From an optimization exercise on the open Yosys and OpenROAD flow, aimed at small area, a short achievable clock period and few clock cycles per item; shortcuts taken in it are not production practice. In this exercise RTL edits were held to simulation tests only and were not proved equivalent to the original. Some runs may be left out. An edit can pass the tests and still lose a function that they never use.

==> flow/design.v, too long to show whole: its modules and the start of the top module <==
// module fa: 4 lines
// module ha: 4 lines
// module qsel: 7 lines
// module bc: 4 lines
// module gc: 3 lines
// module sq_mod_p: 1143 lines
// module sq_mod_q: 2488 lines
// module crt_s: 1008 lines
// module crt_x: 438 lines
// module decode_7seg: 26 lines
// module bbs_generator: 57 lines
module bbs_generator(
    input  wire CLOCK_50,
    input  wire res,
    input  wire [63:0] seed,
    output wire [9:0] LEDR,
    output reg  valid,
    output wire [63:0] x_out,
    output wire [6:0] HEX0,
    output wire [6:0] HEX1,
    output wire [6:0] HEX2,
    output wire [6:0] HEX3,
    output wire [6:0] HEX4,
    output wire [6:0] HEX5
);
  // ...
==> flow/run.sh <==
#!/bin/bash
# synth_recipe.tcl (not shown) runs the flow's synth.tcl, then flattens the netlist and writes it again
# the make line also repeats each setting of config.mk as NAME=value (left out here)
make -C /OpenROAD-flow-scripts/flow DESIGN_CONFIG=/design/flow/config.mk WORK_HOME=/design/flow/orfs CLKGATE_MAP_FILE= SYNTH_SCRIPT=/design/flow/synth_recipe.tcl finish
==> flow/config.mk <==
export PLATFORM = sky130hd
export DESIGN_NAME = bbs_generator
export DESIGN_NICKNAME = bbs_generator
export VERILOG_FILES = /design/flow/design.v
export SDC_FILE = /design/flow/constraint.sdc
export NUM_CORES = 4
export LEC_CHECK = 0
export CAP_MARGIN = 20
export CORE_MARGIN = 2
export CORE_UTILIZATION = 60
export SETUP_SLACK_MARGIN = 3
export SLEW_MARGIN = 20
export SYNTH_HIERARCHICAL = 1
export SYNTH_MINIMUM_KEEP_SIZE = 0
==> flow/constraint.sdc <==
create_clock -name core_clock -period 12.0 [get_ports {CLOCK_50}]
set_input_delay 2.4000 -clock core_clock [delete_from_list [all_inputs] [get_ports {CLOCK_50}]]
set_output_delay 2.4000 -clock core_clock [all_outputs]
set_load 0.01 [all_outputs]
==> run_1/port_nets.png <==
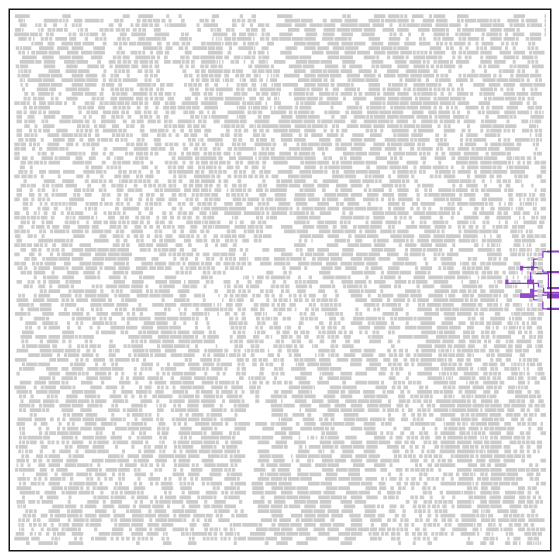
legend:
  HEX2:
    colour: purple
    bits: 7
    direction: output
    end_cells: 7
    buffers: 7
    wire: 117 um
Buffers on Ports: 172
IO Count: 183

==> run_1/cts_layout.png <==
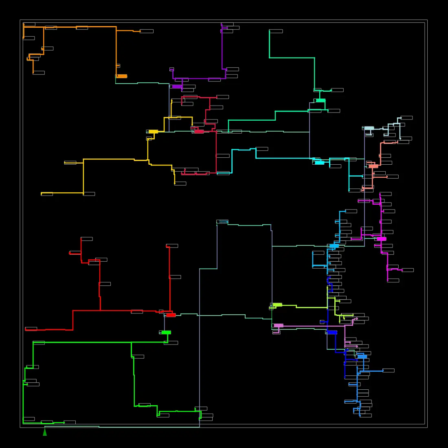
flip-flop and latch count: 151
CTS HTree Levels: 4
Root Buffer: clkbuf_16
Sink Count: 151

==> run_1/met1.png <==
Supply wires on this layer in grey.
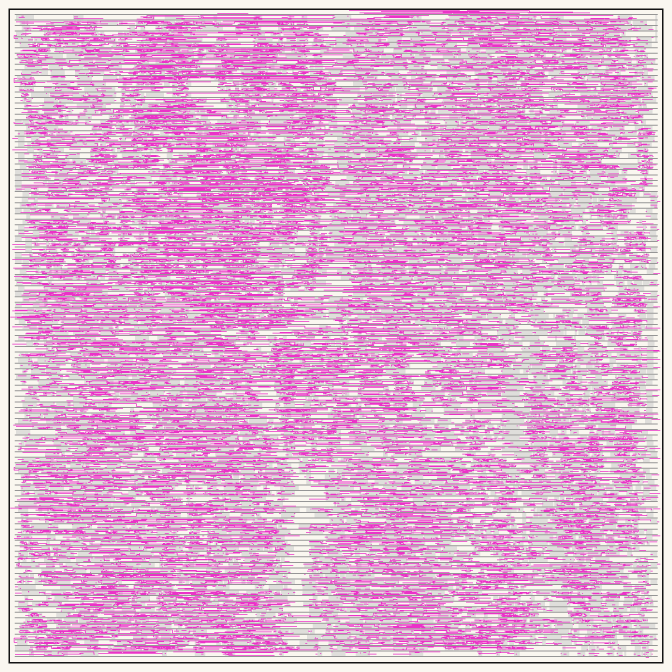
wire length on this layer: 77.9 mm
nets with wire on the layer: 6905
main direction: horizontal
longest straight run: 146 um
met1 Use GR: 53.2%
total wire length: 196 mm
routed vias: 43100

==> run_1/met3.png <==
The bar under the picture is 100 um long.
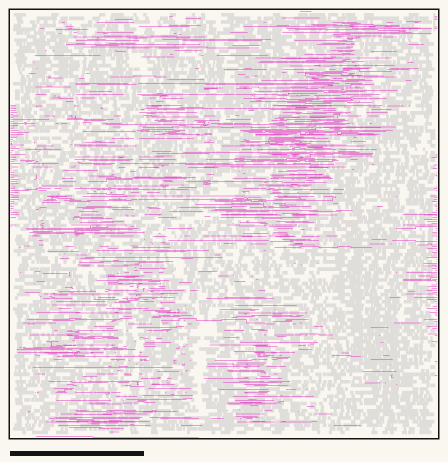
wire length on this layer: 19400 um
share of all routed wire: 9.9%
main direction: horizontal

==> impl_metrics.json, run 1 <==
{
  "nFillCells": 7787,
  "busiest_layer": "met2",
  "multi_input_area_mm2": 0.0561,
  "buffer_area_share_pct": 5.89,
  "crit_fanout": 15,
  "cts_tree": "yes",
  "rsz0062_at_grt": "yes",
  "start_util_pct": 60.3,
  "grt_pass1_wl_mm": 297,
  "max_clock_freq_mhz": 110,
  "clk_latency_ns": 0.55,
  "coreArea_mm2": 0.0997,
  "cts_setup_buffers": 84,
  "r2r_slack_ns": 2.90,
  "ys.flop_type": "dfrtp_1",
  "yosysUniqueCellTypes": 57,
  "fin_skew_ns": 0.0405,
  "outcome": "no timing/DRC/antenna violations",
  "layout_commonest_cell": "and2_1",
  "drtIter0Drc": 3912,
  "gr-usage-met3_pct": 10.7,
  "critical_path_class": "register to register",
  "rows": 116,
  "synth_compound_area_share_pct": 10.5,
  "stdcell_count": 6984,
  "min_period_ns": 9.10,
  "final-clk-cell-share_pct": 0.958,
  "gp_congestion": 0.995,
  "drive_gt1_share_pct": 15.5,
  "syn_inst": 5439,
  "fin_util_pct": 67.0,
  "cp-start-kind": "register",
  "crit_cells": 27,
  "synth.largest_area_cell": "fa_1",
  "worst_path_max_delay_cell": "fa_2",
  "dpl_cell_area_mm2": 0.0632,
  "tap_cells": 1298,
  "multi_input_area_share_pct": 84.0,
  "cts_hold_buf": 0,
  "cp.required_ns": 12.43,
  "synth_top_family_by_area": "adder cells",
  "synthMuxAreaShare_pct": 0.381,
  "whs_path_depth": 1,
  "synth_most_common_cell": "and2_1",
  "buffers": 445,
  "die_area_mm2": 0.103,
  "postCtsResizedCells": 280,
  "area_delta_synth_final_pct": 11.1
}
Testbench counts for the RTL of run 1, summed over its fixed seeds: cycles 216, numbers 192.
==> run_1/registers.png <==
The bar under the picture is 100 um long.
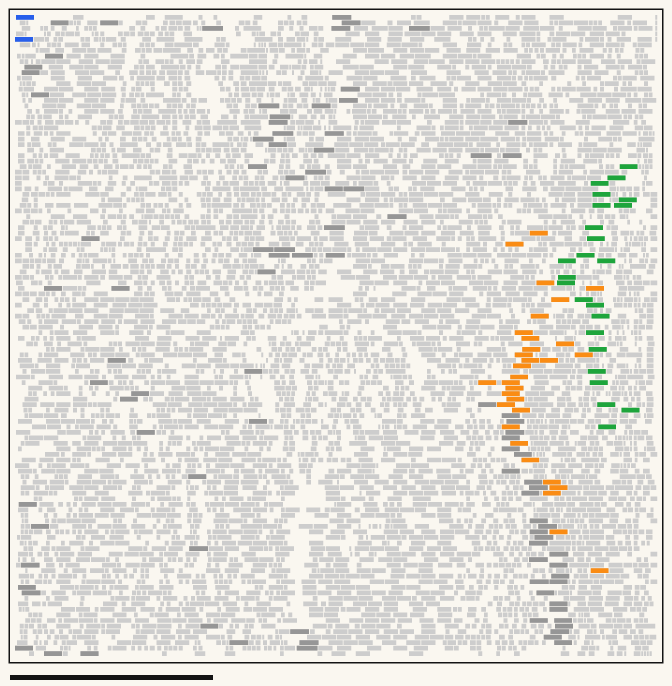

--- run 2: outline of the changes from run 1 ---
flow/design.v: 5182 -> 5186 lines; modules unchanged: 9
  hai: new, 4 lines
  sq_mod_p: edited, 1143 -> 1143 lines
  sq_mod_q: edited, 2488 -> 2488 lines
==> module hai as of run 2 <==
module hai (input wire a, input wire b, output wire s, output wire co);
    assign s  = ~(a ^ b);
    assign co = a | b;
endmodule
==> run_2/registers.png <==
The bar under the picture is 100 um long.
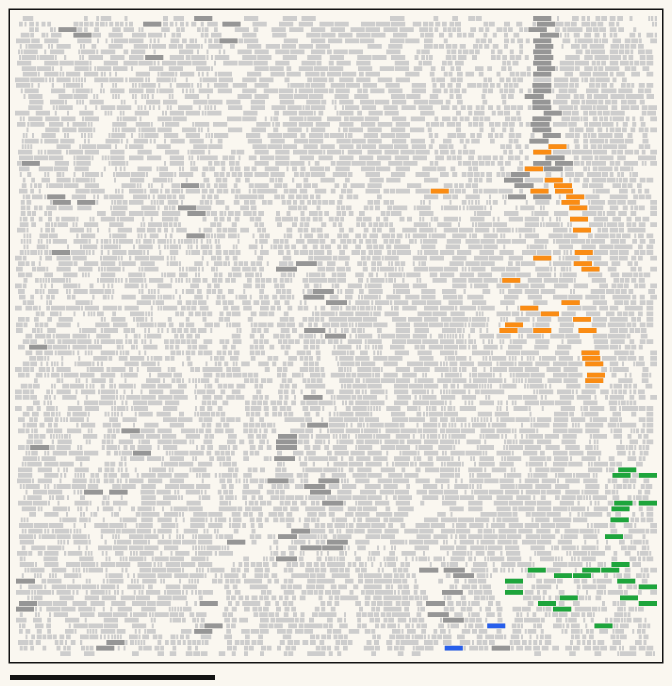
legend:
  phase:
    colour: blue
    placed_flops: 2
  bq_reg:
    colour: orange
    placed_flops: 31
  counter:
    colour: green
    placed_flops: 24
    where: bottom right
not coloured: 94
Layout Utilization: 67.6%
sequential cell area share: 5.88%
register area: 0.00390 mm^2

==> run 2 against run 1 <==
  * Via count grew 6.5%
  * Largest cell class unchanged
  * Synthesized cell count grew 8.8%
  * Worst hold slack gained 0.024 ns
==> impl_metrics.json, run 2 <==
{
  "outcome": "no timing/DRC/antenna violations",
  "drive_gt1_share_pct": 12.5,
  "stdcell_count": 7503,
  "layout_commonest_cell": "fa_1",
  "area_delta_synth_final_pct": 12.0,
  "ys_seq_area_share_pct": 6.37,
  "dpl_cell_area_mm2": 0.0625,
  "rsz0062_at_grt": "yes",
  "synth_area_leaders": "fa_1 47%, ha_1 9.4%, a21o_1 7.3%, nand2_1 7.1%, dfrtp_1 6.4%",
  "busiest_layer": "met2",
  "cts_tree": "yes",
  "yosysWarningCount": 8,
  "cts_sinks": 151,
  "drtIter0Drc": 4172,
  "cp_common_cell": "fa_1",
  "r2r_slack_ns": 3.05,
  "ios": 183,
  "gp_congestion": 0.995,
  "vias": 45900,
  "worst_path_max_delay_cell": "fa_2",
  "synth_compound_area_share_pct": 10.7,
  "cts_root_buf": "clkbuf_16",
  "start_util_pct": 60.4,
  "multi_input_cells": 4907,
  "hold_viol_final": 0,
  "synth_simple_gate_area_share_pct": 15.3,
  "top_layer": "met5",
  "cp.arrival_ns": 9.42,
  "inverters_excl_clock": 618,
  "synthMuxAreaShare_pct": 0.386,
  "final-max-slew-violation-count": 0,
  "die_area_mm2": 0.101,
  "report.final.setup_viol": 0,
  "crit_cells": 29,
  "clk_latency_ns": 0.55,
  "cp.required_ns": 12.47,
  "synth.largest_area_cell": "fa_1",
  "nFillCells": 7714,
  "grt_pass1_wl_mm": 300,
  "tightest_slew_ns": 1.05,
  "dpl.hpwl_mm": 154,
  "min_period_ns": 8.95,
  "final_cell_mix": "1366 x fa_1, 1116 x nand2_1, 570 x and2_1, 558 x inv_1, 558 x a21o_1",
  "max_clock_freq_mhz": 112,
  "dr_wl_met2_mm": 91.1,
  "routed-wl-met3_mm": 21.8,
  "dp_slack_ns": 1.65,
  "multi_input_area_share_pct": 80.0,
  "drt_first_pass_iters": 6,
  "buffers": 503,
  "fin_skew_ns": 0.0302,
  "design_area_mm2": 0.0664,
  "gr-usage-met3_pct": 12.3,
  "synth_commonest_cells": "1404 x fa_1, 1121 x nand2_1, 607 x inv_1",
  "critPathCaptureType": "register",
  "antenna_cells": 5,
  "drv_cap": 0,
  "synth_top_family_by_area": "adder cells",
  "drc_errors": 0,
  "tap_cells": 1287,
  "cts_hold_buf": 0,
  "synth_most_common_cell": "fa_1",
  "coreArea_mm2": 0.0981,
  "grt_max_degree": 62,
  "whs_path_depth": 1,
  "buffer_area_share_pct": 7.14,
  "cts_setup_buffers": 117,
  "clock_path_buffers": 2,
  "grt_pass1_vias": 49300,
  "largestClassByArea": "multi-input gates",
  "postCtsResizedCells": 261,
  "hp-class": "register to register",
  "final-clk-cell-share_pct": 0.937,
  "grt_use_met1_pct": 50.2,
  "die_w_um": 318,
  "ys.flop_type": "dfrtp_1",
  "crit_fanout": 8,
  "yosysUniqueCellTypes": 57,
  "rows": 115,
  "synth_top_area_share_pct": 47.4,
  "final_antenna_net_count": 0,
  "cp-start-kind": "register",
  "critical_path_class": "register to register",
  "htreeDepth": 4,
  "rr_worst_depth": 29,
  "syn_inst": 5916,
  "clock_buffers": 17,
  "design.seq.count": 151,
  "portBuffers": 172,
  "wl_per_cell_um": 26.6,
  "synth_edf_count": 0,
  "synth_adder_area_share_pct": 56.8,
  "crit_family": "adder cells",
  "wirelength_mm": 200,
  "multi_input_area_mm2": 0.0531,
  "ys_seq_elements": 151
}
Testbench counts for the RTL of run 2, summed over its fixed seeds: cycles 216, numbers 192.
==> run_2/port_nets.png <==
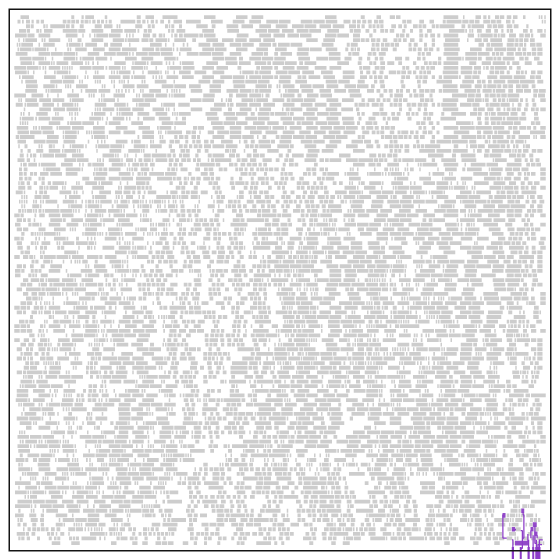
legend:
  HEX2:
    colour: purple
    bits: 7
    direction: output
    end_cells: 7
    buffers: 7
    wire: 108 um

==> run_2/met1.png <==
Supply wires on this layer in grey.
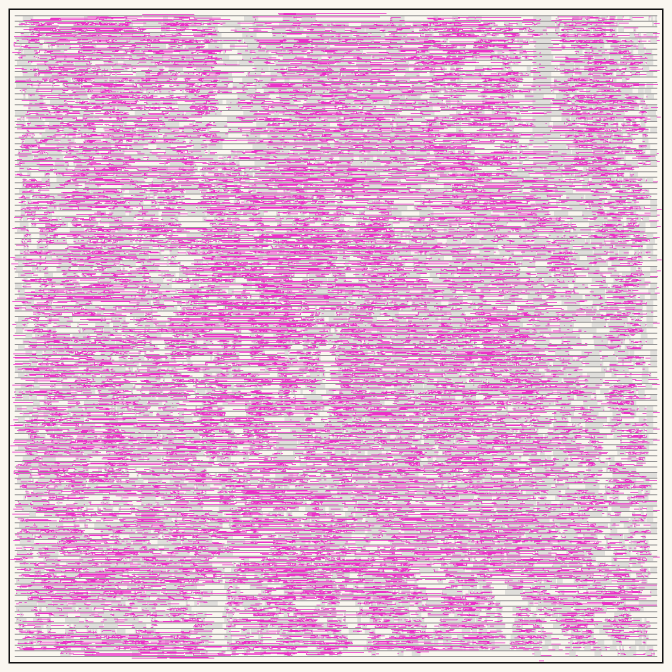

==> run 3, diff against run 2 <==
--- a/flow/config.mk
+++ b/flow/config.mk
@@ -8,7 +8,7 @@
 export CAP_MARGIN = 20
 export CORE_MARGIN = 2
 export CORE_UTILIZATION = 60
-export SETUP_SLACK_MARGIN = 3
+export SETUP_SLACK_MARGIN = 4
 export SLEW_MARGIN = 20
 export SYNTH_HIERARCHICAL = 1
 export SYNTH_MINIMUM_KEEP_SIZE = 0
==> run_3/met1.png <==
Supply wires on this layer in grey.
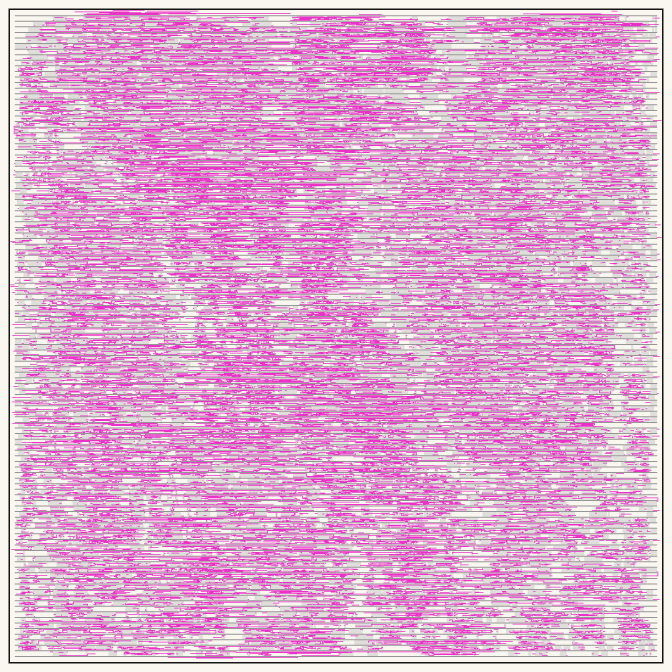
share of all routed wire: 36%
wire length on this layer: 79.6 mm
main direction: horizontal
routed vias: 48200
met1 Use GR: 56.6%

==> run 3 against run 2 <==
  * Critical path depth unchanged
  * Routed wire length up 11%
  * Final cell count up 1.5%
  * Largest cell class unchanged
  * Highest routed layer unchanged
==> impl_metrics.json, run 3 <==
{
  "outcome": "no timing/DRC/antenna violations",
  "cp.required_ns": 12.41,
  "cp-start-kind": "register",
  "start_util_pct": 60.4,
  "cts_tree": "yes",
  "stdcell_count": 7617,
  "synth_commonest_cells": "1404 x fa_1, 1121 x nand2_1, 607 x inv_1",
  "yosysUniqueCellTypes": 57,
  "layout_commonest_cell": "fa_1",
  "fin_util_pct": 71.7,
  "cp.arrival_ns": 9.50,
  "tightest_slew_ns": 1.03,
  "final_antenna_net_count": 0,
  "min_period_ns": 9.09,
  "wl_per_cell_um": 29.1,
  "report.final.setup_viol": 0,
  "regArea_mm2": 0.00387,
  "worst_path_max_delay_cell": "fa_2",
  "cts_hold_buf": 0,
  "seq_area_share_pct": 5.49,
  "multi_input_area_mm2": 0.0552,
  "synth_edf_count": 0,
  "rsz0062_at_grt": "yes",
  "antenna_cells": 11,
  "crit_fanout": 7,
  "rows": 115,
  "drtIter0Drc": 5067,
  "htreeDepth": 4,
  "final-max-slew-violation-count": 0,
  "clk_latency_ns": 0.52,
  "multi_input_cells": 4913,
  "synth_top_area_share_pct": 47.4,
  "dp_slack_ns": 1.70,
  "nFillCells": 7168,
  "synth_adder_area_share_pct": 56.8,
  "synthMuxAreaShare_pct": 0.386,
  "cts_setup_buffers": 229,
  "drt_first_pass_iters": 6,
  "final_cell_mix": "1254 x fa_1, 1096 x nand2_1, 555 x and2_1, 551 x a21o_1, 546 x inv_1",
  "die_area_mm2": 0.101
}
==> run_3/port_nets.png <==
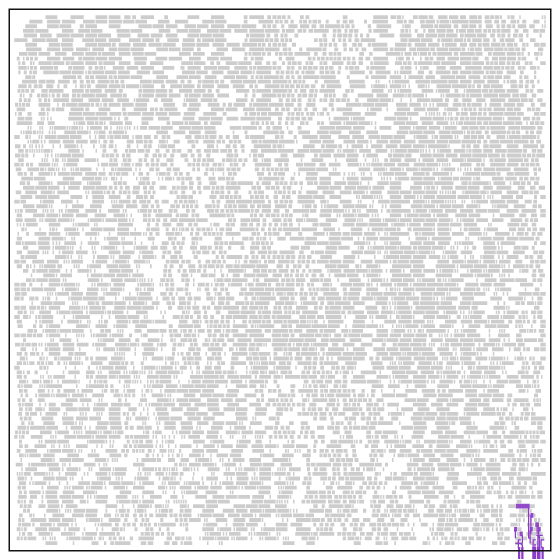
legend:
  HEX2:
    colour: purple
    bits: 7
    direction: output
    end_cells: 7
    buffers: 7
    wire: 111 um

==> run_3/registers.png <==
The bar under the picture is 100 um long.
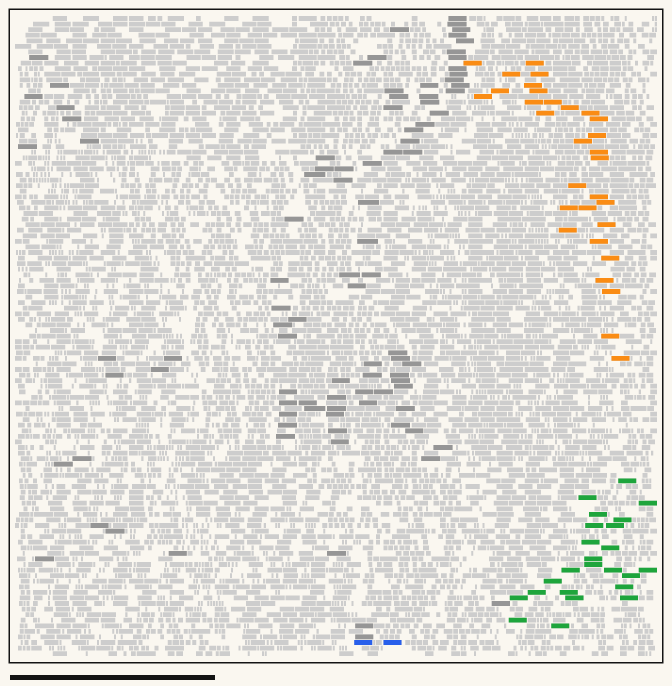

--- run 4: outline of the changes from run 3 ---
flow/design.v: 5186 -> 5194 lines; modules unchanged: 10
  qsel: edited, 7 -> 6 lines
  pgk00: new, 6 lines
  pgk01: new, 6 lines
  pgk10: new, 6 lines
  pgk11: new, 6 lines
  sq_mod_q: edited, 2488 -> 2473 lines
==> module qsel as of run 4 <==
module qsel (input wire co1, input wire t1, input wire co2, input wire t2,
             input wire co3, input wire t3, input wire e, output wire [2:0] o);
    assign o[2] = co3 & (t3 | e);
    assign o[1] = co2 | (t2 & e);
    assign o[0] = co1 | t1 | e;
endmodule
==> module pgk00 as of run 4 <==
module pgk00 (input wire x, input wire y, input wire x1, input wire y1, output wire p, output wire g);
    wire u = x ^ y;
    wire t = x1 & y1;
    assign p = u ^ t;
    assign g = u & t;
endmodule
==> module pgk10 as of run 4 <==
module pgk10 (input wire x, input wire y, input wire x1, input wire y1, output wire p, output wire g);
    wire u = x ^ y;
    wire t = x1 | y1;
    assign p = u ^ t;
    assign g = u & t;
endmodule
==> module pgk11 as of run 4 <==
module pgk11 (input wire x, input wire y, input wire x1, input wire y1, output wire p, output wire g);
    wire u = ~(x ^ y);
    wire t = x1 | y1;
    assign p = u ^ t;
    assign g = u & t;
endmodule
==> module pgk01 as of run 4 <==
module pgk01 (input wire x, input wire y, input wire x1, input wire y1, output wire p, output wire g);
    wire u = ~(x ^ y);
    wire t = x1 & y1;
    assign p = u ^ t;
    assign g = u & t;
endmodule
--- a/flow/config.mk
+++ b/flow/config.mk
@@ -9,5 +9,5 @@
 export CORE_MARGIN = 2
 export CORE_UTILIZATION = 60
-export SETUP_SLACK_MARGIN = 4
+export SETUP_SLACK_MARGIN = 3
 export SLEW_MARGIN = 20
 export SYNTH_HIERARCHICAL = 1
==> run_4/registers.png <==
The bar under the picture is 100 um long.
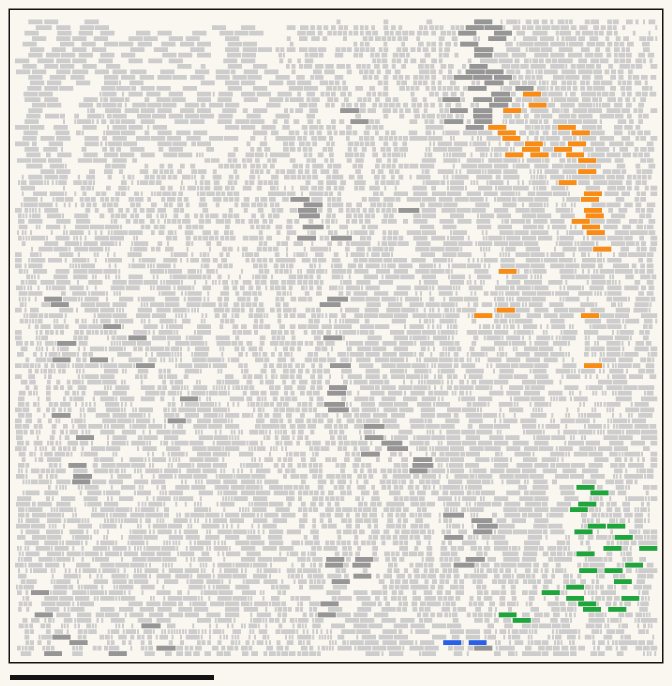
legend:
  phase:
    colour: blue
    placed_flops: 2
  counter:
    colour: green
    placed_flops: 24
    where: bottom right
  bq_reg:
    colour: orange
    placed_flops: 31
    where: top right

==> run 4 against run 3 <==
  * First-iteration DRC count down 2.0%
  * Worst setup slack gained 0.11 ns
  * Still clean on timing, DRC and antenna
  * Fmax grew 1.2%
  * Via count is 4.5% lower
  * Sequential share of layout area rose by 0.36 points
==> impl_metrics.json, run 4 <==
{
  "final-max-slew-violation-count": 0,
  "synth_commonest_cells": "1404 x fa_1, 1089 x nand2_1, 658 x and2_1",
  "drt_first_pass_iters": 6,
  "max_clock_freq_mhz": 111,
  "final_cell_mix": "1349 x fa_1, 1066 x nand2_1, 652 x and2_1, 563 x a21o_1, 555 x inv_1",
  "final_antenna_net_count": 0,
  "vias": 46000,
  "antenna_found_initial": 10,
  "tightest_slew_ns": 1.06,
  "outcome": "no timing/DRC/antenna violations",
  "cts_hold_buf": 0,
  "min_period_ns": 8.98,
  "crit_fanout": 17,
  "antenna_cells": 2,
  "routed-wl-met3_mm": 25.0,
  "dpl.hpwl_mm": 158,
  "grt_use_met1_pct": 56.1,
  "report.final.setup_viol": 0,
  "relSlewSlack_pct": 28.5,
  "regArea_mm2": 0.00388,
  "cp-start-kind": "register",
  "clock_path_buffers": 2,
  "htreeDepth": 4,
  "rows": 115,
  "wl_per_cell_um": 26.5,
  "synth_top_area_share_pct": 46.9,
  "synth_adder_area_share_pct": 55.4,
  "multi_input_cells": 5022,
  "synth_top_family_by_area": "adder cells",
  "yosysUniqueCellTypes": 58,
  "rsz0062_at_grt": "yes",
  "nFillCells": 7881,
  "clock_buffers": 18,
  "stdcell_count": 7537,
  "fin_util_pct": 67.2,
  "die_area_mm2": 0.102,
  "layout_commonest_cell": "fa_1",
  "synthMuxAreaShare_pct": 0.862,
  "seq_area_share_pct": 5.85,
  "clk_latency_ns": 0.53,
  "start_util_pct": 60.7,
  "cts_setup_buffers": 64,
  "drc_errors": 0,
  "worst_path_max_delay_cell": "fa_1",
  "yosysWarningCount": 8,
  "multi_input_area_mm2": 0.0538,
  "cts_tree": "yes",
  "cp.arrival_ns": 9.39,
  "synth_edf_count": 0,
  "drtIter0Drc": 4964,
  "die_h_um": 320,
  "critPathCaptureType": "register"
}
Testbench counts for the RTL of run 4, summed over its fixed seeds: cycles 216, numbers 192.
==> run_4/cts_layout.png <==
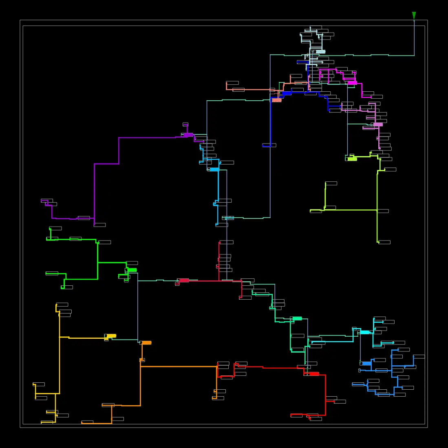
CTS Buf Count: 17

==> run_4/port_nets.png <==
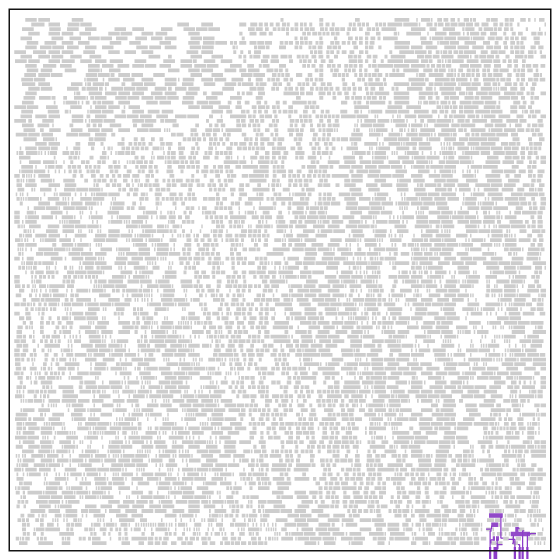

--- run 5: outline of the changes from run 4 ---
flow/design.v: 5194 -> 4390 lines; modules unchanged: 15
  csel: new, 3 lines
  fsum: new, 3 lines
  sq_mod_q: edited, 2473 -> 1663 lines
==> module fsum as of run 5 <==
module fsum (input wire p, input wire gg, input wire pp, input wire c, output wire s);
    assign s = p ^ (gg | (pp & c));
endmodule
==> module csel as of run 5 <==
module csel (input wire [2:0] o, input wire c0, input wire c1, input wire c2, input wire c3, output wire c);
    assign c = o[1] ? (o[2] ? c3 : c2) : (o[0] ? c1 : c0);
endmodule
==> run_5/port_nets.png <==
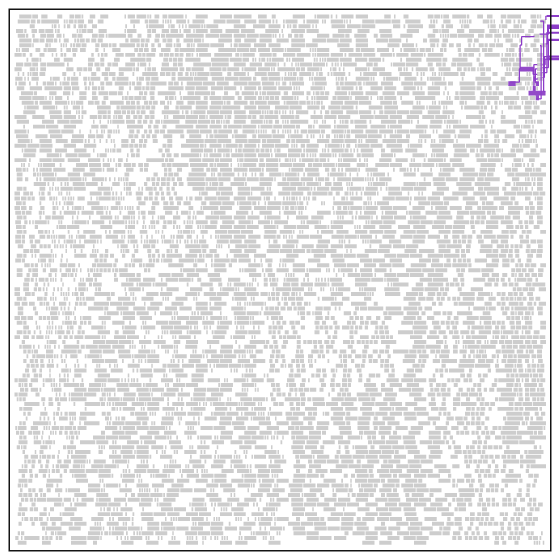
legend:
  HEX2:
    colour: purple
    bits: 7
    direction: output
    end_cells: 7
    buffers: 7
    wire: 244 um

==> run 5 against run 4 <==
  * Still clean on timing, DRC and antenna
  * Synthesized cell count is 10% lower
  * Clock-buffer cell count stayed put
  * Global-route usage is 1.0 points lower
  * Critical path depth is 2 lower
  * Clock skew is 0.0033 ns lower
  * First-iteration DRC count is 28% lower
  * Flip-flop and latch count stayed put
  * Final cell count is 7.9% lower
  * Via count is 11% lower
  * Non-clock buffer count is 120 higher
  * Register-to-register slack worse by 0.11 ns
  * Highest routed layer unchanged
==> impl_metrics.json, run 5 <==
{
  "yosysUniqueCellTypes": 69,
  "dpl.hpwl_mm": 135,
  "synth_commonest_cells": "1408 x fa_1, 1093 x nand2_1, 626 x inv_1",
  "final_cell_mix": "1321 x fa_1, 1074 x nand2_1, 576 x inv_1, 445 x and2_1, 312 x a21o_1",
  "outcome": "no timing/DRC/antenna violations",
  "clk_latency_ns": 0.52,
  "clock_path_buffers": 2,
  "fin_util_pct": 68.7,
  "seq_area_share_pct": 6.21,
  "worst_path_max_delay_cell": "fa_1",
  "cts_hold_buf": 0,
  "min_period_ns": 9.09,
  "stdcell_count": 6941,
  "relSlewSlack_pct": 27.8,
  "rows": 111,
  "die_area_mm2": 0.0943,
  "drc_errors": 0,
  "numCtsBuffers": 17,
  "cp.arrival_ns": 9.51,
  "drtIter0Drc": 3593,
  "crit_fanout": 12,
  "synth_edf_count": 0,
  "clock_buffers": 18,
  "antenna_cells": 4,
  "cp-start-kind": "register",
  "multi_input_cells": 4372,
  "layout_commonest_cell": "fa_1",
  "routed-wl-met3_mm": 22.0,
  "synth_top_area_share_pct": 51.2,
  "regArea_mm2": 0.00390,
  "synthMuxAreaShare_pct": 1.46,
  "final-max-slew-violation-count": 0,
  "antenna_found_initial": 9,
  "cts_tree": "yes",
  "drt_first_pass_iters": 8,
  "wl_per_cell_um": 25.5,
  "max_clock_freq_mhz": 110,
  "grt_use_met1_pct": 51.1,
  "htreeDepth": 4,
  "final_antenna_net_count": 0,
  "nFillCells": 7084,
  "synth_adder_area_share_pct": 58.8,
  "multi_input_area_mm2": 0.0491
}
Testbench counts for the RTL of run 5, summed over its fixed seeds: cycles 216, numbers 192.
==> run_5/met3.png <==
The bar under the picture is 100 um long.
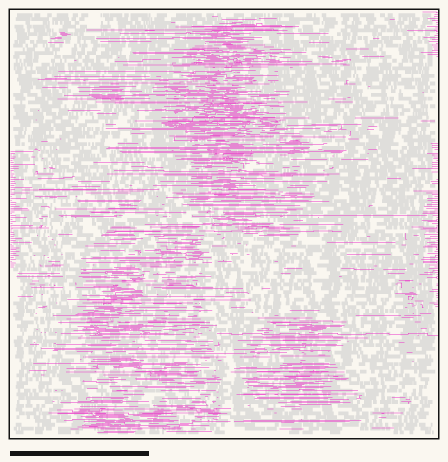
main direction: horizontal
nets with wire on the layer: 892
share of all routed wire: 12%
longest straight run: 167 um
wire length on this layer: 22.0 mm
GR Layer Usage met3: 14.1%
routed vias: 41200
total wire length: 177 mm

==> run_5/registers.png <==
The bar under the picture is 100 um long.
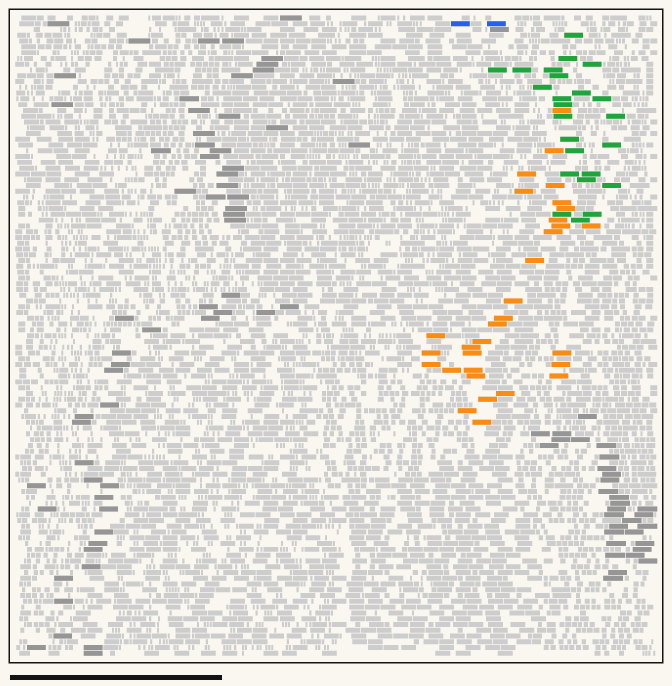

==> run 6: too many edits to list; what changed since run 5 <==
flow/design.v: 4390 -> 4376 lines; modules unchanged: 9
  qsel: edited, 6 -> 7 lines
  sq_mod_q: edited, 1663 -> 1675 lines
  bbs_generator: edited, 57 -> 60 lines
  removed: csel, fsum, pgk00, pgk01, pgk10, pgk11
==> module bbs_generator as of run 6 <==
module bbs_generator(
    input  wire CLOCK_50,
    input  wire res,
    input  wire [63:0] seed,
    output wire [9:0] LEDR,
    output reg  valid,
    output wire [63:0] x_out,
    output wire [6:0] HEX0,
    output wire [6:0] HEX1,
    output wire [6:0] HEX2,
    output wire [6:0] HEX3,
    output wire [6:0] HEX4,
    output wire [6:0] HEX5
);
    reg  [1:0]  phase;       
    reg  [30:0] a_reg, b_reg;
    reg  [30:0] s_reg, bq_reg;
    reg  [23:0] counter;
    wire [63:0] sd = seed & {64{phase == 2'd0}};
    wire [30:0] a_next, b_next, s_next;
    wire [61:0] x;
    sq_mod_p sqp (.a(a_reg), .sd(sd), .r(a_next));
    sq_mod_q sqq (.b(b_reg), .sd(sd), .r(b_next));
    wire b_ge = (&b_reg[30:5]) & (b_reg[4:0] >= 5'd13);
    wire [4:0] b_lo = b_reg[4:0] + 5'd19;
    wire [30:0] b_c = b_ge ? {26'd0, b_lo} : b_reg;
    crt_s    crs (.a(a_reg), .b(b_c), .s(s_next));
    crt_x    crx (.b(bq_reg), .s(s_reg), .x(x));
    wire x0 = bq_reg[0] ^ s_reg[0];
    wire [23:0] shown = counter + {23'd0, ~x0};
    always @(posedge CLOCK_50 or posedge res) begin
        if (res) begin
            phase   <= 2'd0;
            a_reg   <= 31'd0;
            b_reg   <= 31'd0;
            s_reg   <= 31'd0;
            bq_reg  <= 31'd0;
            counter <= 24'd0;
            valid   <= 1'b0;
        end else begin
            if (phase != 2'd2)
                phase <= phase + 2'd1;
            a_reg  <= a_next;
            b_reg  <= b_next;
            s_reg  <= s_next;
            bq_reg <= b_c;
            valid  <= (phase == 2'd2);
            if (valid)
                counter <= shown;
        end
    end
    assign x_out = {2'b00, x};
    assign LEDR  = {8'd0, ~x0, x0};
    decode_7seg d0 (.in(shown[3:0]),   .seg(HEX0));
    decode_7seg d1 (.in(shown[7:4]),   .seg(HEX1));
    decode_7seg d2 (.in(shown[11:8]),  .seg(HEX2));
    decode_7seg d3 (.in(shown[15:12]), .seg(HEX3));
    decode_7seg d4 (.in(shown[19:16]), .seg(HEX4));
    decode_7seg d5 (.in(shown[23:20]), .seg(HEX5));
endmodule
==> module qsel as of run 6 <==
module qsel (input wire co1, input wire t1, input wire co2, input wire t2,
             input wire co3, input wire t3, input wire e, output wire [3:0] o);
    wire s3 = co3 & (t3 | e);
    wire s2 = co2 | (t2 & e);
    wire s1 = co1 | t1 | e;
    assign o = {s3, ~s3 & s2, ~s3 & ~s2 & s1, ~s3 & ~s2 & ~s1};
endmodule
==> run_6/registers.png <==
The bar under the picture is 100 um long.
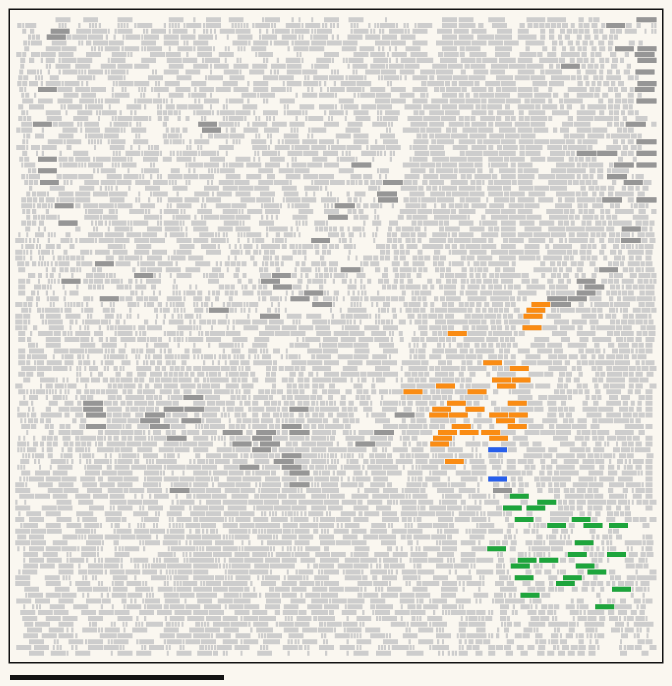
legend:
  bq_reg:
    colour: orange
    placed_flops: 31
    where: right middle
  phase:
    colour: blue
    placed_flops: 2
  counter:
    colour: green
    placed_flops: 24
    where: bottom right
not coloured: 94

==> run_6/met1.png <==
Supply wires on this layer in grey.
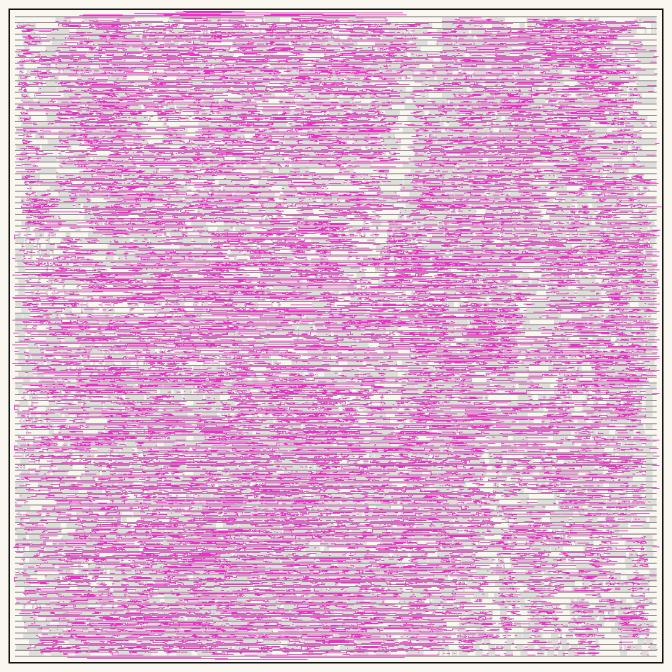
main direction: horizontal
longest straight run: 127 um

==> run 6 against run 5 <==
  * Fmax shrank 0.39%
  * Via count is 3.0% higher
  * Flip-flop and latch count unchanged
  * Worst setup slack lost 0.035 ns
  * Clock skew grew 0.014 ns
  * First-iteration DRC count up 15%
  * Non-clock buffer count increased by 49
  * Sequential share of layout area fell by 0.25 points
  * Design area is 2.8% higher
  * Die area shrank 1.3%
  * Largest cell class unchanged
==> impl_metrics.json, run 6 <==
{
  "cp.buffers_inverters": 3,
  "die_area_mm2": 0.0931,
  "drt_first_pass_iters": 7,
  "numCtsBuffers": 17,
  "min_period_ns": 9.12,
  "critical_path_class": "register to output pin",
  "seq_area_share_pct": 5.96,
  "stdcell_count": 6902,
  "cp.arrival_ns": 6.72,
  "clk_latency_ns": 0.52,
  "relSlewSlack_pct": 26.3,
  "synth_commonest_cells": "1404 x fa_1, 1112 x nand2_1, 607 x inv_1",
  "layout_commonest_cell": "fa_1",
  "clock_path_buffers": 2,
  "vias": 42400,
  "multi_input_cells": 4318,
  "worst_path_max_delay_cell": "clkdlybuf4s50_1",
  "grt_util_met2_pct": 60.5,
  "clock_buffers": 21,
  "fin_util_pct": 71.8,
  "dpl.hpwl_mm": 128,
  "synth_edf_count": 0,
  "wl_per_cell_um": 27.4,
  "antenna_found_initial": 19,
  "regArea_mm2": 0.00385,
  "wirelength_mm": 189,
  "drtIter0Drc": 4114,
  "antenna_cells": 5,
  "dr_wl_met2_mm": 85.2,
  "final_antenna_net_count": 0,
  "synthMuxAreaShare_pct": 0.858,
  "rows": 110,
  "synth-xor-area-share_pct": 3.86,
  "cts_setup_buffers": 100,
  "cts_tree": "yes",
  "outcome": "no timing/DRC/antenna violations",
  "final-max-slew-violation-count": 0,
  "drc_errors": 0,
  "gr-usage-met3_pct": 11.6,
  "nFillCells": 6495,
  "final_cell_mix": "1245 x fa_1, 1091 x nand2_1, 547 x inv_1, 425 x and2_1, 331 x a21o_1",
  "synth_top_area_share_pct": 51.7,
  "cp-start-kind": "register",
  "routed-wl-met3_mm": 22.7,
  "grt_use_met1_pct": 53.3,
  "crit_fanout": 5,
  "synth_top_family_by_area": "adder cells",
  "multi_input_area_mm2": 0.0497,
  "grt_max_degree": 60,
  "htreeDepth": 4
}
Testbench counts for the RTL of run 6, summed over its fixed seeds: cycles 216, numbers 192.
==> run_6/port_nets.png <==
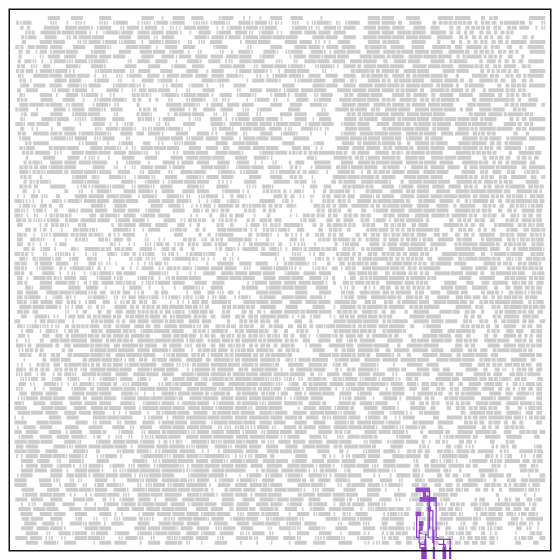

## Run 7: large edit since run 6, in outline
flow/design.v: 4376 -> 4585 lines; modules unchanged: 8
  sq_mod_q: edited, 1675 -> 1773 lines
  crt_s: edited, 1008 -> 1071 lines
  crt_x: edited, 438 -> 486 lines
  bbs_generator: edited, 60 -> 60 lines
==> module bbs_generator as of run 7 <==
module bbs_generator(
    input  wire CLOCK_50,
    input  wire res,
    input  wire [63:0] seed,
    output wire [9:0] LEDR,
    output reg  valid,
    output wire [63:0] x_out,
    output wire [6:0] HEX0,
    output wire [6:0] HEX1,
    output wire [6:0] HEX2,
    output wire [6:0] HEX3,
    output wire [6:0] HEX4,
    output wire [6:0] HEX5
);
    reg  [1:0]  phase;       
    reg  [30:0] a_reg, b_reg;
    reg  [30:0] s_reg, bq_reg;
    reg  [23:0] counter;
    wire [63:0] sd = seed & {64{phase == 2'd0}};
    wire [30:0] a_next, b_next, s_next;
    wire [61:0] x;
    sq_mod_p sqp (.a(a_reg), .sd(sd), .r(a_next));
    sq_mod_q sqq (.b(b_reg), .sd(sd), .r(b_next));
    wire b_ge = (&b_reg[30:5]) & (b_reg[4:0] >= 5'd13);
    wire [4:0] b_lo = b_reg[4:0] + 5'd19;
    wire [30:0] b_c = b_ge ? {26'd0, b_lo} : b_reg;
    crt_s    crs (.a(a_reg), .b(b_reg), .ge(b_ge), .s(s_next));
    crt_x    crx (.b(bq_reg), .s(s_reg), .x(x));
    wire x0 = bq_reg[0] ^ s_reg[0];
    wire [23:0] shown = counter + {23'd0, ~x0};
    always @(posedge CLOCK_50 or posedge res) begin
        if (res) begin
            phase   <= 2'd0;
            a_reg   <= 31'd0;
            b_reg   <= 31'd0;
            s_reg   <= 31'd0;
            bq_reg  <= 31'd0;
            counter <= 24'd0;
            valid   <= 1'b0;
        end else begin
            if (phase != 2'd2)
                phase <= phase + 2'd1;
            a_reg  <= a_next;
            b_reg  <= b_next;
            s_reg  <= s_next;
            bq_reg <= b_c;
            valid  <= (phase == 2'd2);
            if (valid)
                counter <= shown;
        end
    end
    assign x_out = {2'b00, x};
    assign LEDR  = {8'd0, ~x0, x0};
    decode_7seg d0 (.in(shown[3:0]),   .seg(HEX0));
    decode_7seg d1 (.in(shown[7:4]),   .seg(HEX1));
    decode_7seg d2 (.in(shown[11:8]),  .seg(HEX2));
    decode_7seg d3 (.in(shown[15:12]), .seg(HEX3));
    decode_7seg d4 (.in(shown[19:16]), .seg(HEX4));
    decode_7seg d5 (.in(shown[23:20]), .seg(HEX5));
endmodule
==> run_7/port_nets.png <==
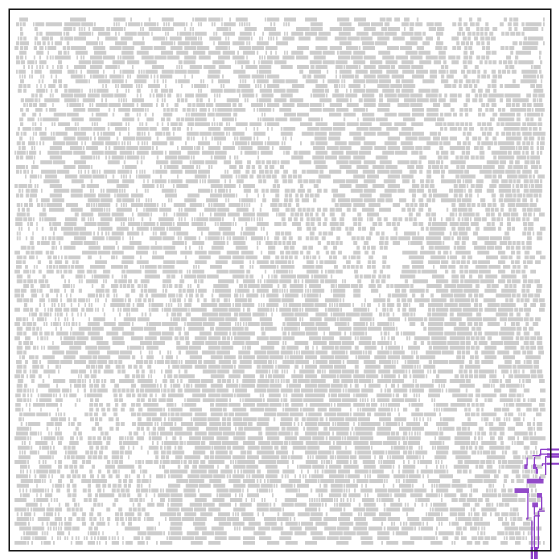
legend:
  HEX2:
    colour: purple
    bits: 7
    direction: output
    end_cells: 7
    buffers: 7
    wire: 148 um

==> run 7 against run 6 <==
  * Die area increased by 2.4%
  * Register-to-register slack improved by 0.10 ns
  * Global-route usage increased by 0.18 points
  * Sequential share of layout area increased by 0.11 points
  * Flip-flop and latch count unchanged
  * Largest cell class unchanged
  * Routed wire length decreased by 0.67%
  * Critical path depth increased by 5
  * Utilization decreased by 2.6 points
  * Highest routed layer unchanged
  * First-iteration DRC count decreased by 5.8%
==> impl_metrics.json, run 7 <==
{
  "numCtsBuffers": 17,
  "fin_skew_ns": 0.0208,
  "nFillCells": 7008,
  "cts_tree": "yes",
  "critical_path_class": "register to register",
  "finalCritPeriodShare_pct": 75.1,
  "regArea_mm2": 0.00386,
  "yosysUniqueCellTypes": 65,
  "grt_use_met1_pct": 52.0,
  "drc_errors": 0,
  "dr_wl_met2_mm": 83.2,
  "min_period_ns": 9.01,
  "final_antenna_net_count": 0,
  "crit_fanout": 12,
  "dpl.hpwl_mm": 139,
  "clock_path_buffers": 2,
  "grt_pass1_wl_mm": 277,
  "largestClassByArea": "multi-input gates",
  "drtIter0Drc": 3875,
  "critical-path-max-stage-delay_ns": 0.56,
  "start_util_pct": 60.7,
  "cts_root_buf": "clkbuf_16",
  "htreeDepth": 4,
  "antenna_found_initial": 6,
  "cp.arrival_ns": 9.39,
  "ys_seq_area_share_pct": 6.78,
  "seq_area_share_pct": 6.08,
  "synth_area_leaders": "fa_1 50%, ha_1 7.9%, nand2_1 7.5%, dfrtp_1 6.8%, and2_1 6.0%",
  "synth_area_mm2": 0.0557,
  "cp-start-kind": "register",
  "cp.buffers_inverters": 4,
  "cts_setup_buffers": 68,
  "grt_pass1_vias": 45300,
  "wl_per_cell_um": 26.7,
  "grt-ovfl-total": 0,
  "busiest_layer": "met2",
  "inverters_excl_clock": 609,
  "fin_util_pct": 69.2,
  "die_area_mm2": 0.0953,
  "stdcell_count": 7032,
  "synthMuxAreaShare_pct": 0.838,
  "synth_top_family_by_area": "adder cells",
  "rows": 111,
  "critPathCaptureType": "register",
  "synth_commonest_cells": "1405 x fa_1, 1106 x nand2_1, 604 x inv_1",
  "layout_commonest_cell": "fa_1",
  "synth_edf_count": 0,
  "buffer_area_share_pct": 8.30,
  "grt_max_degree": 70,
  "buffers": 509,
  "final_cell_mix": "1310 x fa_1, 1092 x nand2_1, 569 x inv_1, 519 x and2_1, 406 x a21o_1",
  "drive_gt1_share_pct": 14.3,
  "portBuffers": 172,
  "r2r_slack_ns": 2.99,
  "clk_latency_ns": 0.52,
  "dpl_cell_area_mm2": 0.0587,
  "report.final.setup_viol": 0,
  "worst_path_max_delay_cell": "fa_1",
  "synth_adder_area_share_pct": 58.4,
  "grt_util_met2_pct": 59.9,
  "vias": 42700,
  "top_layer": "met5",
  "crit_cells": 30,
  "max_clock_freq_mhz": 111,
  "ys.flop_type": "dfrtp_1",
  "design.seq.count": 151,
  "routed-wl-met3_mm": 24.1,
  "finalWorstSetupSlack_ns": 2.99,
  "die_w_um": 309,
  "finalHoldWorstSlack_ns": 0.479,
  "drt_first_pass_iters": 8,
  "synth-xor-area-share_pct": 3.75,
  "multi_input_cells": 4486,
  "avgSynthCellArea_um2": 10.2,
  "outcome": "no timing/DRC/antenna violations",
  "area_delta_synth_final_pct": 14.0,
  "cts_hold_buf": 0,
  "antenna_cells": 2,
  "multi_input_area_mm2": 0.0499,
  "relSlewSlack_pct": 32.2,
  "cp.required_ns": 12.38,
  "ys_async_sr_fraction_pct": 100,
  "avgViaCountPerCell": 6.07,
  "synth_top_area_share_pct": 50.5,
  "final-max-slew-violation-count": 0,
  "cp_common_cell": "fa_1",
  "coreArea_mm2": 0.0918,
  "tap_cells": 1243,
  "clock_buffers": 19
}
Testbench counts for the RTL of run 7, summed over its fixed seeds: cycles 216, numbers 192.
==> run_7/met3.png <==
The bar under the picture is 100 um long.
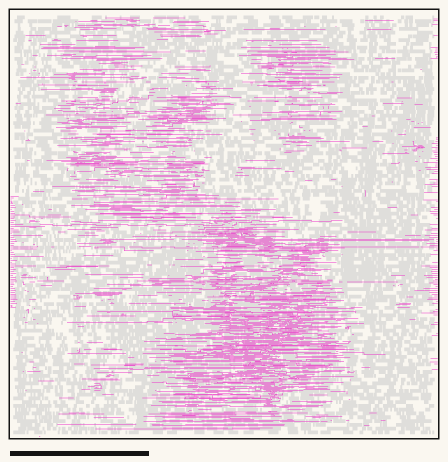
main direction: horizontal
nets with wire on the layer: 986
total wire length: 188 mm
GR Layer Usage met3: 13.6%

==> run_7/met1.png <==
Supply wires on this layer in grey.
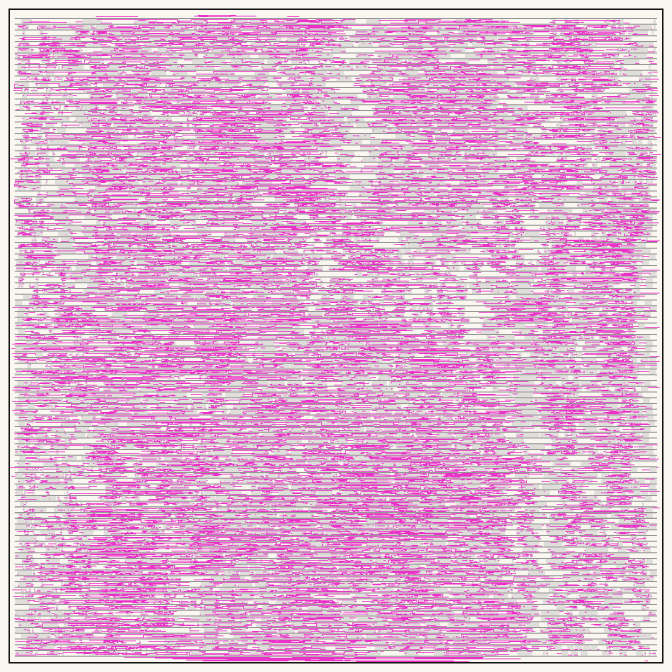

==> run 8, diff against run 7 <==
--- a/flow/config.mk
+++ b/flow/config.mk
@@ -8,7 +8,7 @@
 export CAP_MARGIN = 20
 export CORE_MARGIN = 2
 export CORE_UTILIZATION = 60
-export SETUP_SLACK_MARGIN = 3
+export SETUP_SLACK_MARGIN = 2.5
 export SLEW_MARGIN = 20
 export SYNTH_HIERARCHICAL = 1
 export SYNTH_MINIMUM_KEEP_SIZE = 0
==> run_8/met1.png <==
Supply wires on this layer in grey.
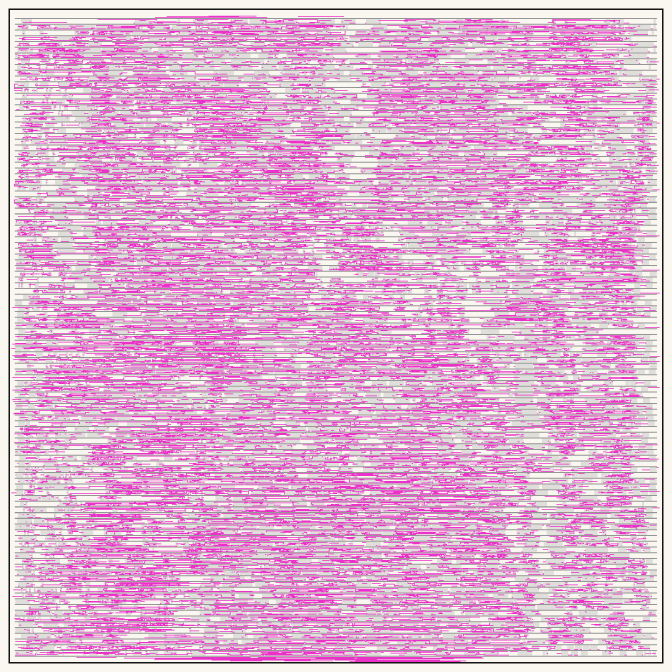
nets with wire on the layer: 6665
wire length on this layer: 67.7 mm
longest straight run: 105 um
share of all routed wire: 39%
met1 Use GR: 52.0%
total wire length: 175 mm
routed vias: 40800

==> run 8 against run 7 <==
  * Via count down 4.5%
  * Routed wire length shrank 6.9%
  * Critical path type is now register to output pin
  * Worst setup slack worse by 0.37 ns
  * Critical path depth decreased by 6
  * Synthesized area unchanged
  * Largest cell class unchanged
  * Critical endpoint is now x_out[48]
  * Clock skew up 0.0022 ns
  * Final cell count shrank 2.8%
  * Register-to-register slack worse by 0.23 ns
  * Design area is 5.1% lower
  * Still clean on timing, DRC and antenna
==> impl_metrics.json, run 8 <==
{
  "buffer_area_share_pct": 5.19,
  "synth_area_leaders": "fa_1 50%, ha_1 7.9%, nand2_1 7.5%, dfrtp_1 6.8%, and2_1 6.0%",
  "ys_async_sr_fraction_pct": 100,
  "cp.required_ns": 9.60,
  "cts_setup_buffers": 6,
  "synth_edf_count": 0,
  "critPathCaptureType": "output pin",
  "ys.flop_type": "dfrtp_1",
  "cp.arrival_ns": 6.98,
  "final_antenna_net_count": 0,
  "drtIter0Drc": 3539,
  "wl_per_cell_um": 25.6,
  "yosysUniqueCellTypes": 65,
  "top_layer": "met5",
  "design.seq.count": 151,
  "dpl.hpwl_mm": 139,
  "synth_adder_area_share_pct": 58.4,
  "drt_first_pass_iters": 6,
  "grt_pass1_wl_mm": 271,
  "die_w_um": 309,
  "dr_wl_met2_mm": 78.6,
  "final_cell_mix": "1400 x fa_1, 1104 x nand2_1, 589 x inv_1, 527 x and2_1, 407 x a21o_1",
  "synth_top_family_by_area": "adder cells",
  "worst_path_max_delay_cell": "clkdlybuf4s50_1",
  "die_area_mm2": 0.0953,
  "synth_commonest_cells": "1405 x fa_1, 1106 x nand2_1, 604 x inv_1",
  "max_clock_freq_mhz": 107,
  "clock_path_buffers": 2,
  "regArea_mm2": 0.00383,
  "relSlewSlack_pct": 34.1,
  "critical-path-max-stage-delay_ns": 0.56,
  "clk_latency_ns": 0.52,
  "fin_skew_ns": 0.0230,
  "buffers": 315,
  "numCtsBuffers": 17,
  "cts_tree": "yes",
  "grt_max_degree": 70,
  "rows": 111,
  "cp.buffers_inverters": 2,
  "crit_cells": 24,
  "grt-ovfl-total": 0,
  "inverters_excl_clock": 609,
  "dpl_cell_area_mm2": 0.0587,
  "critical_path_class": "register to output pin",
  "synthMuxAreaShare_pct": 0.838,
  "htreeDepth": 4,
  "multi_input_area_mm2": 0.0489,
  "ys_seq_area_share_pct": 6.78,
  "finalHoldWorstSlack_ns": 0.480,
  "crit_fanout": 17,
  "portBuffers": 172,
  "finalCritPeriodShare_pct": 78.1,
  "tap_cells": 1243,
  "finalWorstSetupSlack_ns": 2.62,
  "fin_util_pct": 65.7,
  "stdcell_count": 6836,
  "cts_hold_buf": 0,
  "drc_errors": 0,
  "min_period_ns": 9.38,
  "antenna_found_initial": 1,
  "multi_input_cells": 4486,
  "grt_pass1_vias": 44600,
  "cp-start-kind": "register",
  "final-max-slew-violation-count": 0,
  "cts_root_buf": "clkbuf_16",
  "routed-wl-met3_mm": 20.3,
  "outcome": "no timing/DRC/antenna violations",
  "seq_area_share_pct": 6.35,
  "avgViaCountPerCell": 5.97,
  "drive_gt1_share_pct": 7.19,
  "busiest_layer": "met2"
}
==> run_8/met3.png <==
The bar under the picture is 100 um long.
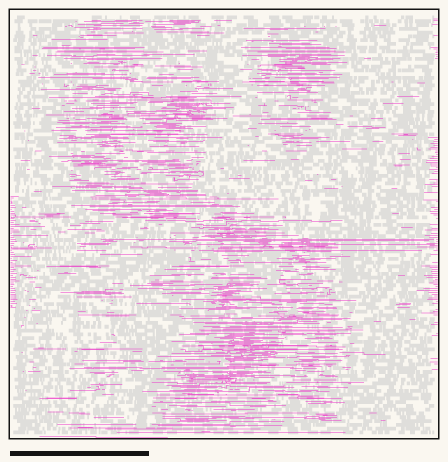
longest straight run: 187 um
share of all routed wire: 12%
wire length on this layer: 20.3 mm

==> run_8/registers.png <==
The bar under the picture is 100 um long.
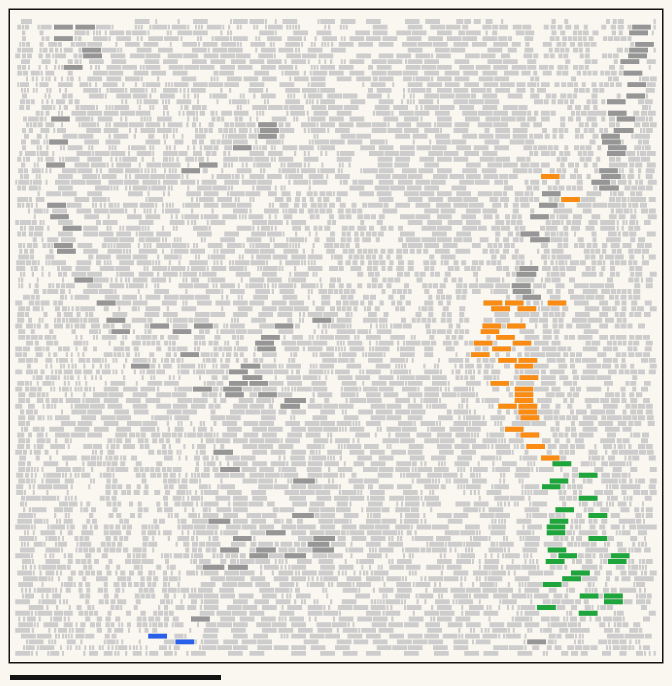

==> run 9: too many edits to list; what changed since run 8 <==
flow/design.v: 4585 -> 4585 lines; modules unchanged: 10
  sq_mod_p: edited, 1143 -> 1143 lines
  sq_mod_q: edited, 1773 -> 1773 lines
--- a/flow/config.mk
+++ b/flow/config.mk
@@ -9,5 +9,5 @@
 export CORE_MARGIN = 2
 export CORE_UTILIZATION = 60
-export SETUP_SLACK_MARGIN = 2.5
+export SETUP_SLACK_MARGIN = 3
 export SLEW_MARGIN = 20
 export SYNTH_HIERARCHICAL = 1
==> run_9/registers.png <==
The bar under the picture is 100 um long.
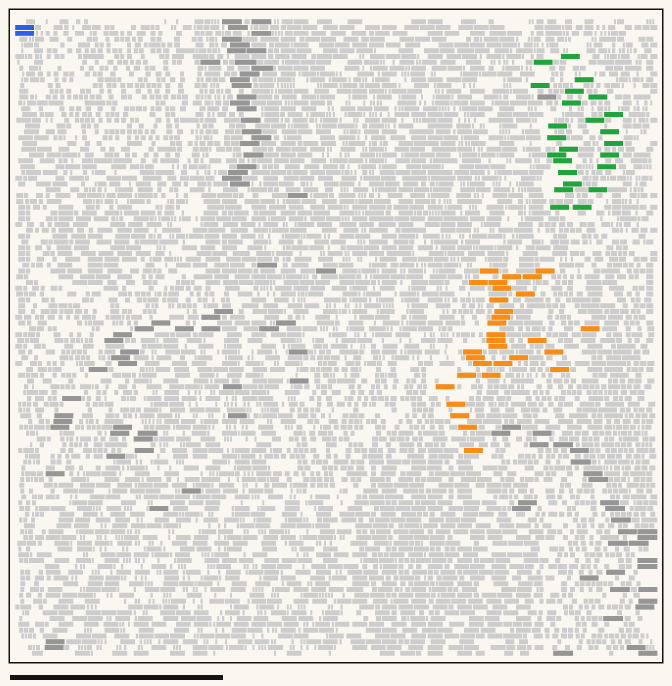
legend:
  bq_reg:
    colour: orange
    placed_flops: 31
    where: right middle
  phase:
    colour: blue
    placed_flops: 2
  counter:
    colour: green
    placed_flops: 24
    where: top right
register area: 0.00384 mm^2
sequential cell area share: 6.11%

==> run 9 against run 8 <==
  * Via count up 2.0%
  * Critical endpoint unchanged
  * Global-route usage grew 1.1 points
  * Still clean on timing, DRC and antenna
  * Routed wire length rose by 5.8%
==> impl_metrics.json, run 9 <==
{
  "critical_path_class": "register to output pin",
  "avgViaCountPerCell": 6.21,
  "drive_gt1_share_pct": 15.5,
  "die_w_um": 306,
  "tap_cells": 1176,
  "cp.required_ns": 9.60,
  "ys_seq_area_share_pct": 6.90,
  "dpl_cell_area_mm2": 0.0577,
  "synth_area_leaders": "fa_1 51%, ha_1 8.0%, dfrtp_1 6.9%, nand2_1 6.7%, and2_1 6.0%",
  "synth_commonest_cells": "1405 x fa_1, 973 x nand2_1, 527 x and2_1",
  "max_clock_freq_mhz": 111,
  "grt_pass1_wl_mm": 275,
  "ys_async_sr_fraction_pct": 100,
  "inverters_excl_clock": 290,
  "ys.flop_type": "dfrtp_1",
  "cts_root_buf": "clkbuf_16",
  "finalWorstSetupSlack_ns": 3.00,
  "grt_max_degree": 93,
  "multi_input_cells": 4495,
  "outcome": "no timing/DRC/antenna violations",
  "top_layer": "met5",
  "clk_latency_ns": 0.52,
  "fin_util_pct": 69.6,
  "synth_edf_count": 0,
  "antenna_found_initial": 9,
  "final_antenna_net_count": 0,
  "finalHoldWorstSlack_ns": 0.481,
  "dpl.hpwl_mm": 134,
  "routed-wl-met3_mm": 23.0,
  "grt_use_met1_pct": 50.4,
  "relSlewSlack_pct": 28.4,
  "final_cell_mix": "1331 x fa_1, 970 x nand2_1, 521 x and2_1, 402 x a21o_1, 309 x ha_1",
  "buffer_area_share_pct": 9.10,
  "fin_skew_ns": 0.0176,
  "multi_input_area_mm2": 0.0500,
  "drc_errors": 0,
  "cts_hold_buf": 0,
  "drtIter0Drc": 3739,
  "finalCritPeriodShare_pct": 75.0,
  "grt_pass1_vias": 44900,
  "numCtsBuffers": 17,
  "die_area_mm2": 0.0937,
  "grt-ovfl-total": 0
}
Testbench counts for the RTL of run 9, summed over its fixed seeds: cycles 216, numbers 192.
==> run_9/met3.png <==
The bar under the picture is 100 um long.
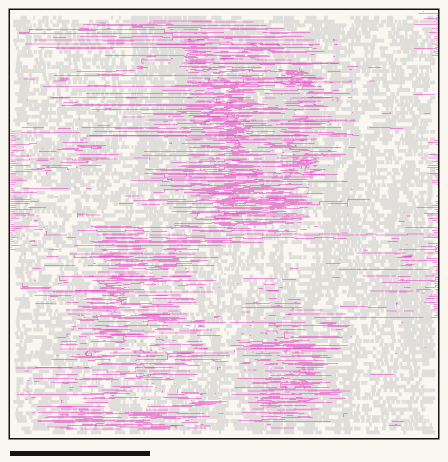
wire length on this layer: 23.0 mm
share of all routed wire: 12%

==> run_9/met1.png <==
Supply wires on this layer in grey.
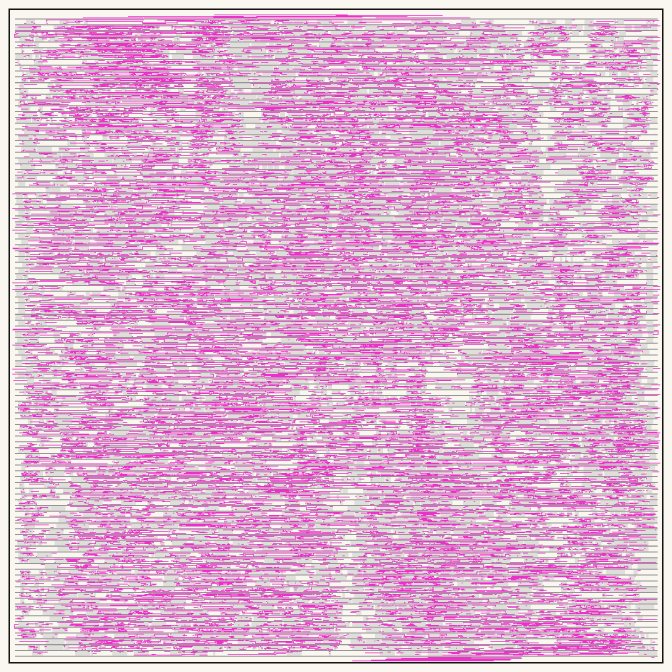

==> run 10, diff against run 9 <==
--- a/flow/config.mk
+++ b/flow/config.mk
@@ -8,7 +8,7 @@
 export CAP_MARGIN = 20
 export CORE_MARGIN = 2
 export CORE_UTILIZATION = 60
-export SETUP_SLACK_MARGIN = 3
+export SETUP_SLACK_MARGIN = 2
 export SLEW_MARGIN = 20
 export SYNTH_HIERARCHICAL = 1
 export SYNTH_MINIMUM_KEEP_SIZE = 0
==> run_10/met1.png <==
Supply wires on this layer in grey.
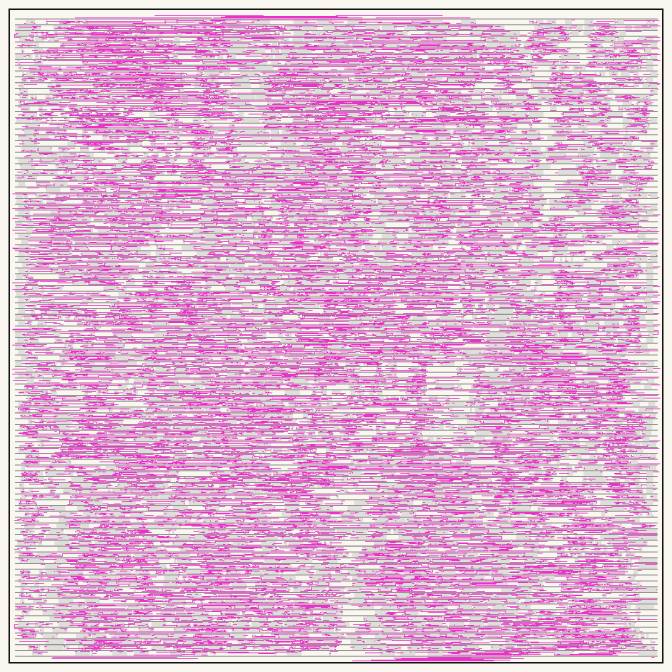
wire length on this layer: 66.2 mm
main direction: horizontal

==> run 10 against run 9 <==
  * Flip-flop and latch count is the same
  * Register-to-register slack got worse by 0.72 ns
  * First-iteration DRC count decreased by 14%
  * Critical endpoint is now b_reg[6]$_DFF_PP0_
  * Still clean
  * Routed wire length shrank 7.7%
  * Worst hold slack about the same
  * Sequential share of layout area is 0.37 points higher
  * Highest routed layer unchanged
  * Final cell count decreased by 4.0%
==> impl_metrics.json, run 10 <==
{
  "final_cell_mix": "1404 x fa_1, 972 x nand2_1, 526 x and2_1, 407 x a21o_1, 350 x ha_1",
  "cts_hold_buf": 0,
  "die_area_mm2": 0.0937,
  "drtIter0Drc": 3211,
  "dpl_cell_area_mm2": 0.0577,
  "ys.flop_type": "dfrtp_1",
  "fin_skew_ns": 0.0177,
  "routed-wl-met3_mm": 18.3,
  "regArea_mm2": 0.00379,
  "grt-ovfl-total": 0,
  "grt_pass1_vias": 44100,
  "cp.required_ns": 12.44,
  "synth_commonest_cells": "1405 x fa_1, 973 x nand2_1, 527 x and2_1",
  "multi_input_area_mm2": 0.0489,
  "cts_root_buf": "clkbuf_16",
  "buffer_area_share_pct": 4.52,
  "grt_max_degree": 93,
  "drc_errors": 0,
  "clk_latency_ns": 0.52,
  "top_layer": "met5",
  "critical_path_class": "register to register",
  "drive_gt1_share_pct": 6.26,
  "grt_use_met1_pct": 50.2,
  "finalHoldWorstSlack_ns": 0.481,
  "grt_pass1_wl_mm": 267,
  "die_w_um": 306,
  "max_clock_freq_mhz": 103,
  "tap_cells": 1176,
  "fin_util_pct": 64.9,
  "outcome": "no timing/DRC/antenna violations",
  "final_antenna_net_count": 0,
  "multi_input_cells": 4494,
  "relSlewSlack_pct": 28.4,
  "dpl.hpwl_mm": 134,
  "avgViaCountPerCell": 6.12,
  "inverters_excl_clock": 290
}
==> run_10/cts_layout.png <==
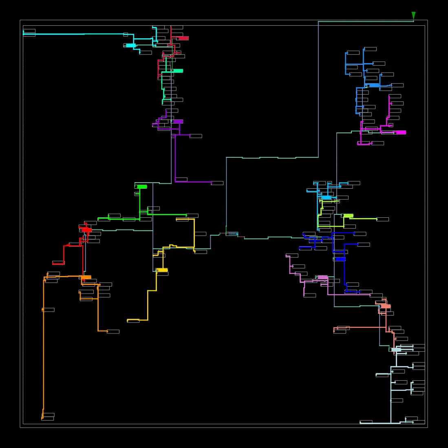

==> run_10/port_nets.png <==
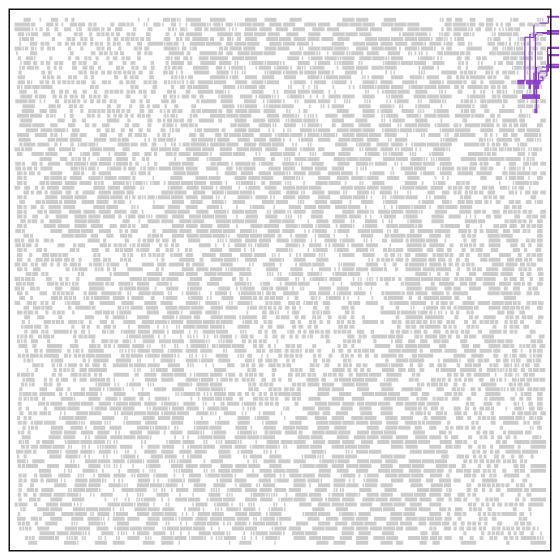

==> run 11, diff against run 10 <==
--- a/flow/config.mk
+++ b/flow/config.mk
@@ -8,7 +8,7 @@
 export CAP_MARGIN = 20
 export CORE_MARGIN = 2
 export CORE_UTILIZATION = 60
-export SETUP_SLACK_MARGIN = 2
+export SETUP_SLACK_MARGIN = 1.5
 export SLEW_MARGIN = 20
 export SYNTH_HIERARCHICAL = 1
 export SYNTH_MINIMUM_KEEP_SIZE = 0
==> run_11/port_nets.png <==
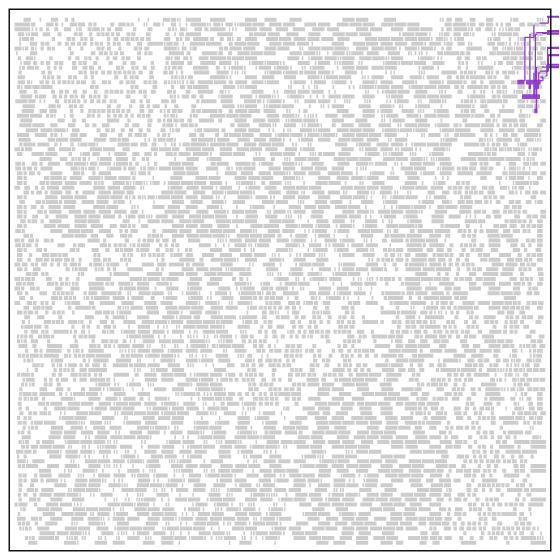
legend:
  HEX2:
    colour: purple
    bits: 7
    direction: output
    end_cells: 7
    buffers: 7
    wire: 231 um

==> run_11/met3.png <==
The bar under the picture is 100 um long.
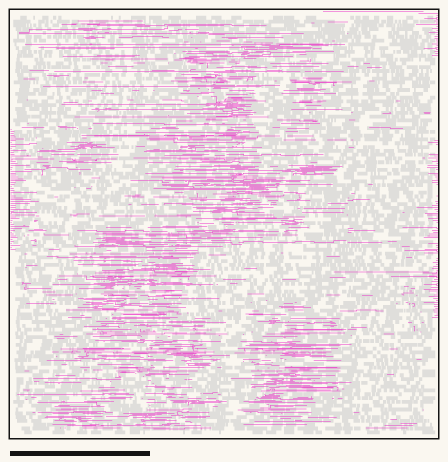
longest straight run: 196 um
wire length on this layer: 18700 um
nets with wire on the layer: 786

==> run 11 against run 10 <==
  * Global-route usage barely moved
  * Die area unchanged
  * Via count decreased by 0.34%
  * Design area shrank 0.39%
  * Synthesized area stayed put
  * Non-clock buffer count fell by 11
  * First-iteration DRC count fell by 1.0%
  * Clock skew rose by 0.0018 ns
  * Critical endpoint unchanged
  * Highest routed layer unchanged
==> impl_metrics.json, run 11 <==
{
  "drtIter0Drc": 3178,
  "die_area_mm2": 0.0937,
  "grt_pass1_vias": 44100,
  "grt_use_met1_pct": 50.2,
  "clock_path_buffers": 2,
  "multi_input_area_mm2": 0.0489,
  "largestClassByArea": "multi-input gates",
  "fin_skew_ns": 0.0194,
  "cp.required_ns": 12.44,
  "final_antenna_net_count": 0,
  "grt_max_degree": 93,
  "cts_hold_buf": 0,
  "track_usage_pct": 38.4,
  "synthMuxAreaShare_pct": 0.921,
  "grt_pass1_wl_mm": 267,
  "cp_common_cell": "fa_1",
  "ys_async_sr_fraction_pct": 100,
  "vias": 39200,
  "outcome": "no timing/DRC/antenna violations",
  "seq_area_share_pct": 6.48,
  "synth_commonest_cells": "1405 x fa_1, 973 x nand2_1, 527 x and2_1",
  "ys_seq_area_share_pct": 6.90,
  "inverters_excl_clock": 290,
  "critical-path-max-stage-delay_ns": 0.84,
  "relSlewSlack_pct": 27.8,
  "drc_errors": 0,
  "clk_latency_ns": 0.52,
  "cts_setup_buffers": 0,
  "multi_input_cells": 4493,
  "min_period_ns": 10.06,
  "routed-wl-met3_mm": 18.7,
  "die_w_um": 306,
  "buffer_area_share_pct": 4.29,
  "tap_cells": 1176,
  "regArea_mm2": 0.00378,
  "drt_first_pass_iters": 6,
  "top_layer": "met5",
  "coreArea_mm2": 0.0903,
  "final_cell_mix": "1405 x fa_1, 972 x nand2_1, 527 x and2_1, 410 x a21o_1, 350 x ha_1",
  "synth_area_mm2": 0.0548,
  "dr_wl_met2_mm": 77.3,
  "fin_util_pct": 64.6,
  "drive_gt1_share_pct": 5.69,
  "nFillCells": 7353,
  "synth.largest_area_cell": "fa_1",
  "clkTransAtPathRegs_ns": 0.08,
  "design.seq.count": 151,
  "crit_family": "adder cells",
  "cts_root_buf": "clkbuf_16",
  "gp_congestion": 1.00,
  "final-max-slew-violation-count": 0,
  "dp_slack_ns": 1.79,
  "max_clock_freq_mhz": 99.4,
  "avgViaCountPerCell": 6.12,
  "rr_worst_depth": 26,
  "critical_path_class": "register to register",
  "dpl_cell_area_mm2": 0.0577,
  "grt-ovfl-total": 0,
  "ys.flop_type": "dfrtp_1",
  "finalHoldWorstSlack_ns": 0.481,
  "dpl.hpwl_mm": 134
}
==> run_11/met1.png <==
Supply wires on this layer in grey.
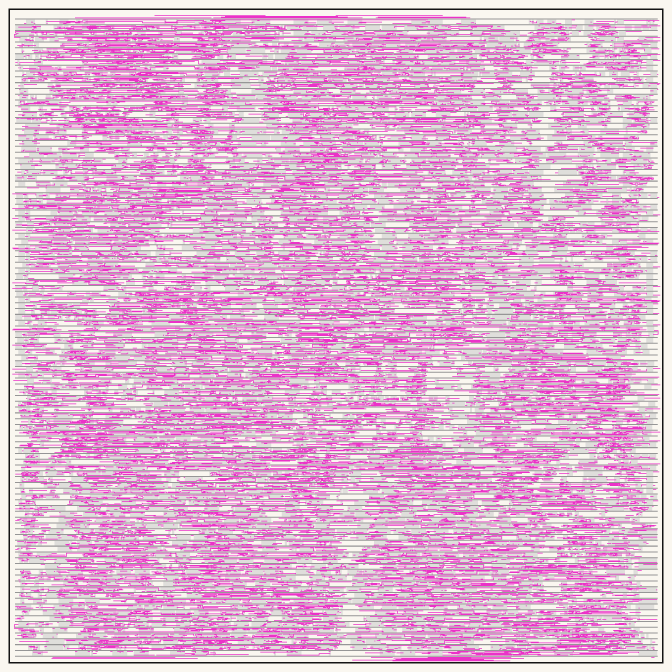

==> run 12, diff against run 11 <==
--- a/flow/config.mk
+++ b/flow/config.mk
@@ -8,7 +8,7 @@
 export CAP_MARGIN = 20
 export CORE_MARGIN = 2
 export CORE_UTILIZATION = 60
-export SETUP_SLACK_MARGIN = 1.5
+export SETUP_SLACK_MARGIN = 2.5
 export SLEW_MARGIN = 20
 export SYNTH_HIERARCHICAL = 1
 export SYNTH_MINIMUM_KEEP_SIZE = 0
==> run_12/met1.png <==
Supply wires on this layer in grey.
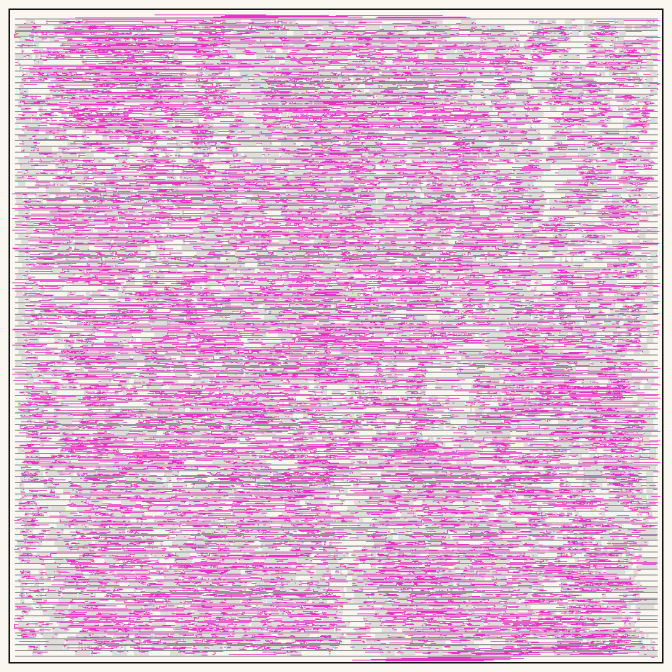
nets with wire on the layer: 6412
wire length on this layer: 66.4 mm

==> run_12/cts_layout.png <==
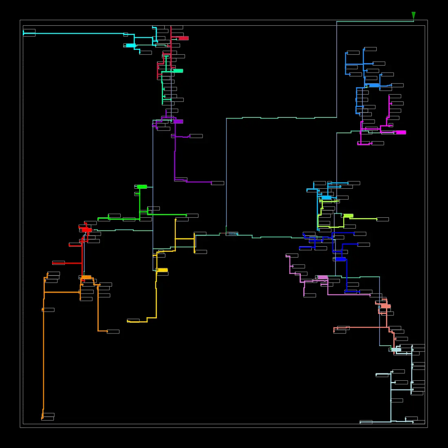

==> run 12 against run 11 <==
  * Still clean on timing, DRC and antenna
  * Fmax up 8.0%
  * Via count is 0.78% higher
  * Design area is 2.1% higher
  * Critical path depth is 2 lower
  * Non-clock buffer count up 49
  * Register-to-register slack improved by 0.81 ns
  * Final cell count grew 0.78%
  * Critical path type is now register to output pin
==> impl_metrics.json, run 12 <==
{
  "cts_root_buf": "clkbuf_16",
  "final_cell_mix": "1380 x fa_1, 971 x nand2_1, 525 x and2_1, 406 x a21o_1, 348 x ha_1",
  "dpl.hpwl_mm": 134,
  "tap_cells": 1176,
  "fin_util_pct": 66.0,
  "synthMuxAreaShare_pct": 0.921,
  "cts_setup_buffers": 11,
  "grt-ovfl-total": 0,
  "finalHoldWorstSlack_ns": 0.481,
  "drive_gt1_share_pct": 8.30,
  "final-max-slew-violation-count": 0,
  "dr_wl_met2_mm": 78.6,
  "seq_area_share_pct": 6.41,
  "multi_input_area_mm2": 0.0491,
  "ys.flop_type": "dfrtp_1",
  "drtIter0Drc": 3232,
  "avgViaCountPerCell": 6.12,
  "min_period_ns": 9.31,
  "final_antenna_net_count": 0,
  "grt_use_met1_pct": 50.2,
  "clock_path_buffers": 2,
  "critical-path-max-stage-delay_ns": 0.56,
  "dpl_cell_area_mm2": 0.0577,
  "nFillCells": 7216,
  "vias": 39500,
  "routed-wl-met3_mm": 19.8,
  "outcome": "no timing/DRC/antenna violations",
  "drt_first_pass_iters": 6,
  "max_clock_freq_mhz": 107,
  "cp.required_ns": 9.60,
  "cp_common_cell": "ha_1",
  "die_area_mm2": 0.0937,
  "ys_seq_area_share_pct": 6.90,
  "largestClassByArea": "multi-input gates",
  "track_usage_pct": 38.5,
  "gp_congestion": 1.00,
  "top_layer": "met5",
  "crit_family": "adder cells",
  "drc_errors": 0,
  "multi_input_cells": 4494,
  "regArea_mm2": 0.00381,
  "synth_commonest_cells": "1405 x fa_1, 973 x nand2_1, 527 x and2_1",
  "grt_pass1_vias": 44200,
  "cts_hold_buf": 0,
  "die_w_um": 306,
  "grt_max_degree": 93,
  "buffer_area_share_pct": 5.74,
  "area_delta_synth_final_pct": 8.77,
  "synth.largest_area_cell": "fa_1",
  "grt_pass1_wl_mm": 268,
  "ys_async_sr_fraction_pct": 100
}
==> run_12/port_nets.png <==
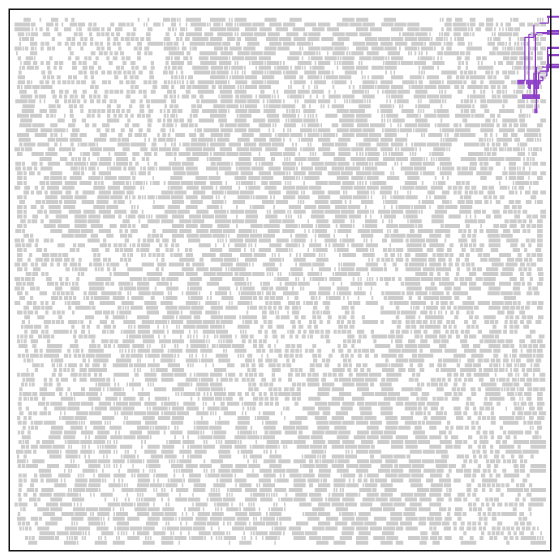

==> run 13, diff against run 12 <==
--- a/flow/config.mk
+++ b/flow/config.mk
@@ -7,7 +7,7 @@
 export LEC_CHECK = 0
 export CAP_MARGIN = 20
 export CORE_MARGIN = 2
-export CORE_UTILIZATION = 60
+export CORE_UTILIZATION = 70
 export SETUP_SLACK_MARGIN = 2.5
 export SLEW_MARGIN = 20
 export SYNTH_HIERARCHICAL = 1
==> run_13/port_nets.png <==
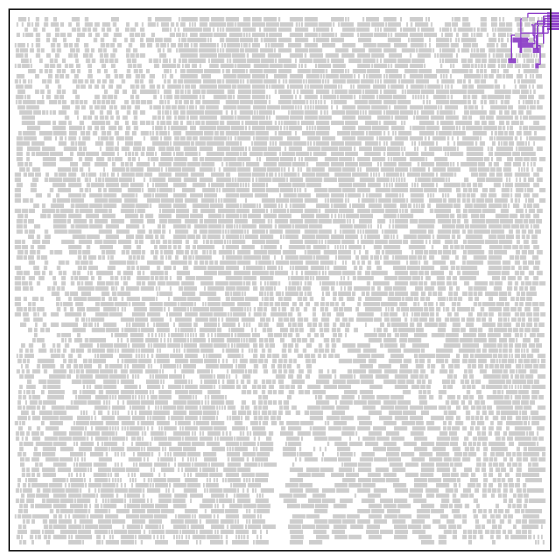
legend:
  HEX2:
    colour: purple
    bits: 7
    direction: output
    end_cells: 7
    buffers: 7
    wire: 165 um

==> run 13 against run 12 <==
  * Final cell count fell by 1.9%
  * First-iteration DRC count is 52% higher
  * Routed wire length barely moved
  * Utilization increased by 11 points
  * Highest routed layer unchanged
==> impl_metrics.json, run 13 <==
{
  "cts_tree": "yes",
  "synth_area_leaders": "fa_1 51%, ha_1 8.0%, dfrtp_1 6.9%, nand2_1 6.7%, and2_1 6.0%",
  "crit_cells": 26,
  "syn_inst": 5163,
  "portBuffers": 172,
  "finalHoldWorstSlack_ns": 0.505,
  "rows": 102,
  "synth_most_common_cell": "fa_1",
  "numCtsBuffers": 17,
  "dpl_cell_area_mm2": 0.0575,
  "coreArea_mm2": 0.0775,
  "finalCritPeriodShare_pct": 78.4,
  "critical-path-max-stage-delay_ns": 0.76,
  "drt_first_pass_iters": 7,
  "largestClassByArea": "multi-input gates",
  "gp_congestion": 1.03,
  "drtIter0Drc": 4901,
  "dr_wl_met2_mm": 76.9,
  "min_period_ns": 9.41,
  "cp-start-kind": "register",
  "synth_top_area_share_pct": 51.4,
  "m1WireLength_mm": 60.3,
  "fin_util_pct": 76.8,
  "die_area_mm2": 0.0805,
  "multi_input_cells": 4495,
  "relSlewSlack_pct": 30.2,
  "multi_input_area_share_pct": 82.6,
  "hold_viol_final": 0,
  "synth_top_family_by_area": "adder cells",
  "antenna_found_initial": 7,
  "synth.largest_area_cell": "fa_1",
  "synth_simple_gate_area_share_pct": 16.6,
  "grt_use_met1_pct": 55.8,
  "grt_pass1_vias": 44800,
  "nFillCells": 5114,
  "synth_adder_area_share_pct": 59.4,
  "track_usage_pct": 43.5,
  "cts_hold_buf": 0,
  "clkTransAtPathRegs_ns": 0.07,
  "dp_slack_ns": 1.90,
  "finalWorstSetupSlack_ns": 2.59,
  "buffer_area_share_pct": 5.99,
  "die_h_um": 284,
  "drc_errors": 0,
  "final-max-slew-violation-count": 0,
  "top_layer": "met5",
  "worst_path_max_delay_cell": "fa_1",
  "crit_family": "adder cells",
  "rsz0062_at_grt": "yes",
  "multi_input_area_mm2": 0.0491,
  "final_cell_mix": "1389 x fa_1, 971 x nand2_1, 525 x and2_1, 407 x a21o_1, 349 x ha_1",
  "synth-xor-area-share_pct": 3.77,
  "grt-ovfl-total": 0,
  "design_area_mm2": 0.0595,
  "area_delta_synth_final_pct": 8.70,
  "ys.flop_type": "dfrtp_1",
  "cts_setup_buffers": 8,
  "clk_latency_ns": 0.51,
  "outcome": "no timing/DRC/antenna violations",
  "grt_pass1_wl_mm": 262,
  "report.final.setup_viol": 0,
  "rr_worst_depth": 26,
  "die_w_um": 284,
  "ys_seq_elements": 151,
  "ys_async_sr_fraction_pct": 100,
  "yosysWarningCount": 8,
  "clock_path_buffers": 2,
  "regArea_mm2": 0.00382,
  "final_antenna_net_count": 0,
  "design.seq.count": 151,
  "ys_seq_area_share_pct": 6.90,
  "synth_area_mm2": 0.0548,
  "dp_cells": 6246,
  "grt_max_degree": 89,
  "seq_area_share_pct": 6.43,
  "avgViaCountPerCell": 6.56,
  "tap_cells": 1040,
  "hp-class": "register to register",
  "routed-wl-met3_mm": 24.3,
  "cp.required_ns": 12.38,
  "grt_util_met2_pct": 65.6,
  "cp_common_cell": "fa_1",
  "drive_gt1_share_pct": 8.30,
  "cts_root_buf": "clkbuf_16",
  "synthMuxAreaShare_pct": 0.921,
  "postCtsResizedCells": 110,
  "crit_fanout": 17,
  "dpl.hpwl_mm": 130,
  "synth_commonest_cells": "1405 x fa_1, 973 x nand2_1, 527 x and2_1",
  "synth_compound_area_share_pct": 8.38,
  "max_clock_freq_mhz": 106
}
==> run_13/met3.png <==
The bar under the picture is 100 um long.
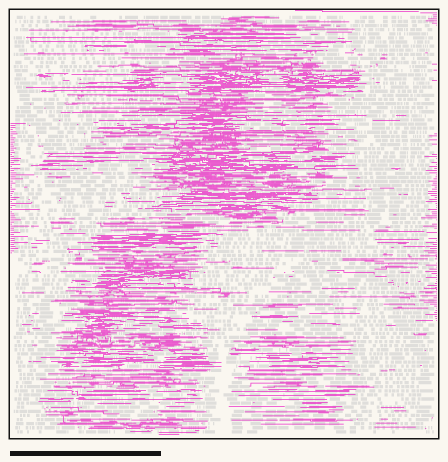
wire length on this layer: 24.3 mm
share of all routed wire: 14%
total wire length: 174 mm
routed vias: 41600
GR Layer Usage met3: 15.0%

==> run_13/cts_layout.png <==
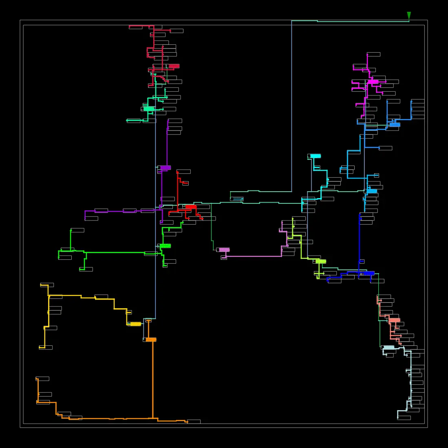

==> run 14, diff against run 13 <==
--- a/flow/design.v
+++ b/flow/design.v
@@ -2925,20 +2925,23 @@
     wire [30:0] t = yt_s;
     wire h1 = yt_co ^ e;    
     wire h2 = yt_co & e;    
-    wire [6:0] l0 = {1'b0, t[5:0]};
-    wire [6:0] l19 = {1'b0, t[5:0]} + 7'd19;
-    wire [6:0] l38 = {1'b0, t[5:0]} + 7'd38;
-    wire [6:0] l = h2 ? l38 : (h1 ? l19 : l0);
+    wire [6:0] w0 = {1'b0, t[5:0]};
+    wire [6:0] w1 = {1'b0, t[5:0]} + 7'd19;
+    wire [6:0] w2 = {1'b0, t[5:0]} + 7'd38;
+    wire [6:0] w3 = {1'b0, t[5:0]} + 7'd57;
+    wire c6 = h2 ? w2[6] : (h1 ? w1[6] : w0[6]);
+    wire [24:0] z = {yt_p[30:7] ^ yt_g[29:6], yt_p[6] ^ yt_G[5]};
     wire [25:0] ones;
     assign ones[0] = 1'b1;
     genvar gi;
     generate for (gi = 1; gi < 26; gi = gi + 1) begin : op
-        assign ones[gi] = ones[gi-1] & t[gi+5];
+        assign ones[gi] = &z[gi-1:0];
     end endgenerate
-    wire [24:0] hi = t[30:6] ^ ({25{l[6]}} & ones[24:0]);
-    wire ovf = l[6] & ones[25];
-    wire [6:0] l2 = {1'b0, l[5:0]} + 7'd19;
-    assign r = ovf ? {24'd0, l2} : {hi, l[5:0]};
+    wire ovf = c6 & ones[25];
+    wire [5:0] la = h2 ? w2[5:0] : (h1 ? w1[5:0] : w0[5:0]);
+    wire [5:0] lb = h2 ? w3[5:0] : (h1 ? w2[5:0] : w1[5:0]);
+    wire [24:0] hi = t[30:6] ^ ({25{c6}} & ones[24:0]);
+    assign r = ovf ? {25'd0, lb} : {hi, la};
 endmodule
 module crt_s (
     input  wire [30:0] a,
--- a/flow/config.mk
+++ b/flow/config.mk
@@ -7,7 +7,7 @@
 export LEC_CHECK = 0
 export CAP_MARGIN = 20
 export CORE_MARGIN = 2
-export CORE_UTILIZATION = 70
+export CORE_UTILIZATION = 60
 export SETUP_SLACK_MARGIN = 2.5
 export SLEW_MARGIN = 20
 export SYNTH_HIERARCHICAL = 1
==> run_14/cts_layout.png <==
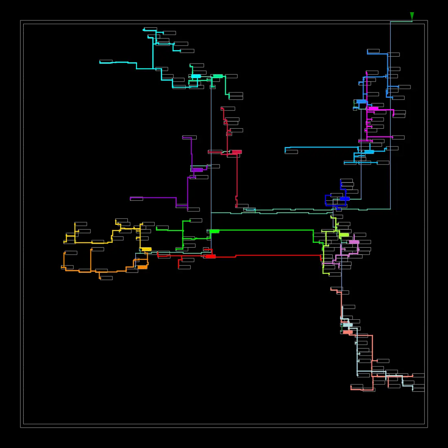

==> run_14/met3.png <==
The bar under the picture is 100 um long.
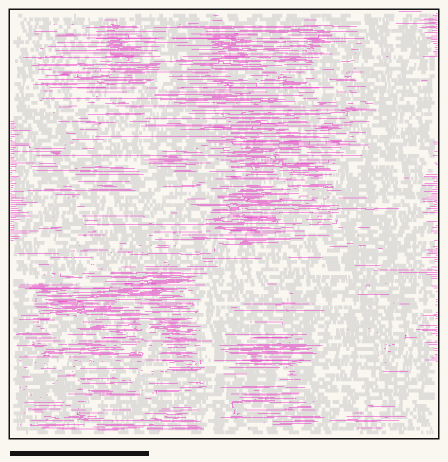
share of all routed wire: 11%
main direction: horizontal
nets with wire on the layer: 874
wire length on this layer: 20.1 mm
longest straight run: 234 um
GR Layer Usage met3: 11.1%
routed vias: 40800
total wire length: 178 mm

==> run 14 against run 13 <==
  * Non-clock buffer count increased by 31
  * Still clean on timing, DRC and antenna
  * Via count down 2.0%
  * Highest routed layer unchanged
  * Critical path type is now register to output pin
  * Flip-flop and latch count did not move
  * Register-to-register slack improved by 0.09 ns
  * Critical path depth decreased by 1
  * Utilization is 11 points lower
  * Design area increased by 1.2%
  * Synthesized cell count up 1.3%
==> impl_metrics.json, run 14 <==
{
  "synth_area_mm2": 0.0552,
  "multi_input_area_mm2": 0.0496,
  "grt_use_met1_pct": 52.3,
  "outcome": "no timing/DRC/antenna violations",
  "regArea_mm2": 0.00384,
  "finalCritPeriodShare_pct": 78.1,
  "ys.flop_type": "dfrtp_1",
  "final_cell_mix": "1388 x fa_1, 985 x nand2_1, 530 x and2_1, 407 x a21o_1, 343 x ha_1",
  "postCtsResizedCells": 92,
  "dpl_cell_area_mm2": 0.0583,
  "multi_input_cells": 4556,
  "final_antenna_net_count": 0,
  "synth_top_area_share_pct": 50.9,
  "buffer_area_share_pct": 5.84,
  "finalWorstSetupSlack_ns": 2.62,
  "rsz0062_at_grt": "yes",
  "top_layer": "met5",
  "min_period_ns": 9.38,
  "cts_setup_buffers": 20,
  "drt_first_pass_iters": 7,
  "cts_root_buf": "clkbuf_16",
  "relSlewSlack_pct": 29.0,
  "hp-class": "register to register",
  "avgViaCountPerCell": 6.20,
  "clock_path_buffers": 2,
  "ys_async_sr_fraction_pct": 100,
  "portBuffers": 172,
  "cts_tree": "yes",
  "m1WireLength_mm": 68.5,
  "ys_seq_area_share_pct": 6.84,
  "gp_congestion": 1.01,
  "dr_wl_met2_mm": 81.0,
  "synthMuxAreaShare_pct": 0.950,
  "grt-ovfl-total": 0,
  "synth_commonest_cells": "1405 x fa_1, 990 x nand2_1, 531 x and2_1",
  "ys_seq_elements": 151,
  "drtIter0Drc": 3717,
  "die_area_mm2": 0.0945,
  "rr_worst_depth": 27,
  "clkTransAtPathRegs_ns": 0.07,
  "cp-start-kind": "register",
  "cp_common_cell": "ha_1",
  "drive_gt1_share_pct": 8.98,
  "clk_latency_ns": 0.48,
  "seq_area_share_pct": 6.38,
  "grt_max_degree": 80,
  "cp.required_ns": 9.60,
  "syn_inst": 5229,
  "synth_top_family_by_area": "adder cells",
  "synth.largest_area_cell": "fa_1",
  "nFillCells": 7358,
  "yosysWarningCount": 8,
  "die_h_um": 307,
  "drc_errors": 0,
  "dpl.hpwl_mm": 138
}
Testbench counts for the RTL of run 14, summed over its fixed seeds: cycles 216, numbers 192.
==> run_14/met1.png <==
Supply wires on this layer in grey.
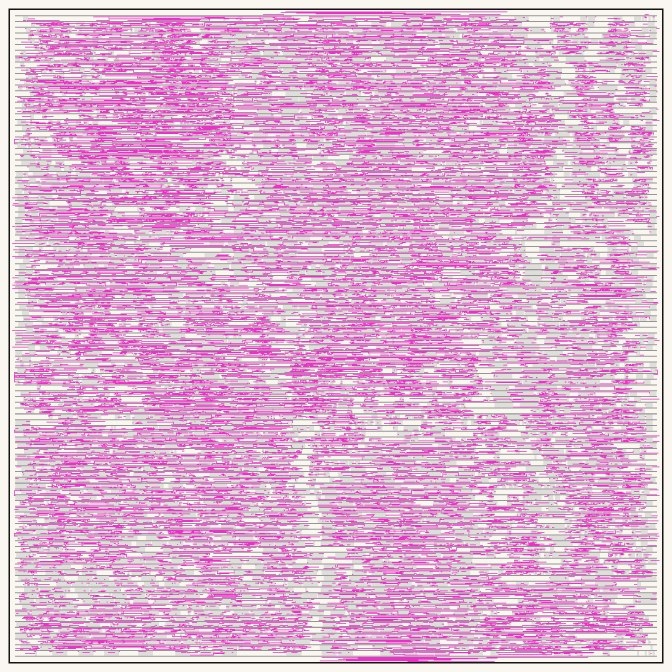

==> run 15, diff against run 14 <==
--- a/flow/design.v
+++ b/flow/design.v
@@ -4497,7 +4497,13 @@
     wire [35:0] L = ax_s;
     wire [4:0] m = 5'd19 - L[35:31];
     wire [5:0] lo = {1'b0, s[4:0]} - {1'b0, m};
-    wire [25:0] hi = s[30:5] - {25'd0, lo[5]};
+    wire [25:0] zeros;
+    assign zeros[0] = 1'b1;
+    genvar gi;
+    generate for (gi = 1; gi < 26; gi = gi + 1) begin : op
+        assign zeros[gi] = zeros[gi-1] & ~s[gi+4];
+    end endgenerate
+    wire [25:0] hi = s[30:5] ^ ({26{lo[5]}} & zeros);
     assign x = {hi, lo[4:0], L[30:0]};
 endmodule
 module decode_7seg(
==> run_15/met1.png <==
Supply wires on this layer in grey.
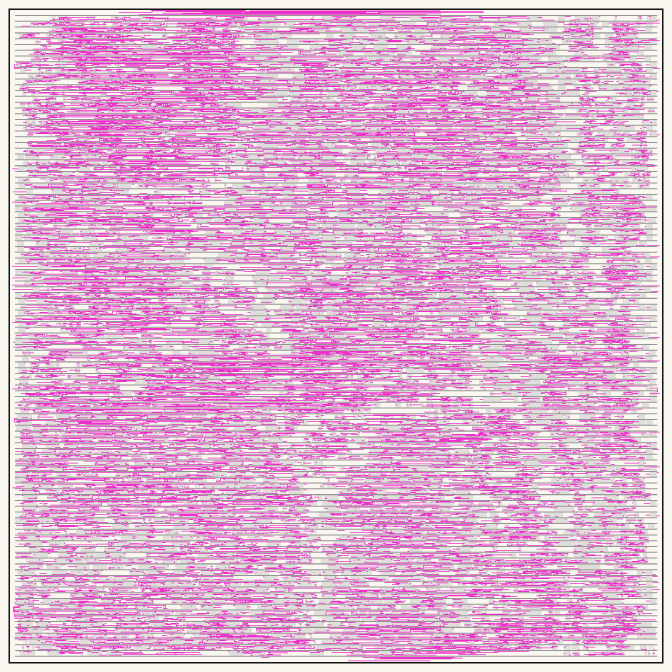
longest straight run: 147 um
wire length on this layer: 68.3 mm
main direction: horizontal
total wire length: 176 mm
routed vias: 40500
met1 Use GR: 52.8%

==> run 15 against run 14 <==
  * Worst hold slack lost 0.0060 ns
  * Sequential share of layout area grew 0.095 points
  * Clock skew shrank 0.00054 ns
  * Critical path type is now register to register
==> impl_metrics.json, run 15 <==
{
  "outcome": "no timing/DRC/antenna violations",
  "syn_inst": 5230,
  "multi_input_cells": 4550,
  "cts_tree": "yes",
  "drc_errors": 0,
  "synthMuxAreaShare_pct": 0.950,
  "nFillCells": 7472,
  "grt_max_degree": 90,
  "antenna_cells": 0,
  "drt_first_pass_iters": 7,
  "synth_top_area_share_pct": 51.0,
  "avgViaCountPerCell": 6.19,
  "cts_sinks": 151,
  "die_h_um": 307,
  "ys_seq_elements": 151,
  "cts_root_buf": "clkbuf_16",
  "finalWorstSetupSlack_ns": 2.75,
  "min_period_ns": 9.25,
  "final-max-slew-violation-count": 0,
  "ys_async_sr_fraction_pct": 100,
  "final_cell_mix": "1394 x fa_1, 990 x nand2_1, 529 x and2_1, 411 x a21o_1, 346 x ha_1",
  "cts_setup_buffers": 13,
  "top_layer": "met5",
  "m1WireLength_mm": 68.3,
  "layout_commonest_cell": "fa_1",
  "buffer_area_share_pct": 5.41,
  "seq_area_share_pct": 6.48,
  "clkTransAtPathRegs_ns": 0.08,
  "final-clk-cell-share_pct": 1.05,
  "synth_commonest_cells": "1405 x fa_1, 990 x nand2_1, 531 x and2_1",
  "rr_worst_depth": 27,
  "synth_compound_area_share_pct": 8.99,
  "finalCritPeriodShare_pct": 77.1,
  "clock_buffers": 17,
  "cp-start-kind": "register",
  "relSlewSlack_pct": 33.2,
  "multi_input_area_mm2": 0.0494,
  "synth_area_mm2": 0.0552,
  "rsz0062_at_grt": "no",
  "gr-usage-met3_pct": 9.50,
  "cp_common_cell": "fa_1",
  "dpl.hpwl_mm": 138,
  "clk_latency_ns": 0.50,
  "synth_top_family_by_area": "adder cells",
  "gp_congestion": 1.02,
  "die_w_um": 307,
  "synth_simple_gate_area_share_pct": 16.4,
  "grt_pass1_wl_mm": 271,
  "yosysWarningCount": 8,
  "drtIter0Drc": 3782,
  "grt_util_met2_pct": 59.8,
  "ys_seq_area_share_pct": 6.85,
  "grt-ovfl-total": 0,
  "dp_cells": 6462,
  "die_area_mm2": 0.0944,
  "clock_path_buffers": 2,
  "ys.flop_type": "dfrtp_1",
  "start_util_pct": 60.4,
  "cp.required_ns": 12.40,
  "dpl_cell_area_mm2": 0.0582,
  "synth.largest_area_cell": "fa_1",
  "rows": 111,
  "portBuffers": 172,
  "synth_edf_count": 0,
  "drive_gt1_share_pct": 7.58,
  "postCtsResizedCells": 50,
  "regArea_mm2": 0.00387,
  "dr_wl_met2_mm": 80.0,
  "hp-class": "register to register",
  "final_antenna_net_count": 0
}
Testbench counts for the RTL of run 15, summed over its fixed seeds: cycles 216, numbers 192.
==> run_15/cts_layout.png <==
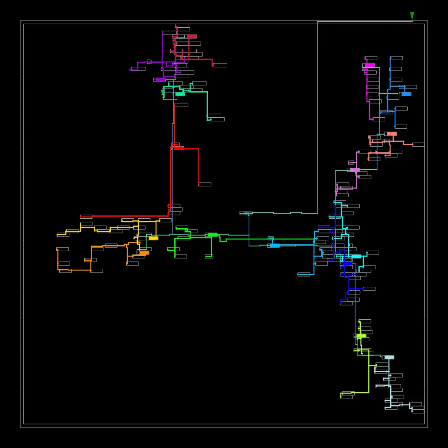

==> run_15/registers.png <==
The bar under the picture is 100 um long.
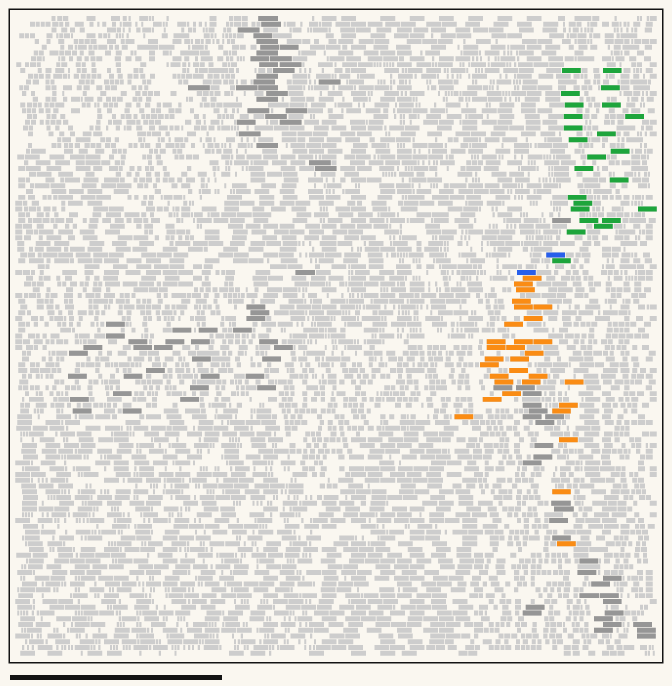

==> run 16: too many edits to list; what changed since run 15 <==
flow/design.v: 4594 -> 4529 lines; modules unchanged: 8
  crt_s: edited, 1071 -> 1008 lines
  crt_x: edited, 492 -> 495 lines
  bbs_generator: edited, 60 -> 62 lines
  removed: qsel
==> module bbs_generator as of run 16 <==
module bbs_generator(
    input  wire CLOCK_50,
    input  wire res,
    input  wire [63:0] seed,
    output wire [9:0] LEDR,
    output reg  valid,
    output wire [63:0] x_out,
    output wire [6:0] HEX0,
    output wire [6:0] HEX1,
    output wire [6:0] HEX2,
    output wire [6:0] HEX3,
    output wire [6:0] HEX4,
    output wire [6:0] HEX5
);
    reg  [1:0]  phase;       
    reg  [30:0] a_reg, b_reg;
    reg  [30:0] s_reg, bq_reg;
    reg         ge_reg;
    reg  [23:0] counter;
    wire [63:0] sd = seed & {64{phase == 2'd0}};
    wire [30:0] a_next, b_next, s_next;
    wire [61:0] x;
    sq_mod_p sqp (.a(a_reg), .sd(sd), .r(a_next));
    sq_mod_q sqq (.b(b_reg), .sd(sd), .r(b_next));
    wire b_ge = (&b_reg[30:5]) & (b_reg[4:0] >= 5'd13);
    crt_s    crs (.a(a_reg), .b(b_reg), .s(s_next));
    crt_x    crx (.b(bq_reg), .s(s_reg), .ge(ge_reg), .x(x));
    wire corr0 = ge_reg & (&s_reg[30:1]) & ~s_reg[0];
    wire x0 = bq_reg[0] ^ s_reg[0] ^ corr0;
    wire [23:0] shown = counter + {23'd0, ~x0};
    always @(posedge CLOCK_50 or posedge res) begin
        if (res) begin
            phase   <= 2'd0;
            a_reg   <= 31'd0;
            b_reg   <= 31'd0;
            s_reg   <= 31'd0;
            bq_reg  <= 31'd0;
            ge_reg  <= 1'b0;
            counter <= 24'd0;
            valid   <= 1'b0;
        end else begin
            if (phase != 2'd2)
                phase <= phase + 2'd1;
            a_reg  <= a_next;
            b_reg  <= b_next;
            s_reg  <= s_next;
            bq_reg <= b_reg;
            ge_reg <= b_ge;
            valid  <= (phase == 2'd2);
            if (valid)
                counter <= shown;
        end
    end
    assign x_out = {2'b00, x};
    assign LEDR  = {8'd0, ~x0, x0};
    decode_7seg d0 (.in(shown[3:0]),   .seg(HEX0));
    decode_7seg d1 (.in(shown[7:4]),   .seg(HEX1));
    decode_7seg d2 (.in(shown[11:8]),  .seg(HEX2));
    decode_7seg d3 (.in(shown[15:12]), .seg(HEX3));
    decode_7seg d4 (.in(shown[19:16]), .seg(HEX4));
    decode_7seg d5 (.in(shown[23:20]), .seg(HEX5));
endmodule
==> run_16/registers.png <==
The bar under the picture is 100 um long.
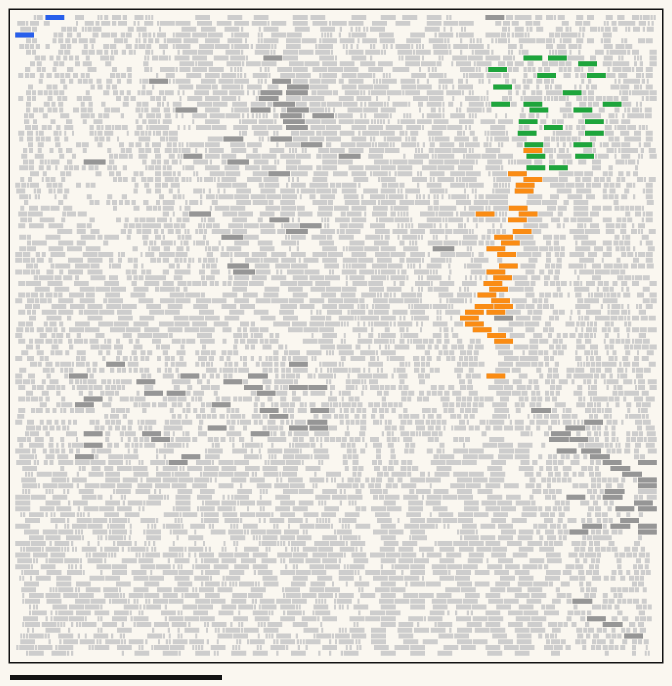
legend:
  bq_reg:
    colour: orange
    placed_flops: 31
    where: right middle
  phase:
    colour: blue
    placed_flops: 2
  counter:
    colour: green
    placed_flops: 24
    where: top right
not coloured: 95

==> run 16 against run 15 <==
  * Final cell count up 0.93%
  * Sequential share of layout area grew 0.057 points
  * Critical path depth increased by 3
  * Flip-flop and latch count increased by 1
  * Utilization up 0.36 points
  * Design area grew 0.40%
==> impl_metrics.json, run 16 <==
{
  "ys_seq_elements": 152,
  "synth_commonest_cells": "1404 x fa_1, 993 x nand2_1, 508 x and2_1",
  "clk_latency_ns": 0.52,
  "top_layer": "met5",
  "cts_root_buf": "clkbuf_16",
  "gp_congestion": 1.03,
  "ys_async_sr_fraction_pct": 100,
  "hp-class": "register to register",
  "dr_wl_met2_mm": 81.0,
  "nFillCells": 7378,
  "final_antenna_net_count": 0,
  "synth_area_mm2": 0.0550,
  "inverters_excl_clock": 286,
  "clock_buffers": 19,
  "outcome": "no timing/DRC/antenna violations",
  "synth_simple_gate_area_share_pct": 16.7,
  "cp_common_cell": "fa_1",
  "die_area_mm2": 0.0942,
  "gr-usage-met3_pct": 11.5,
  "synth_top_family_by_area": "adder cells",
  "synth_edf_count": 0,
  "regArea_mm2": 0.00392,
  "drc_errors": 0,
  "wirelength_mm": 178,
  "clock_path_buffers": 2,
  "yosysWarningCount": 8,
  "ys.flop_type": "dfrtp_1",
  "final-max-slew-violation-count": 0,
  "ios": 183,
  "synth_top_area_share_pct": 51.1,
  "rsz0062_at_grt": "yes",
  "finalWorstSetupSlack_ns": 2.73,
  "drtIter0Drc": 3494,
  "dpl.hpwl_mm": 138,
  "multi_input_cells": 4578,
  "vias": 41000,
  "relSlewSlack_pct": 29.6,
  "start_util_pct": 60.3,
  "postCtsResizedCells": 115,
  "cts_setup_buffers": 33,
  "clkTransAtPathRegs_ns": 0.09,
  "antenna_cells": 0,
  "buffer_area_share_pct": 5.85,
  "grt-ovfl-total": 0,
  "drt_first_pass_iters": 5,
  "m1WireLength_mm": 69.8,
  "critical_path_class": "register to register",
  "grt_max_degree": 74,
  "grt_use_met1_pct": 53.2,
  "cts_tree": "yes",
  "min_period_ns": 9.27,
  "rr_worst_depth": 30,
  "cp.buffers_inverters": 5,
  "synth.largest_area_cell": "fa_1",
  "cts_sinks": 152,
  "die_h_um": 307,
  "final-clk-cell-share_pct": 1.00,
  "finalCritPeriodShare_pct": 77.2,
  "dp_cells": 6482,
  "seq_area_share_pct": 6.54,
  "portBuffers": 172,
  "synthMuxAreaShare_pct": 0.971,
  "grt_util_met2_pct": 60.5,
  "largestClassByArea": "multi-input gates",
  "worst_path_max_delay_cell": "fa_2",
  "stdcell_count": 6601,
  "final_cell_mix": "1388 x fa_1, 991 x nand2_1, 506 x and2_1, 408 x a21o_1, 312 x ha_1",
  "layout_commonest_cell": "fa_1",
  "ys_seq_area_share_pct": 6.91,
  "multi_input_area_mm2": 0.0493,
  "die_w_um": 307,
  "drive_gt1_share_pct": 8.94,
  "synth_compound_area_share_pct": 9.39
}
Testbench counts for the RTL of run 16, summed over its fixed seeds: cycles 216, numbers 192.
==> run_16/met3.png <==
The bar under the picture is 100 um long.
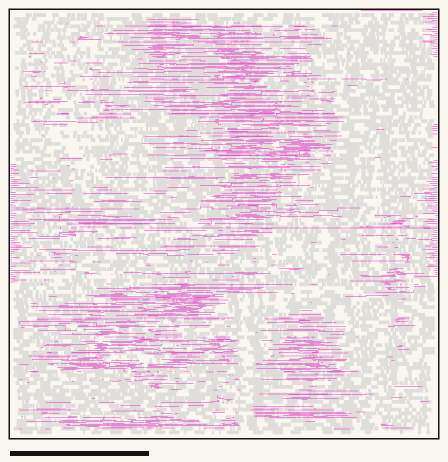
longest straight run: 200 um
share of all routed wire: 11%
wire length on this layer: 19400 um
nets with wire on the layer: 814

==> run_16/port_nets.png <==
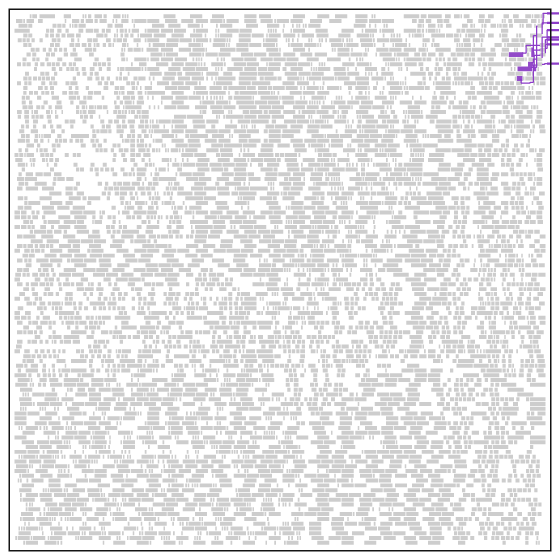

==> run 17, diff against run 16 <==
--- a/flow/config.mk
+++ b/flow/config.mk
@@ -8,7 +8,7 @@
 export CAP_MARGIN = 20
 export CORE_MARGIN = 2
 export CORE_UTILIZATION = 60
-export SETUP_SLACK_MARGIN = 2.5
+export SETUP_SLACK_MARGIN = 3
 export SLEW_MARGIN = 20
 export SYNTH_HIERARCHICAL = 1
 export SYNTH_MINIMUM_KEEP_SIZE = 0
==> run_17/port_nets.png <==
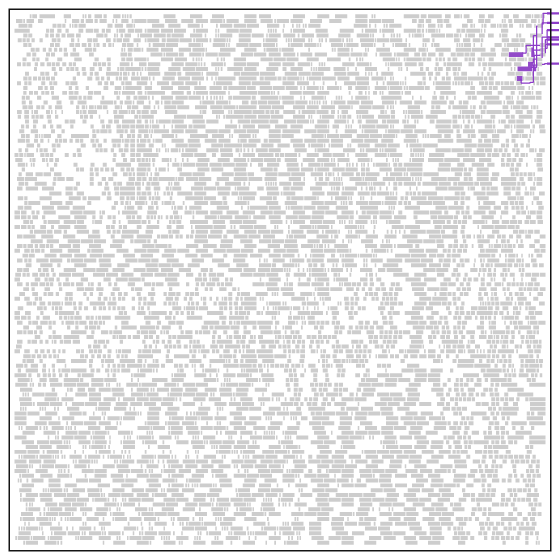
legend:
  HEX2:
    colour: purple
    bits: 7
    direction: output
    end_cells: 7
    buffers: 7
    wire: 158 um

==> run_17/met1.png <==
Supply wires on this layer in grey.
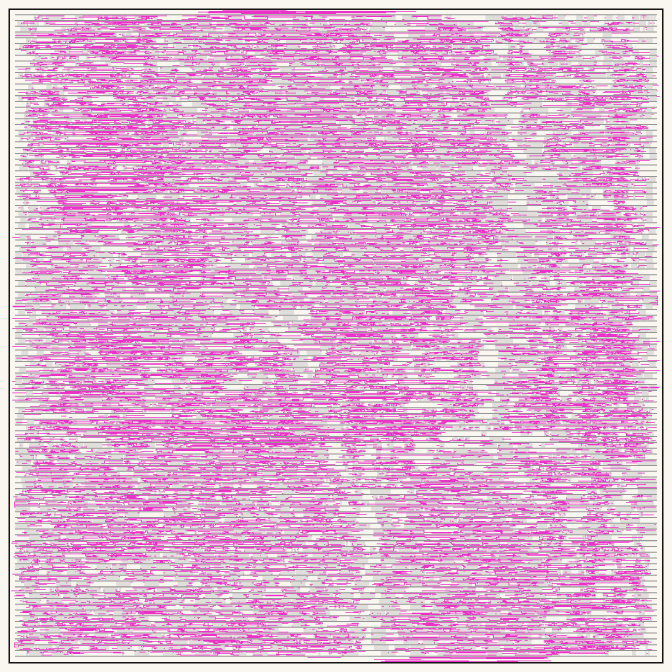
main direction: horizontal
wire length on this layer: 70.1 mm
nets with wire on the layer: 6597
longest straight run: 219 um

==> run 17 against run 16 <==
  * Critical path depth decreased by 1
  * Via count increased by 1.3%
  * Sequential share of layout area decreased by 0.11 points
  * Worst setup slack improved by 0.28 ns
  * Die area unchanged
  * Clock-buffer cell count unchanged
  * Utilization increased by 1.4 points
  * Synthesized cell count unchanged
  * Fmax increased by 3.1%
  * Register-to-register slack improved by 0.28 ns
  * Final cell count increased by 1.0%
  * Still clean on timing, DRC and antenna
==> impl_metrics.json, run 17 <==
{
  "outcome": "no timing/DRC/antenna violations",
  "ios": 183,
  "inverters_excl_clock": 286,
  "die_w_um": 307,
  "layout_commonest_cell": "fa_1",
  "yosysWarningCount": 8,
  "nFillCells": 7248,
  "final_antenna_net_count": 0,
  "synth_top_family_by_area": "adder cells",
  "synth_compound_area_share_pct": 9.39,
  "clk_latency_ns": 0.52,
  "die_area_mm2": 0.0942,
  "worst_path_max_delay_cell": "fa_2",
  "ys.flop_type": "dfrtp_1",
  "relSlewSlack_pct": 29.6,
  "portBuffers": 172,
  "m1WireLength_mm": 70.1,
  "gr-usage-met3_pct": 11.9,
  "ys_seq_elements": 152,
  "synth_area_leaders": "fa_1 51%, ha_1 7.2%, dfrtp_1 6.9%, nand2_1 6.8%, and2_1 5.8%",
  "multi_input_area_mm2": 0.0499,
  "finalCritPeriodShare_pct": 74.9,
  "ys_seq_area_share_pct": 6.91,
  "synth_top_area_share_pct": 51.1,
  "vias": 41500,
  "largestClassByArea": "multi-input gates",
  "finalWorstSetupSlack_ns": 3.01,
  "start_util_pct": 60.3,
  "clkTransAtPathRegs_ns": 0.09,
  "synthMuxAreaShare_pct": 0.971,
  "cts_root_buf": "clkbuf_16",
  "cts_sinks": 152,
  "synth_edf_count": 0,
  "cp.buffers_inverters": 4,
  "regArea_mm2": 0.00393,
  "rsz0062_at_grt": "yes",
  "ys_async_sr_fraction_pct": 100,
  "critical_path_class": "register to register",
  "drive_gt1_share_pct": 12.0,
  "postCtsResizedCells": 224,
  "stdcell_count": 6670,
  "cts_tree": "yes",
  "whs_path_depth": 1,
  "final_cell_mix": "1369 x fa_1, 986 x nand2_1, 502 x and2_1, 407 x a21o_1, 288 x ha_1",
  "synth_commonest_cells": "1404 x fa_1, 993 x nand2_1, 508 x and2_1",
  "buffer_area_share_pct": 6.81,
  "seq_area_share_pct": 6.42,
  "multi_input_cells": 4579,
  "dp_cells": 6482,
  "grt_util_met2_pct": 61.5,
  "gp_congestion": 1.03,
  "synth_simple_gate_area_share_pct": 16.7,
  "grt-ovfl-total": 0,
  "hp-class": "register to register",
  "cts_setup_buffers": 99,
  "wl_per_cell_um": 27.1,
  "dr_wl_met2_mm": 82.1,
  "drc_errors": 0,
  "clock_path_buffers": 2,
  "min_period_ns": 8.99,
  "grt_use_met1_pct": 53.4,
  "numCtsBuffers": 17,
  "drtIter0Drc": 3566,
  "final-max-slew-violation-count": 0,
  "final-clk-cell-share_pct": 0.984,
  "rr_worst_depth": 29,
  "grt_max_degree": 74
}
==> run_17/registers.png <==
The bar under the picture is 100 um long.
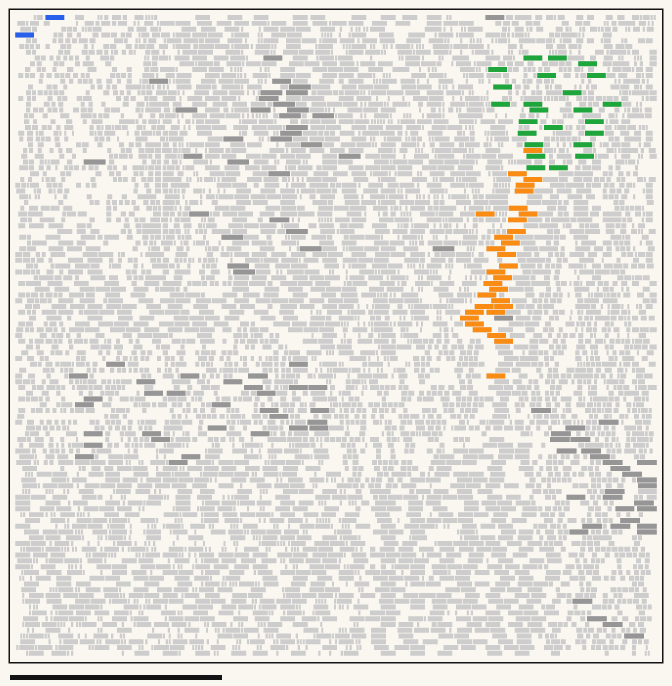

==> run 18, diff against run 17 <==
--- a/flow/config.mk
+++ b/flow/config.mk
@@ -8,6 +8,7 @@
 export CAP_MARGIN = 20
 export CORE_MARGIN = 2
 export CORE_UTILIZATION = 60
+export PLACE_DENSITY = 0.7
 export SETUP_SLACK_MARGIN = 3
 export SLEW_MARGIN = 20
 export SYNTH_HIERARCHICAL = 1
==> run_18/registers.png <==
The bar under the picture is 100 um long.
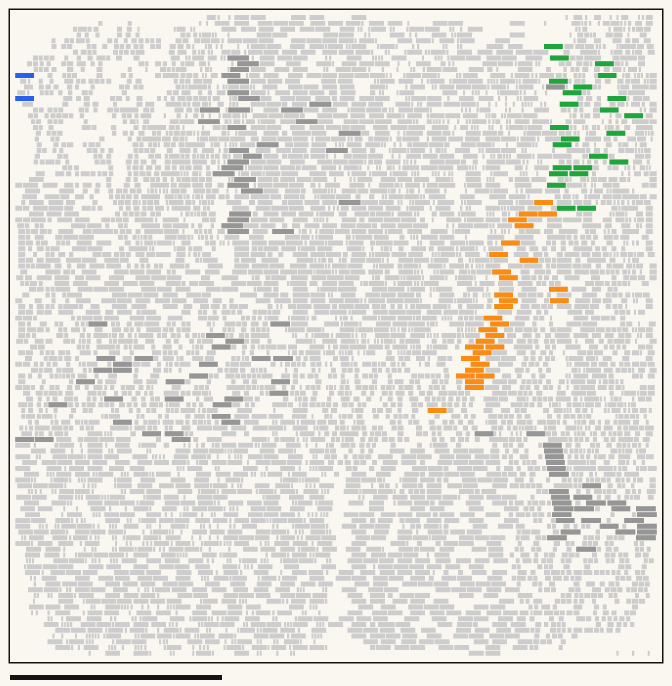
legend:
  bq_reg:
    colour: orange
    placed_flops: 31
    where: right middle
  counter:
    colour: green
    placed_flops: 24
    where: top right
  phase:
    colour: blue
    placed_flops: 2
not coloured: 95
register area: 0.00393 mm^2
Layout Utilization: 67.2%
sequential cell area share: 6.40%

==> run_18/cts_layout.png <==
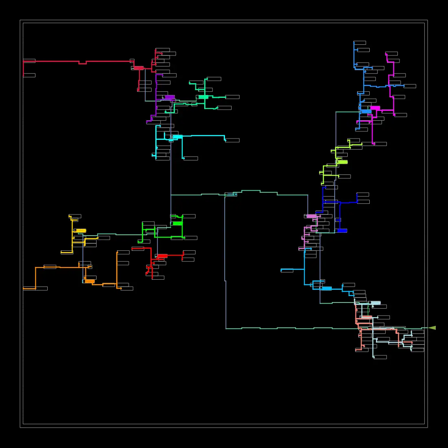
flip-flop and latch count: 152
Sink Count: 152

==> run 18 against run 17 <==
  * Flip-flop and latch count unchanged
  * First-iteration DRC count up 20%
  * Fmax increased by 0.29%
  * Final cell count grew 0.39%
  * Synthesized area did not move
  * Worst setup slack gained 0.026 ns
  * Still clean on timing, DRC and antenna
  * Utilization grew 0.18 points
  * Highest routed layer unchanged
  * Largest cell class unchanged
  * Via count up 1.4%
  * Critical endpoint unchanged
==> impl_metrics.json, run 18 <==
{
  "final_cell_mix": "1334 x fa_1, 986 x nand2_1, 499 x and2_1, 406 x a21o_1, 291 x ha_1",
  "numCtsBuffers": 17,
  "final_antenna_net_count": 0,
  "synth_edf_count": 0,
  "synth_area_leaders": "fa_1 51%, ha_1 7.2%, dfrtp_1 6.9%, nand2_1 6.8%, and2_1 5.8%",
  "cp_common_cell": "fa_1",
  "ys_seq_area_share_pct": 6.91,
  "nFillCells": 7105,
  "largestClassByArea": "multi-input gates",
  "grt_use_met1_pct": 53.2,
  "portBuffers": 172,
  "gr-usage-met3_pct": 12.9,
  "rr_worst_depth": 28,
  "outcome": "no timing/DRC/antenna violations",
  "synth_simple_gate_area_share_pct": 16.7,
  "whs_path_depth": 1,
  "layout_commonest_cell": "fa_1",
  "clock_path_buffers": 2,
  "gp_congestion": 1.03,
  "cts_tree": "yes",
  "synth_top_family_by_area": "adder cells",
  "report.final.setup_viol": 0,
  "drc_errors": 0,
  "grt_util_met2_pct": 60.3,
  "rsz0062_at_grt": "yes",
  "ys.flop_type": "dfrtp_1",
  "buffer_area_share_pct": 7.15,
  "cts_setup_buffers": 84,
  "inverters_excl_clock": 286,
  "dp_cells": 6474,
  "final-clk-cell-share_pct": 0.957,
  "postCtsResizedCells": 195,
  "ys_seq_elements": 152,
  "die_area_mm2": 0.0942,
  "multi_input_cells": 4579,
  "cp.buffers_inverters": 3,
  "final-max-slew-violation-count": 0,
  "drtIter0Drc": 4276,
  "synthMuxAreaShare_pct": 0.971,
  "finalCritPeriodShare_pct": 74.7,
  "clk_latency_ns": 0.50,
  "synth_compound_area_share_pct": 9.39,
  "finalWorstSetupSlack_ns": 3.04,
  "multi_input_area_mm2": 0.0498,
  "drive_gt1_share_pct": 12.8,
  "hp-class": "register to register",
  "wl_per_cell_um": 26.8,
  "start_util_pct": 60.3,
  "cts_root_buf": "clkbuf_16",
  "vias": 42000,
  "ios": 183,
  "m1WireLength_mm": 68.9,
  "die_w_um": 307,
  "clkTransAtPathRegs_ns": 0.08,
  "dr_wl_met2_mm": 80.7,
  "stdcell_count": 6696,
  "relSlewSlack_pct": 32.5,
  "synth_top_area_share_pct": 51.1,
  "worst_path_max_delay_cell": "fa_1"
}

[re-timing with driven ports]
No port has a modelled driver above. Below, the same layouts with a new extraction and two added sets of constraints. Step 1, drivers: a clkbuf_16 drives CLOCK_50 and a buf_2 each remaining input, both assumed. Step 2 moves the port delays by t, midway between the first and last clock arrival at a register: inputs arrive t later, outputs are due t later. That takes back most of the time a late clock gives input paths. Slacks: ideal ports / drivers / drivers and shift; pairs: ideal ports / drivers.
run | shift t [ns] | setup WS [ns] | hold slack, ns | worst setup path after step 2 | worst slew at a driven data input, ns
run 1 | 0.589 | 2.905 / 2.905 / 2.755 | 0.471 / 0.471 / 0.471 | input to register | 0.06
run 2 | 0.602 | 3.048 / 3.034 / 2.517 | 0.495 / 0.495 / 0.495 | input to register | 0.08
run 3 | 0.582 | 2.908 / 2.908 / 2.496 | 0.484 / 0.484 / 0.484 | input to register | 0.11
run 4 | 0.595 | 3.016 / 2.992 / 2.651 | 0.485 / 0.485 / 0.485 | input to register | 0.06
run 5 | 0.574 | 2.910 / 2.910 / 2.438 | 0.480 / 0.480 / 0.480 | input to register | 0.06
run 6 | 0.583 | 2.875 / 2.798 / 2.562 | 0.483 / 0.483 / 0.483 | input to register | 0.16
run 7 | 0.585 | 2.993 / 2.993 / 2.609 | 0.479 / 0.479 / 0.479 | input to register | 0.06
run 8 | 0.577 | 2.625 / 2.553 / 2.433 | 0.480 / 0.480 / 0.480 | input to register | 0.06
run 9 | 0.587 | 3.002 / 2.928 / 2.813 | 0.481 / 0.481 / 0.481 | input to register | 0.05
run 10 | 0.590 | 2.317 / 2.268 / 2.317 | 0.481 / 0.481 / 0.481 | register to register | 0.05
run 11 | 0.589 | 1.943 / 1.939 / 1.943 | 0.481 / 0.481 / 0.481 | register to register | 0.05
run 12 | 0.591 | 2.691 / 2.617 / 2.564 | 0.481 / 0.481 / 0.481 | input to register | 0.05
run 13 | 0.562 | 2.591 / 2.548 / 2.591 | 0.505 / 0.505 / 0.505 | register to register | 0.05
run 14 | 0.540 | 2.623 / 2.553 / 2.516 | 0.484 / 0.484 / 0.484 | input to register | 0.04
run 15 | 0.556 | 2.747 / 2.747 / 2.469 | 0.478 / 0.478 / 0.478 | input to register | 0.05
run 16 | 0.577 | 2.733 / 2.711 / 2.553 | 0.483 / 0.483 / 0.483 | input to register | 0.05
run 17 | 0.577 | 3.010 / 2.995 / 2.735 | 0.482 / 0.482 / 0.482 | input to register | 0.05
run 18 | 0.558 | 3.036 / 3.036 / 2.812 | 0.480 / 0.480 / 0.480 | input to register | 0.06
After both steps setup and hold are still met in every run listed. For run 2, which loses most, drivers alone change the setup slack by -0.014 ns; drivers and shift together by -0.531 ns.
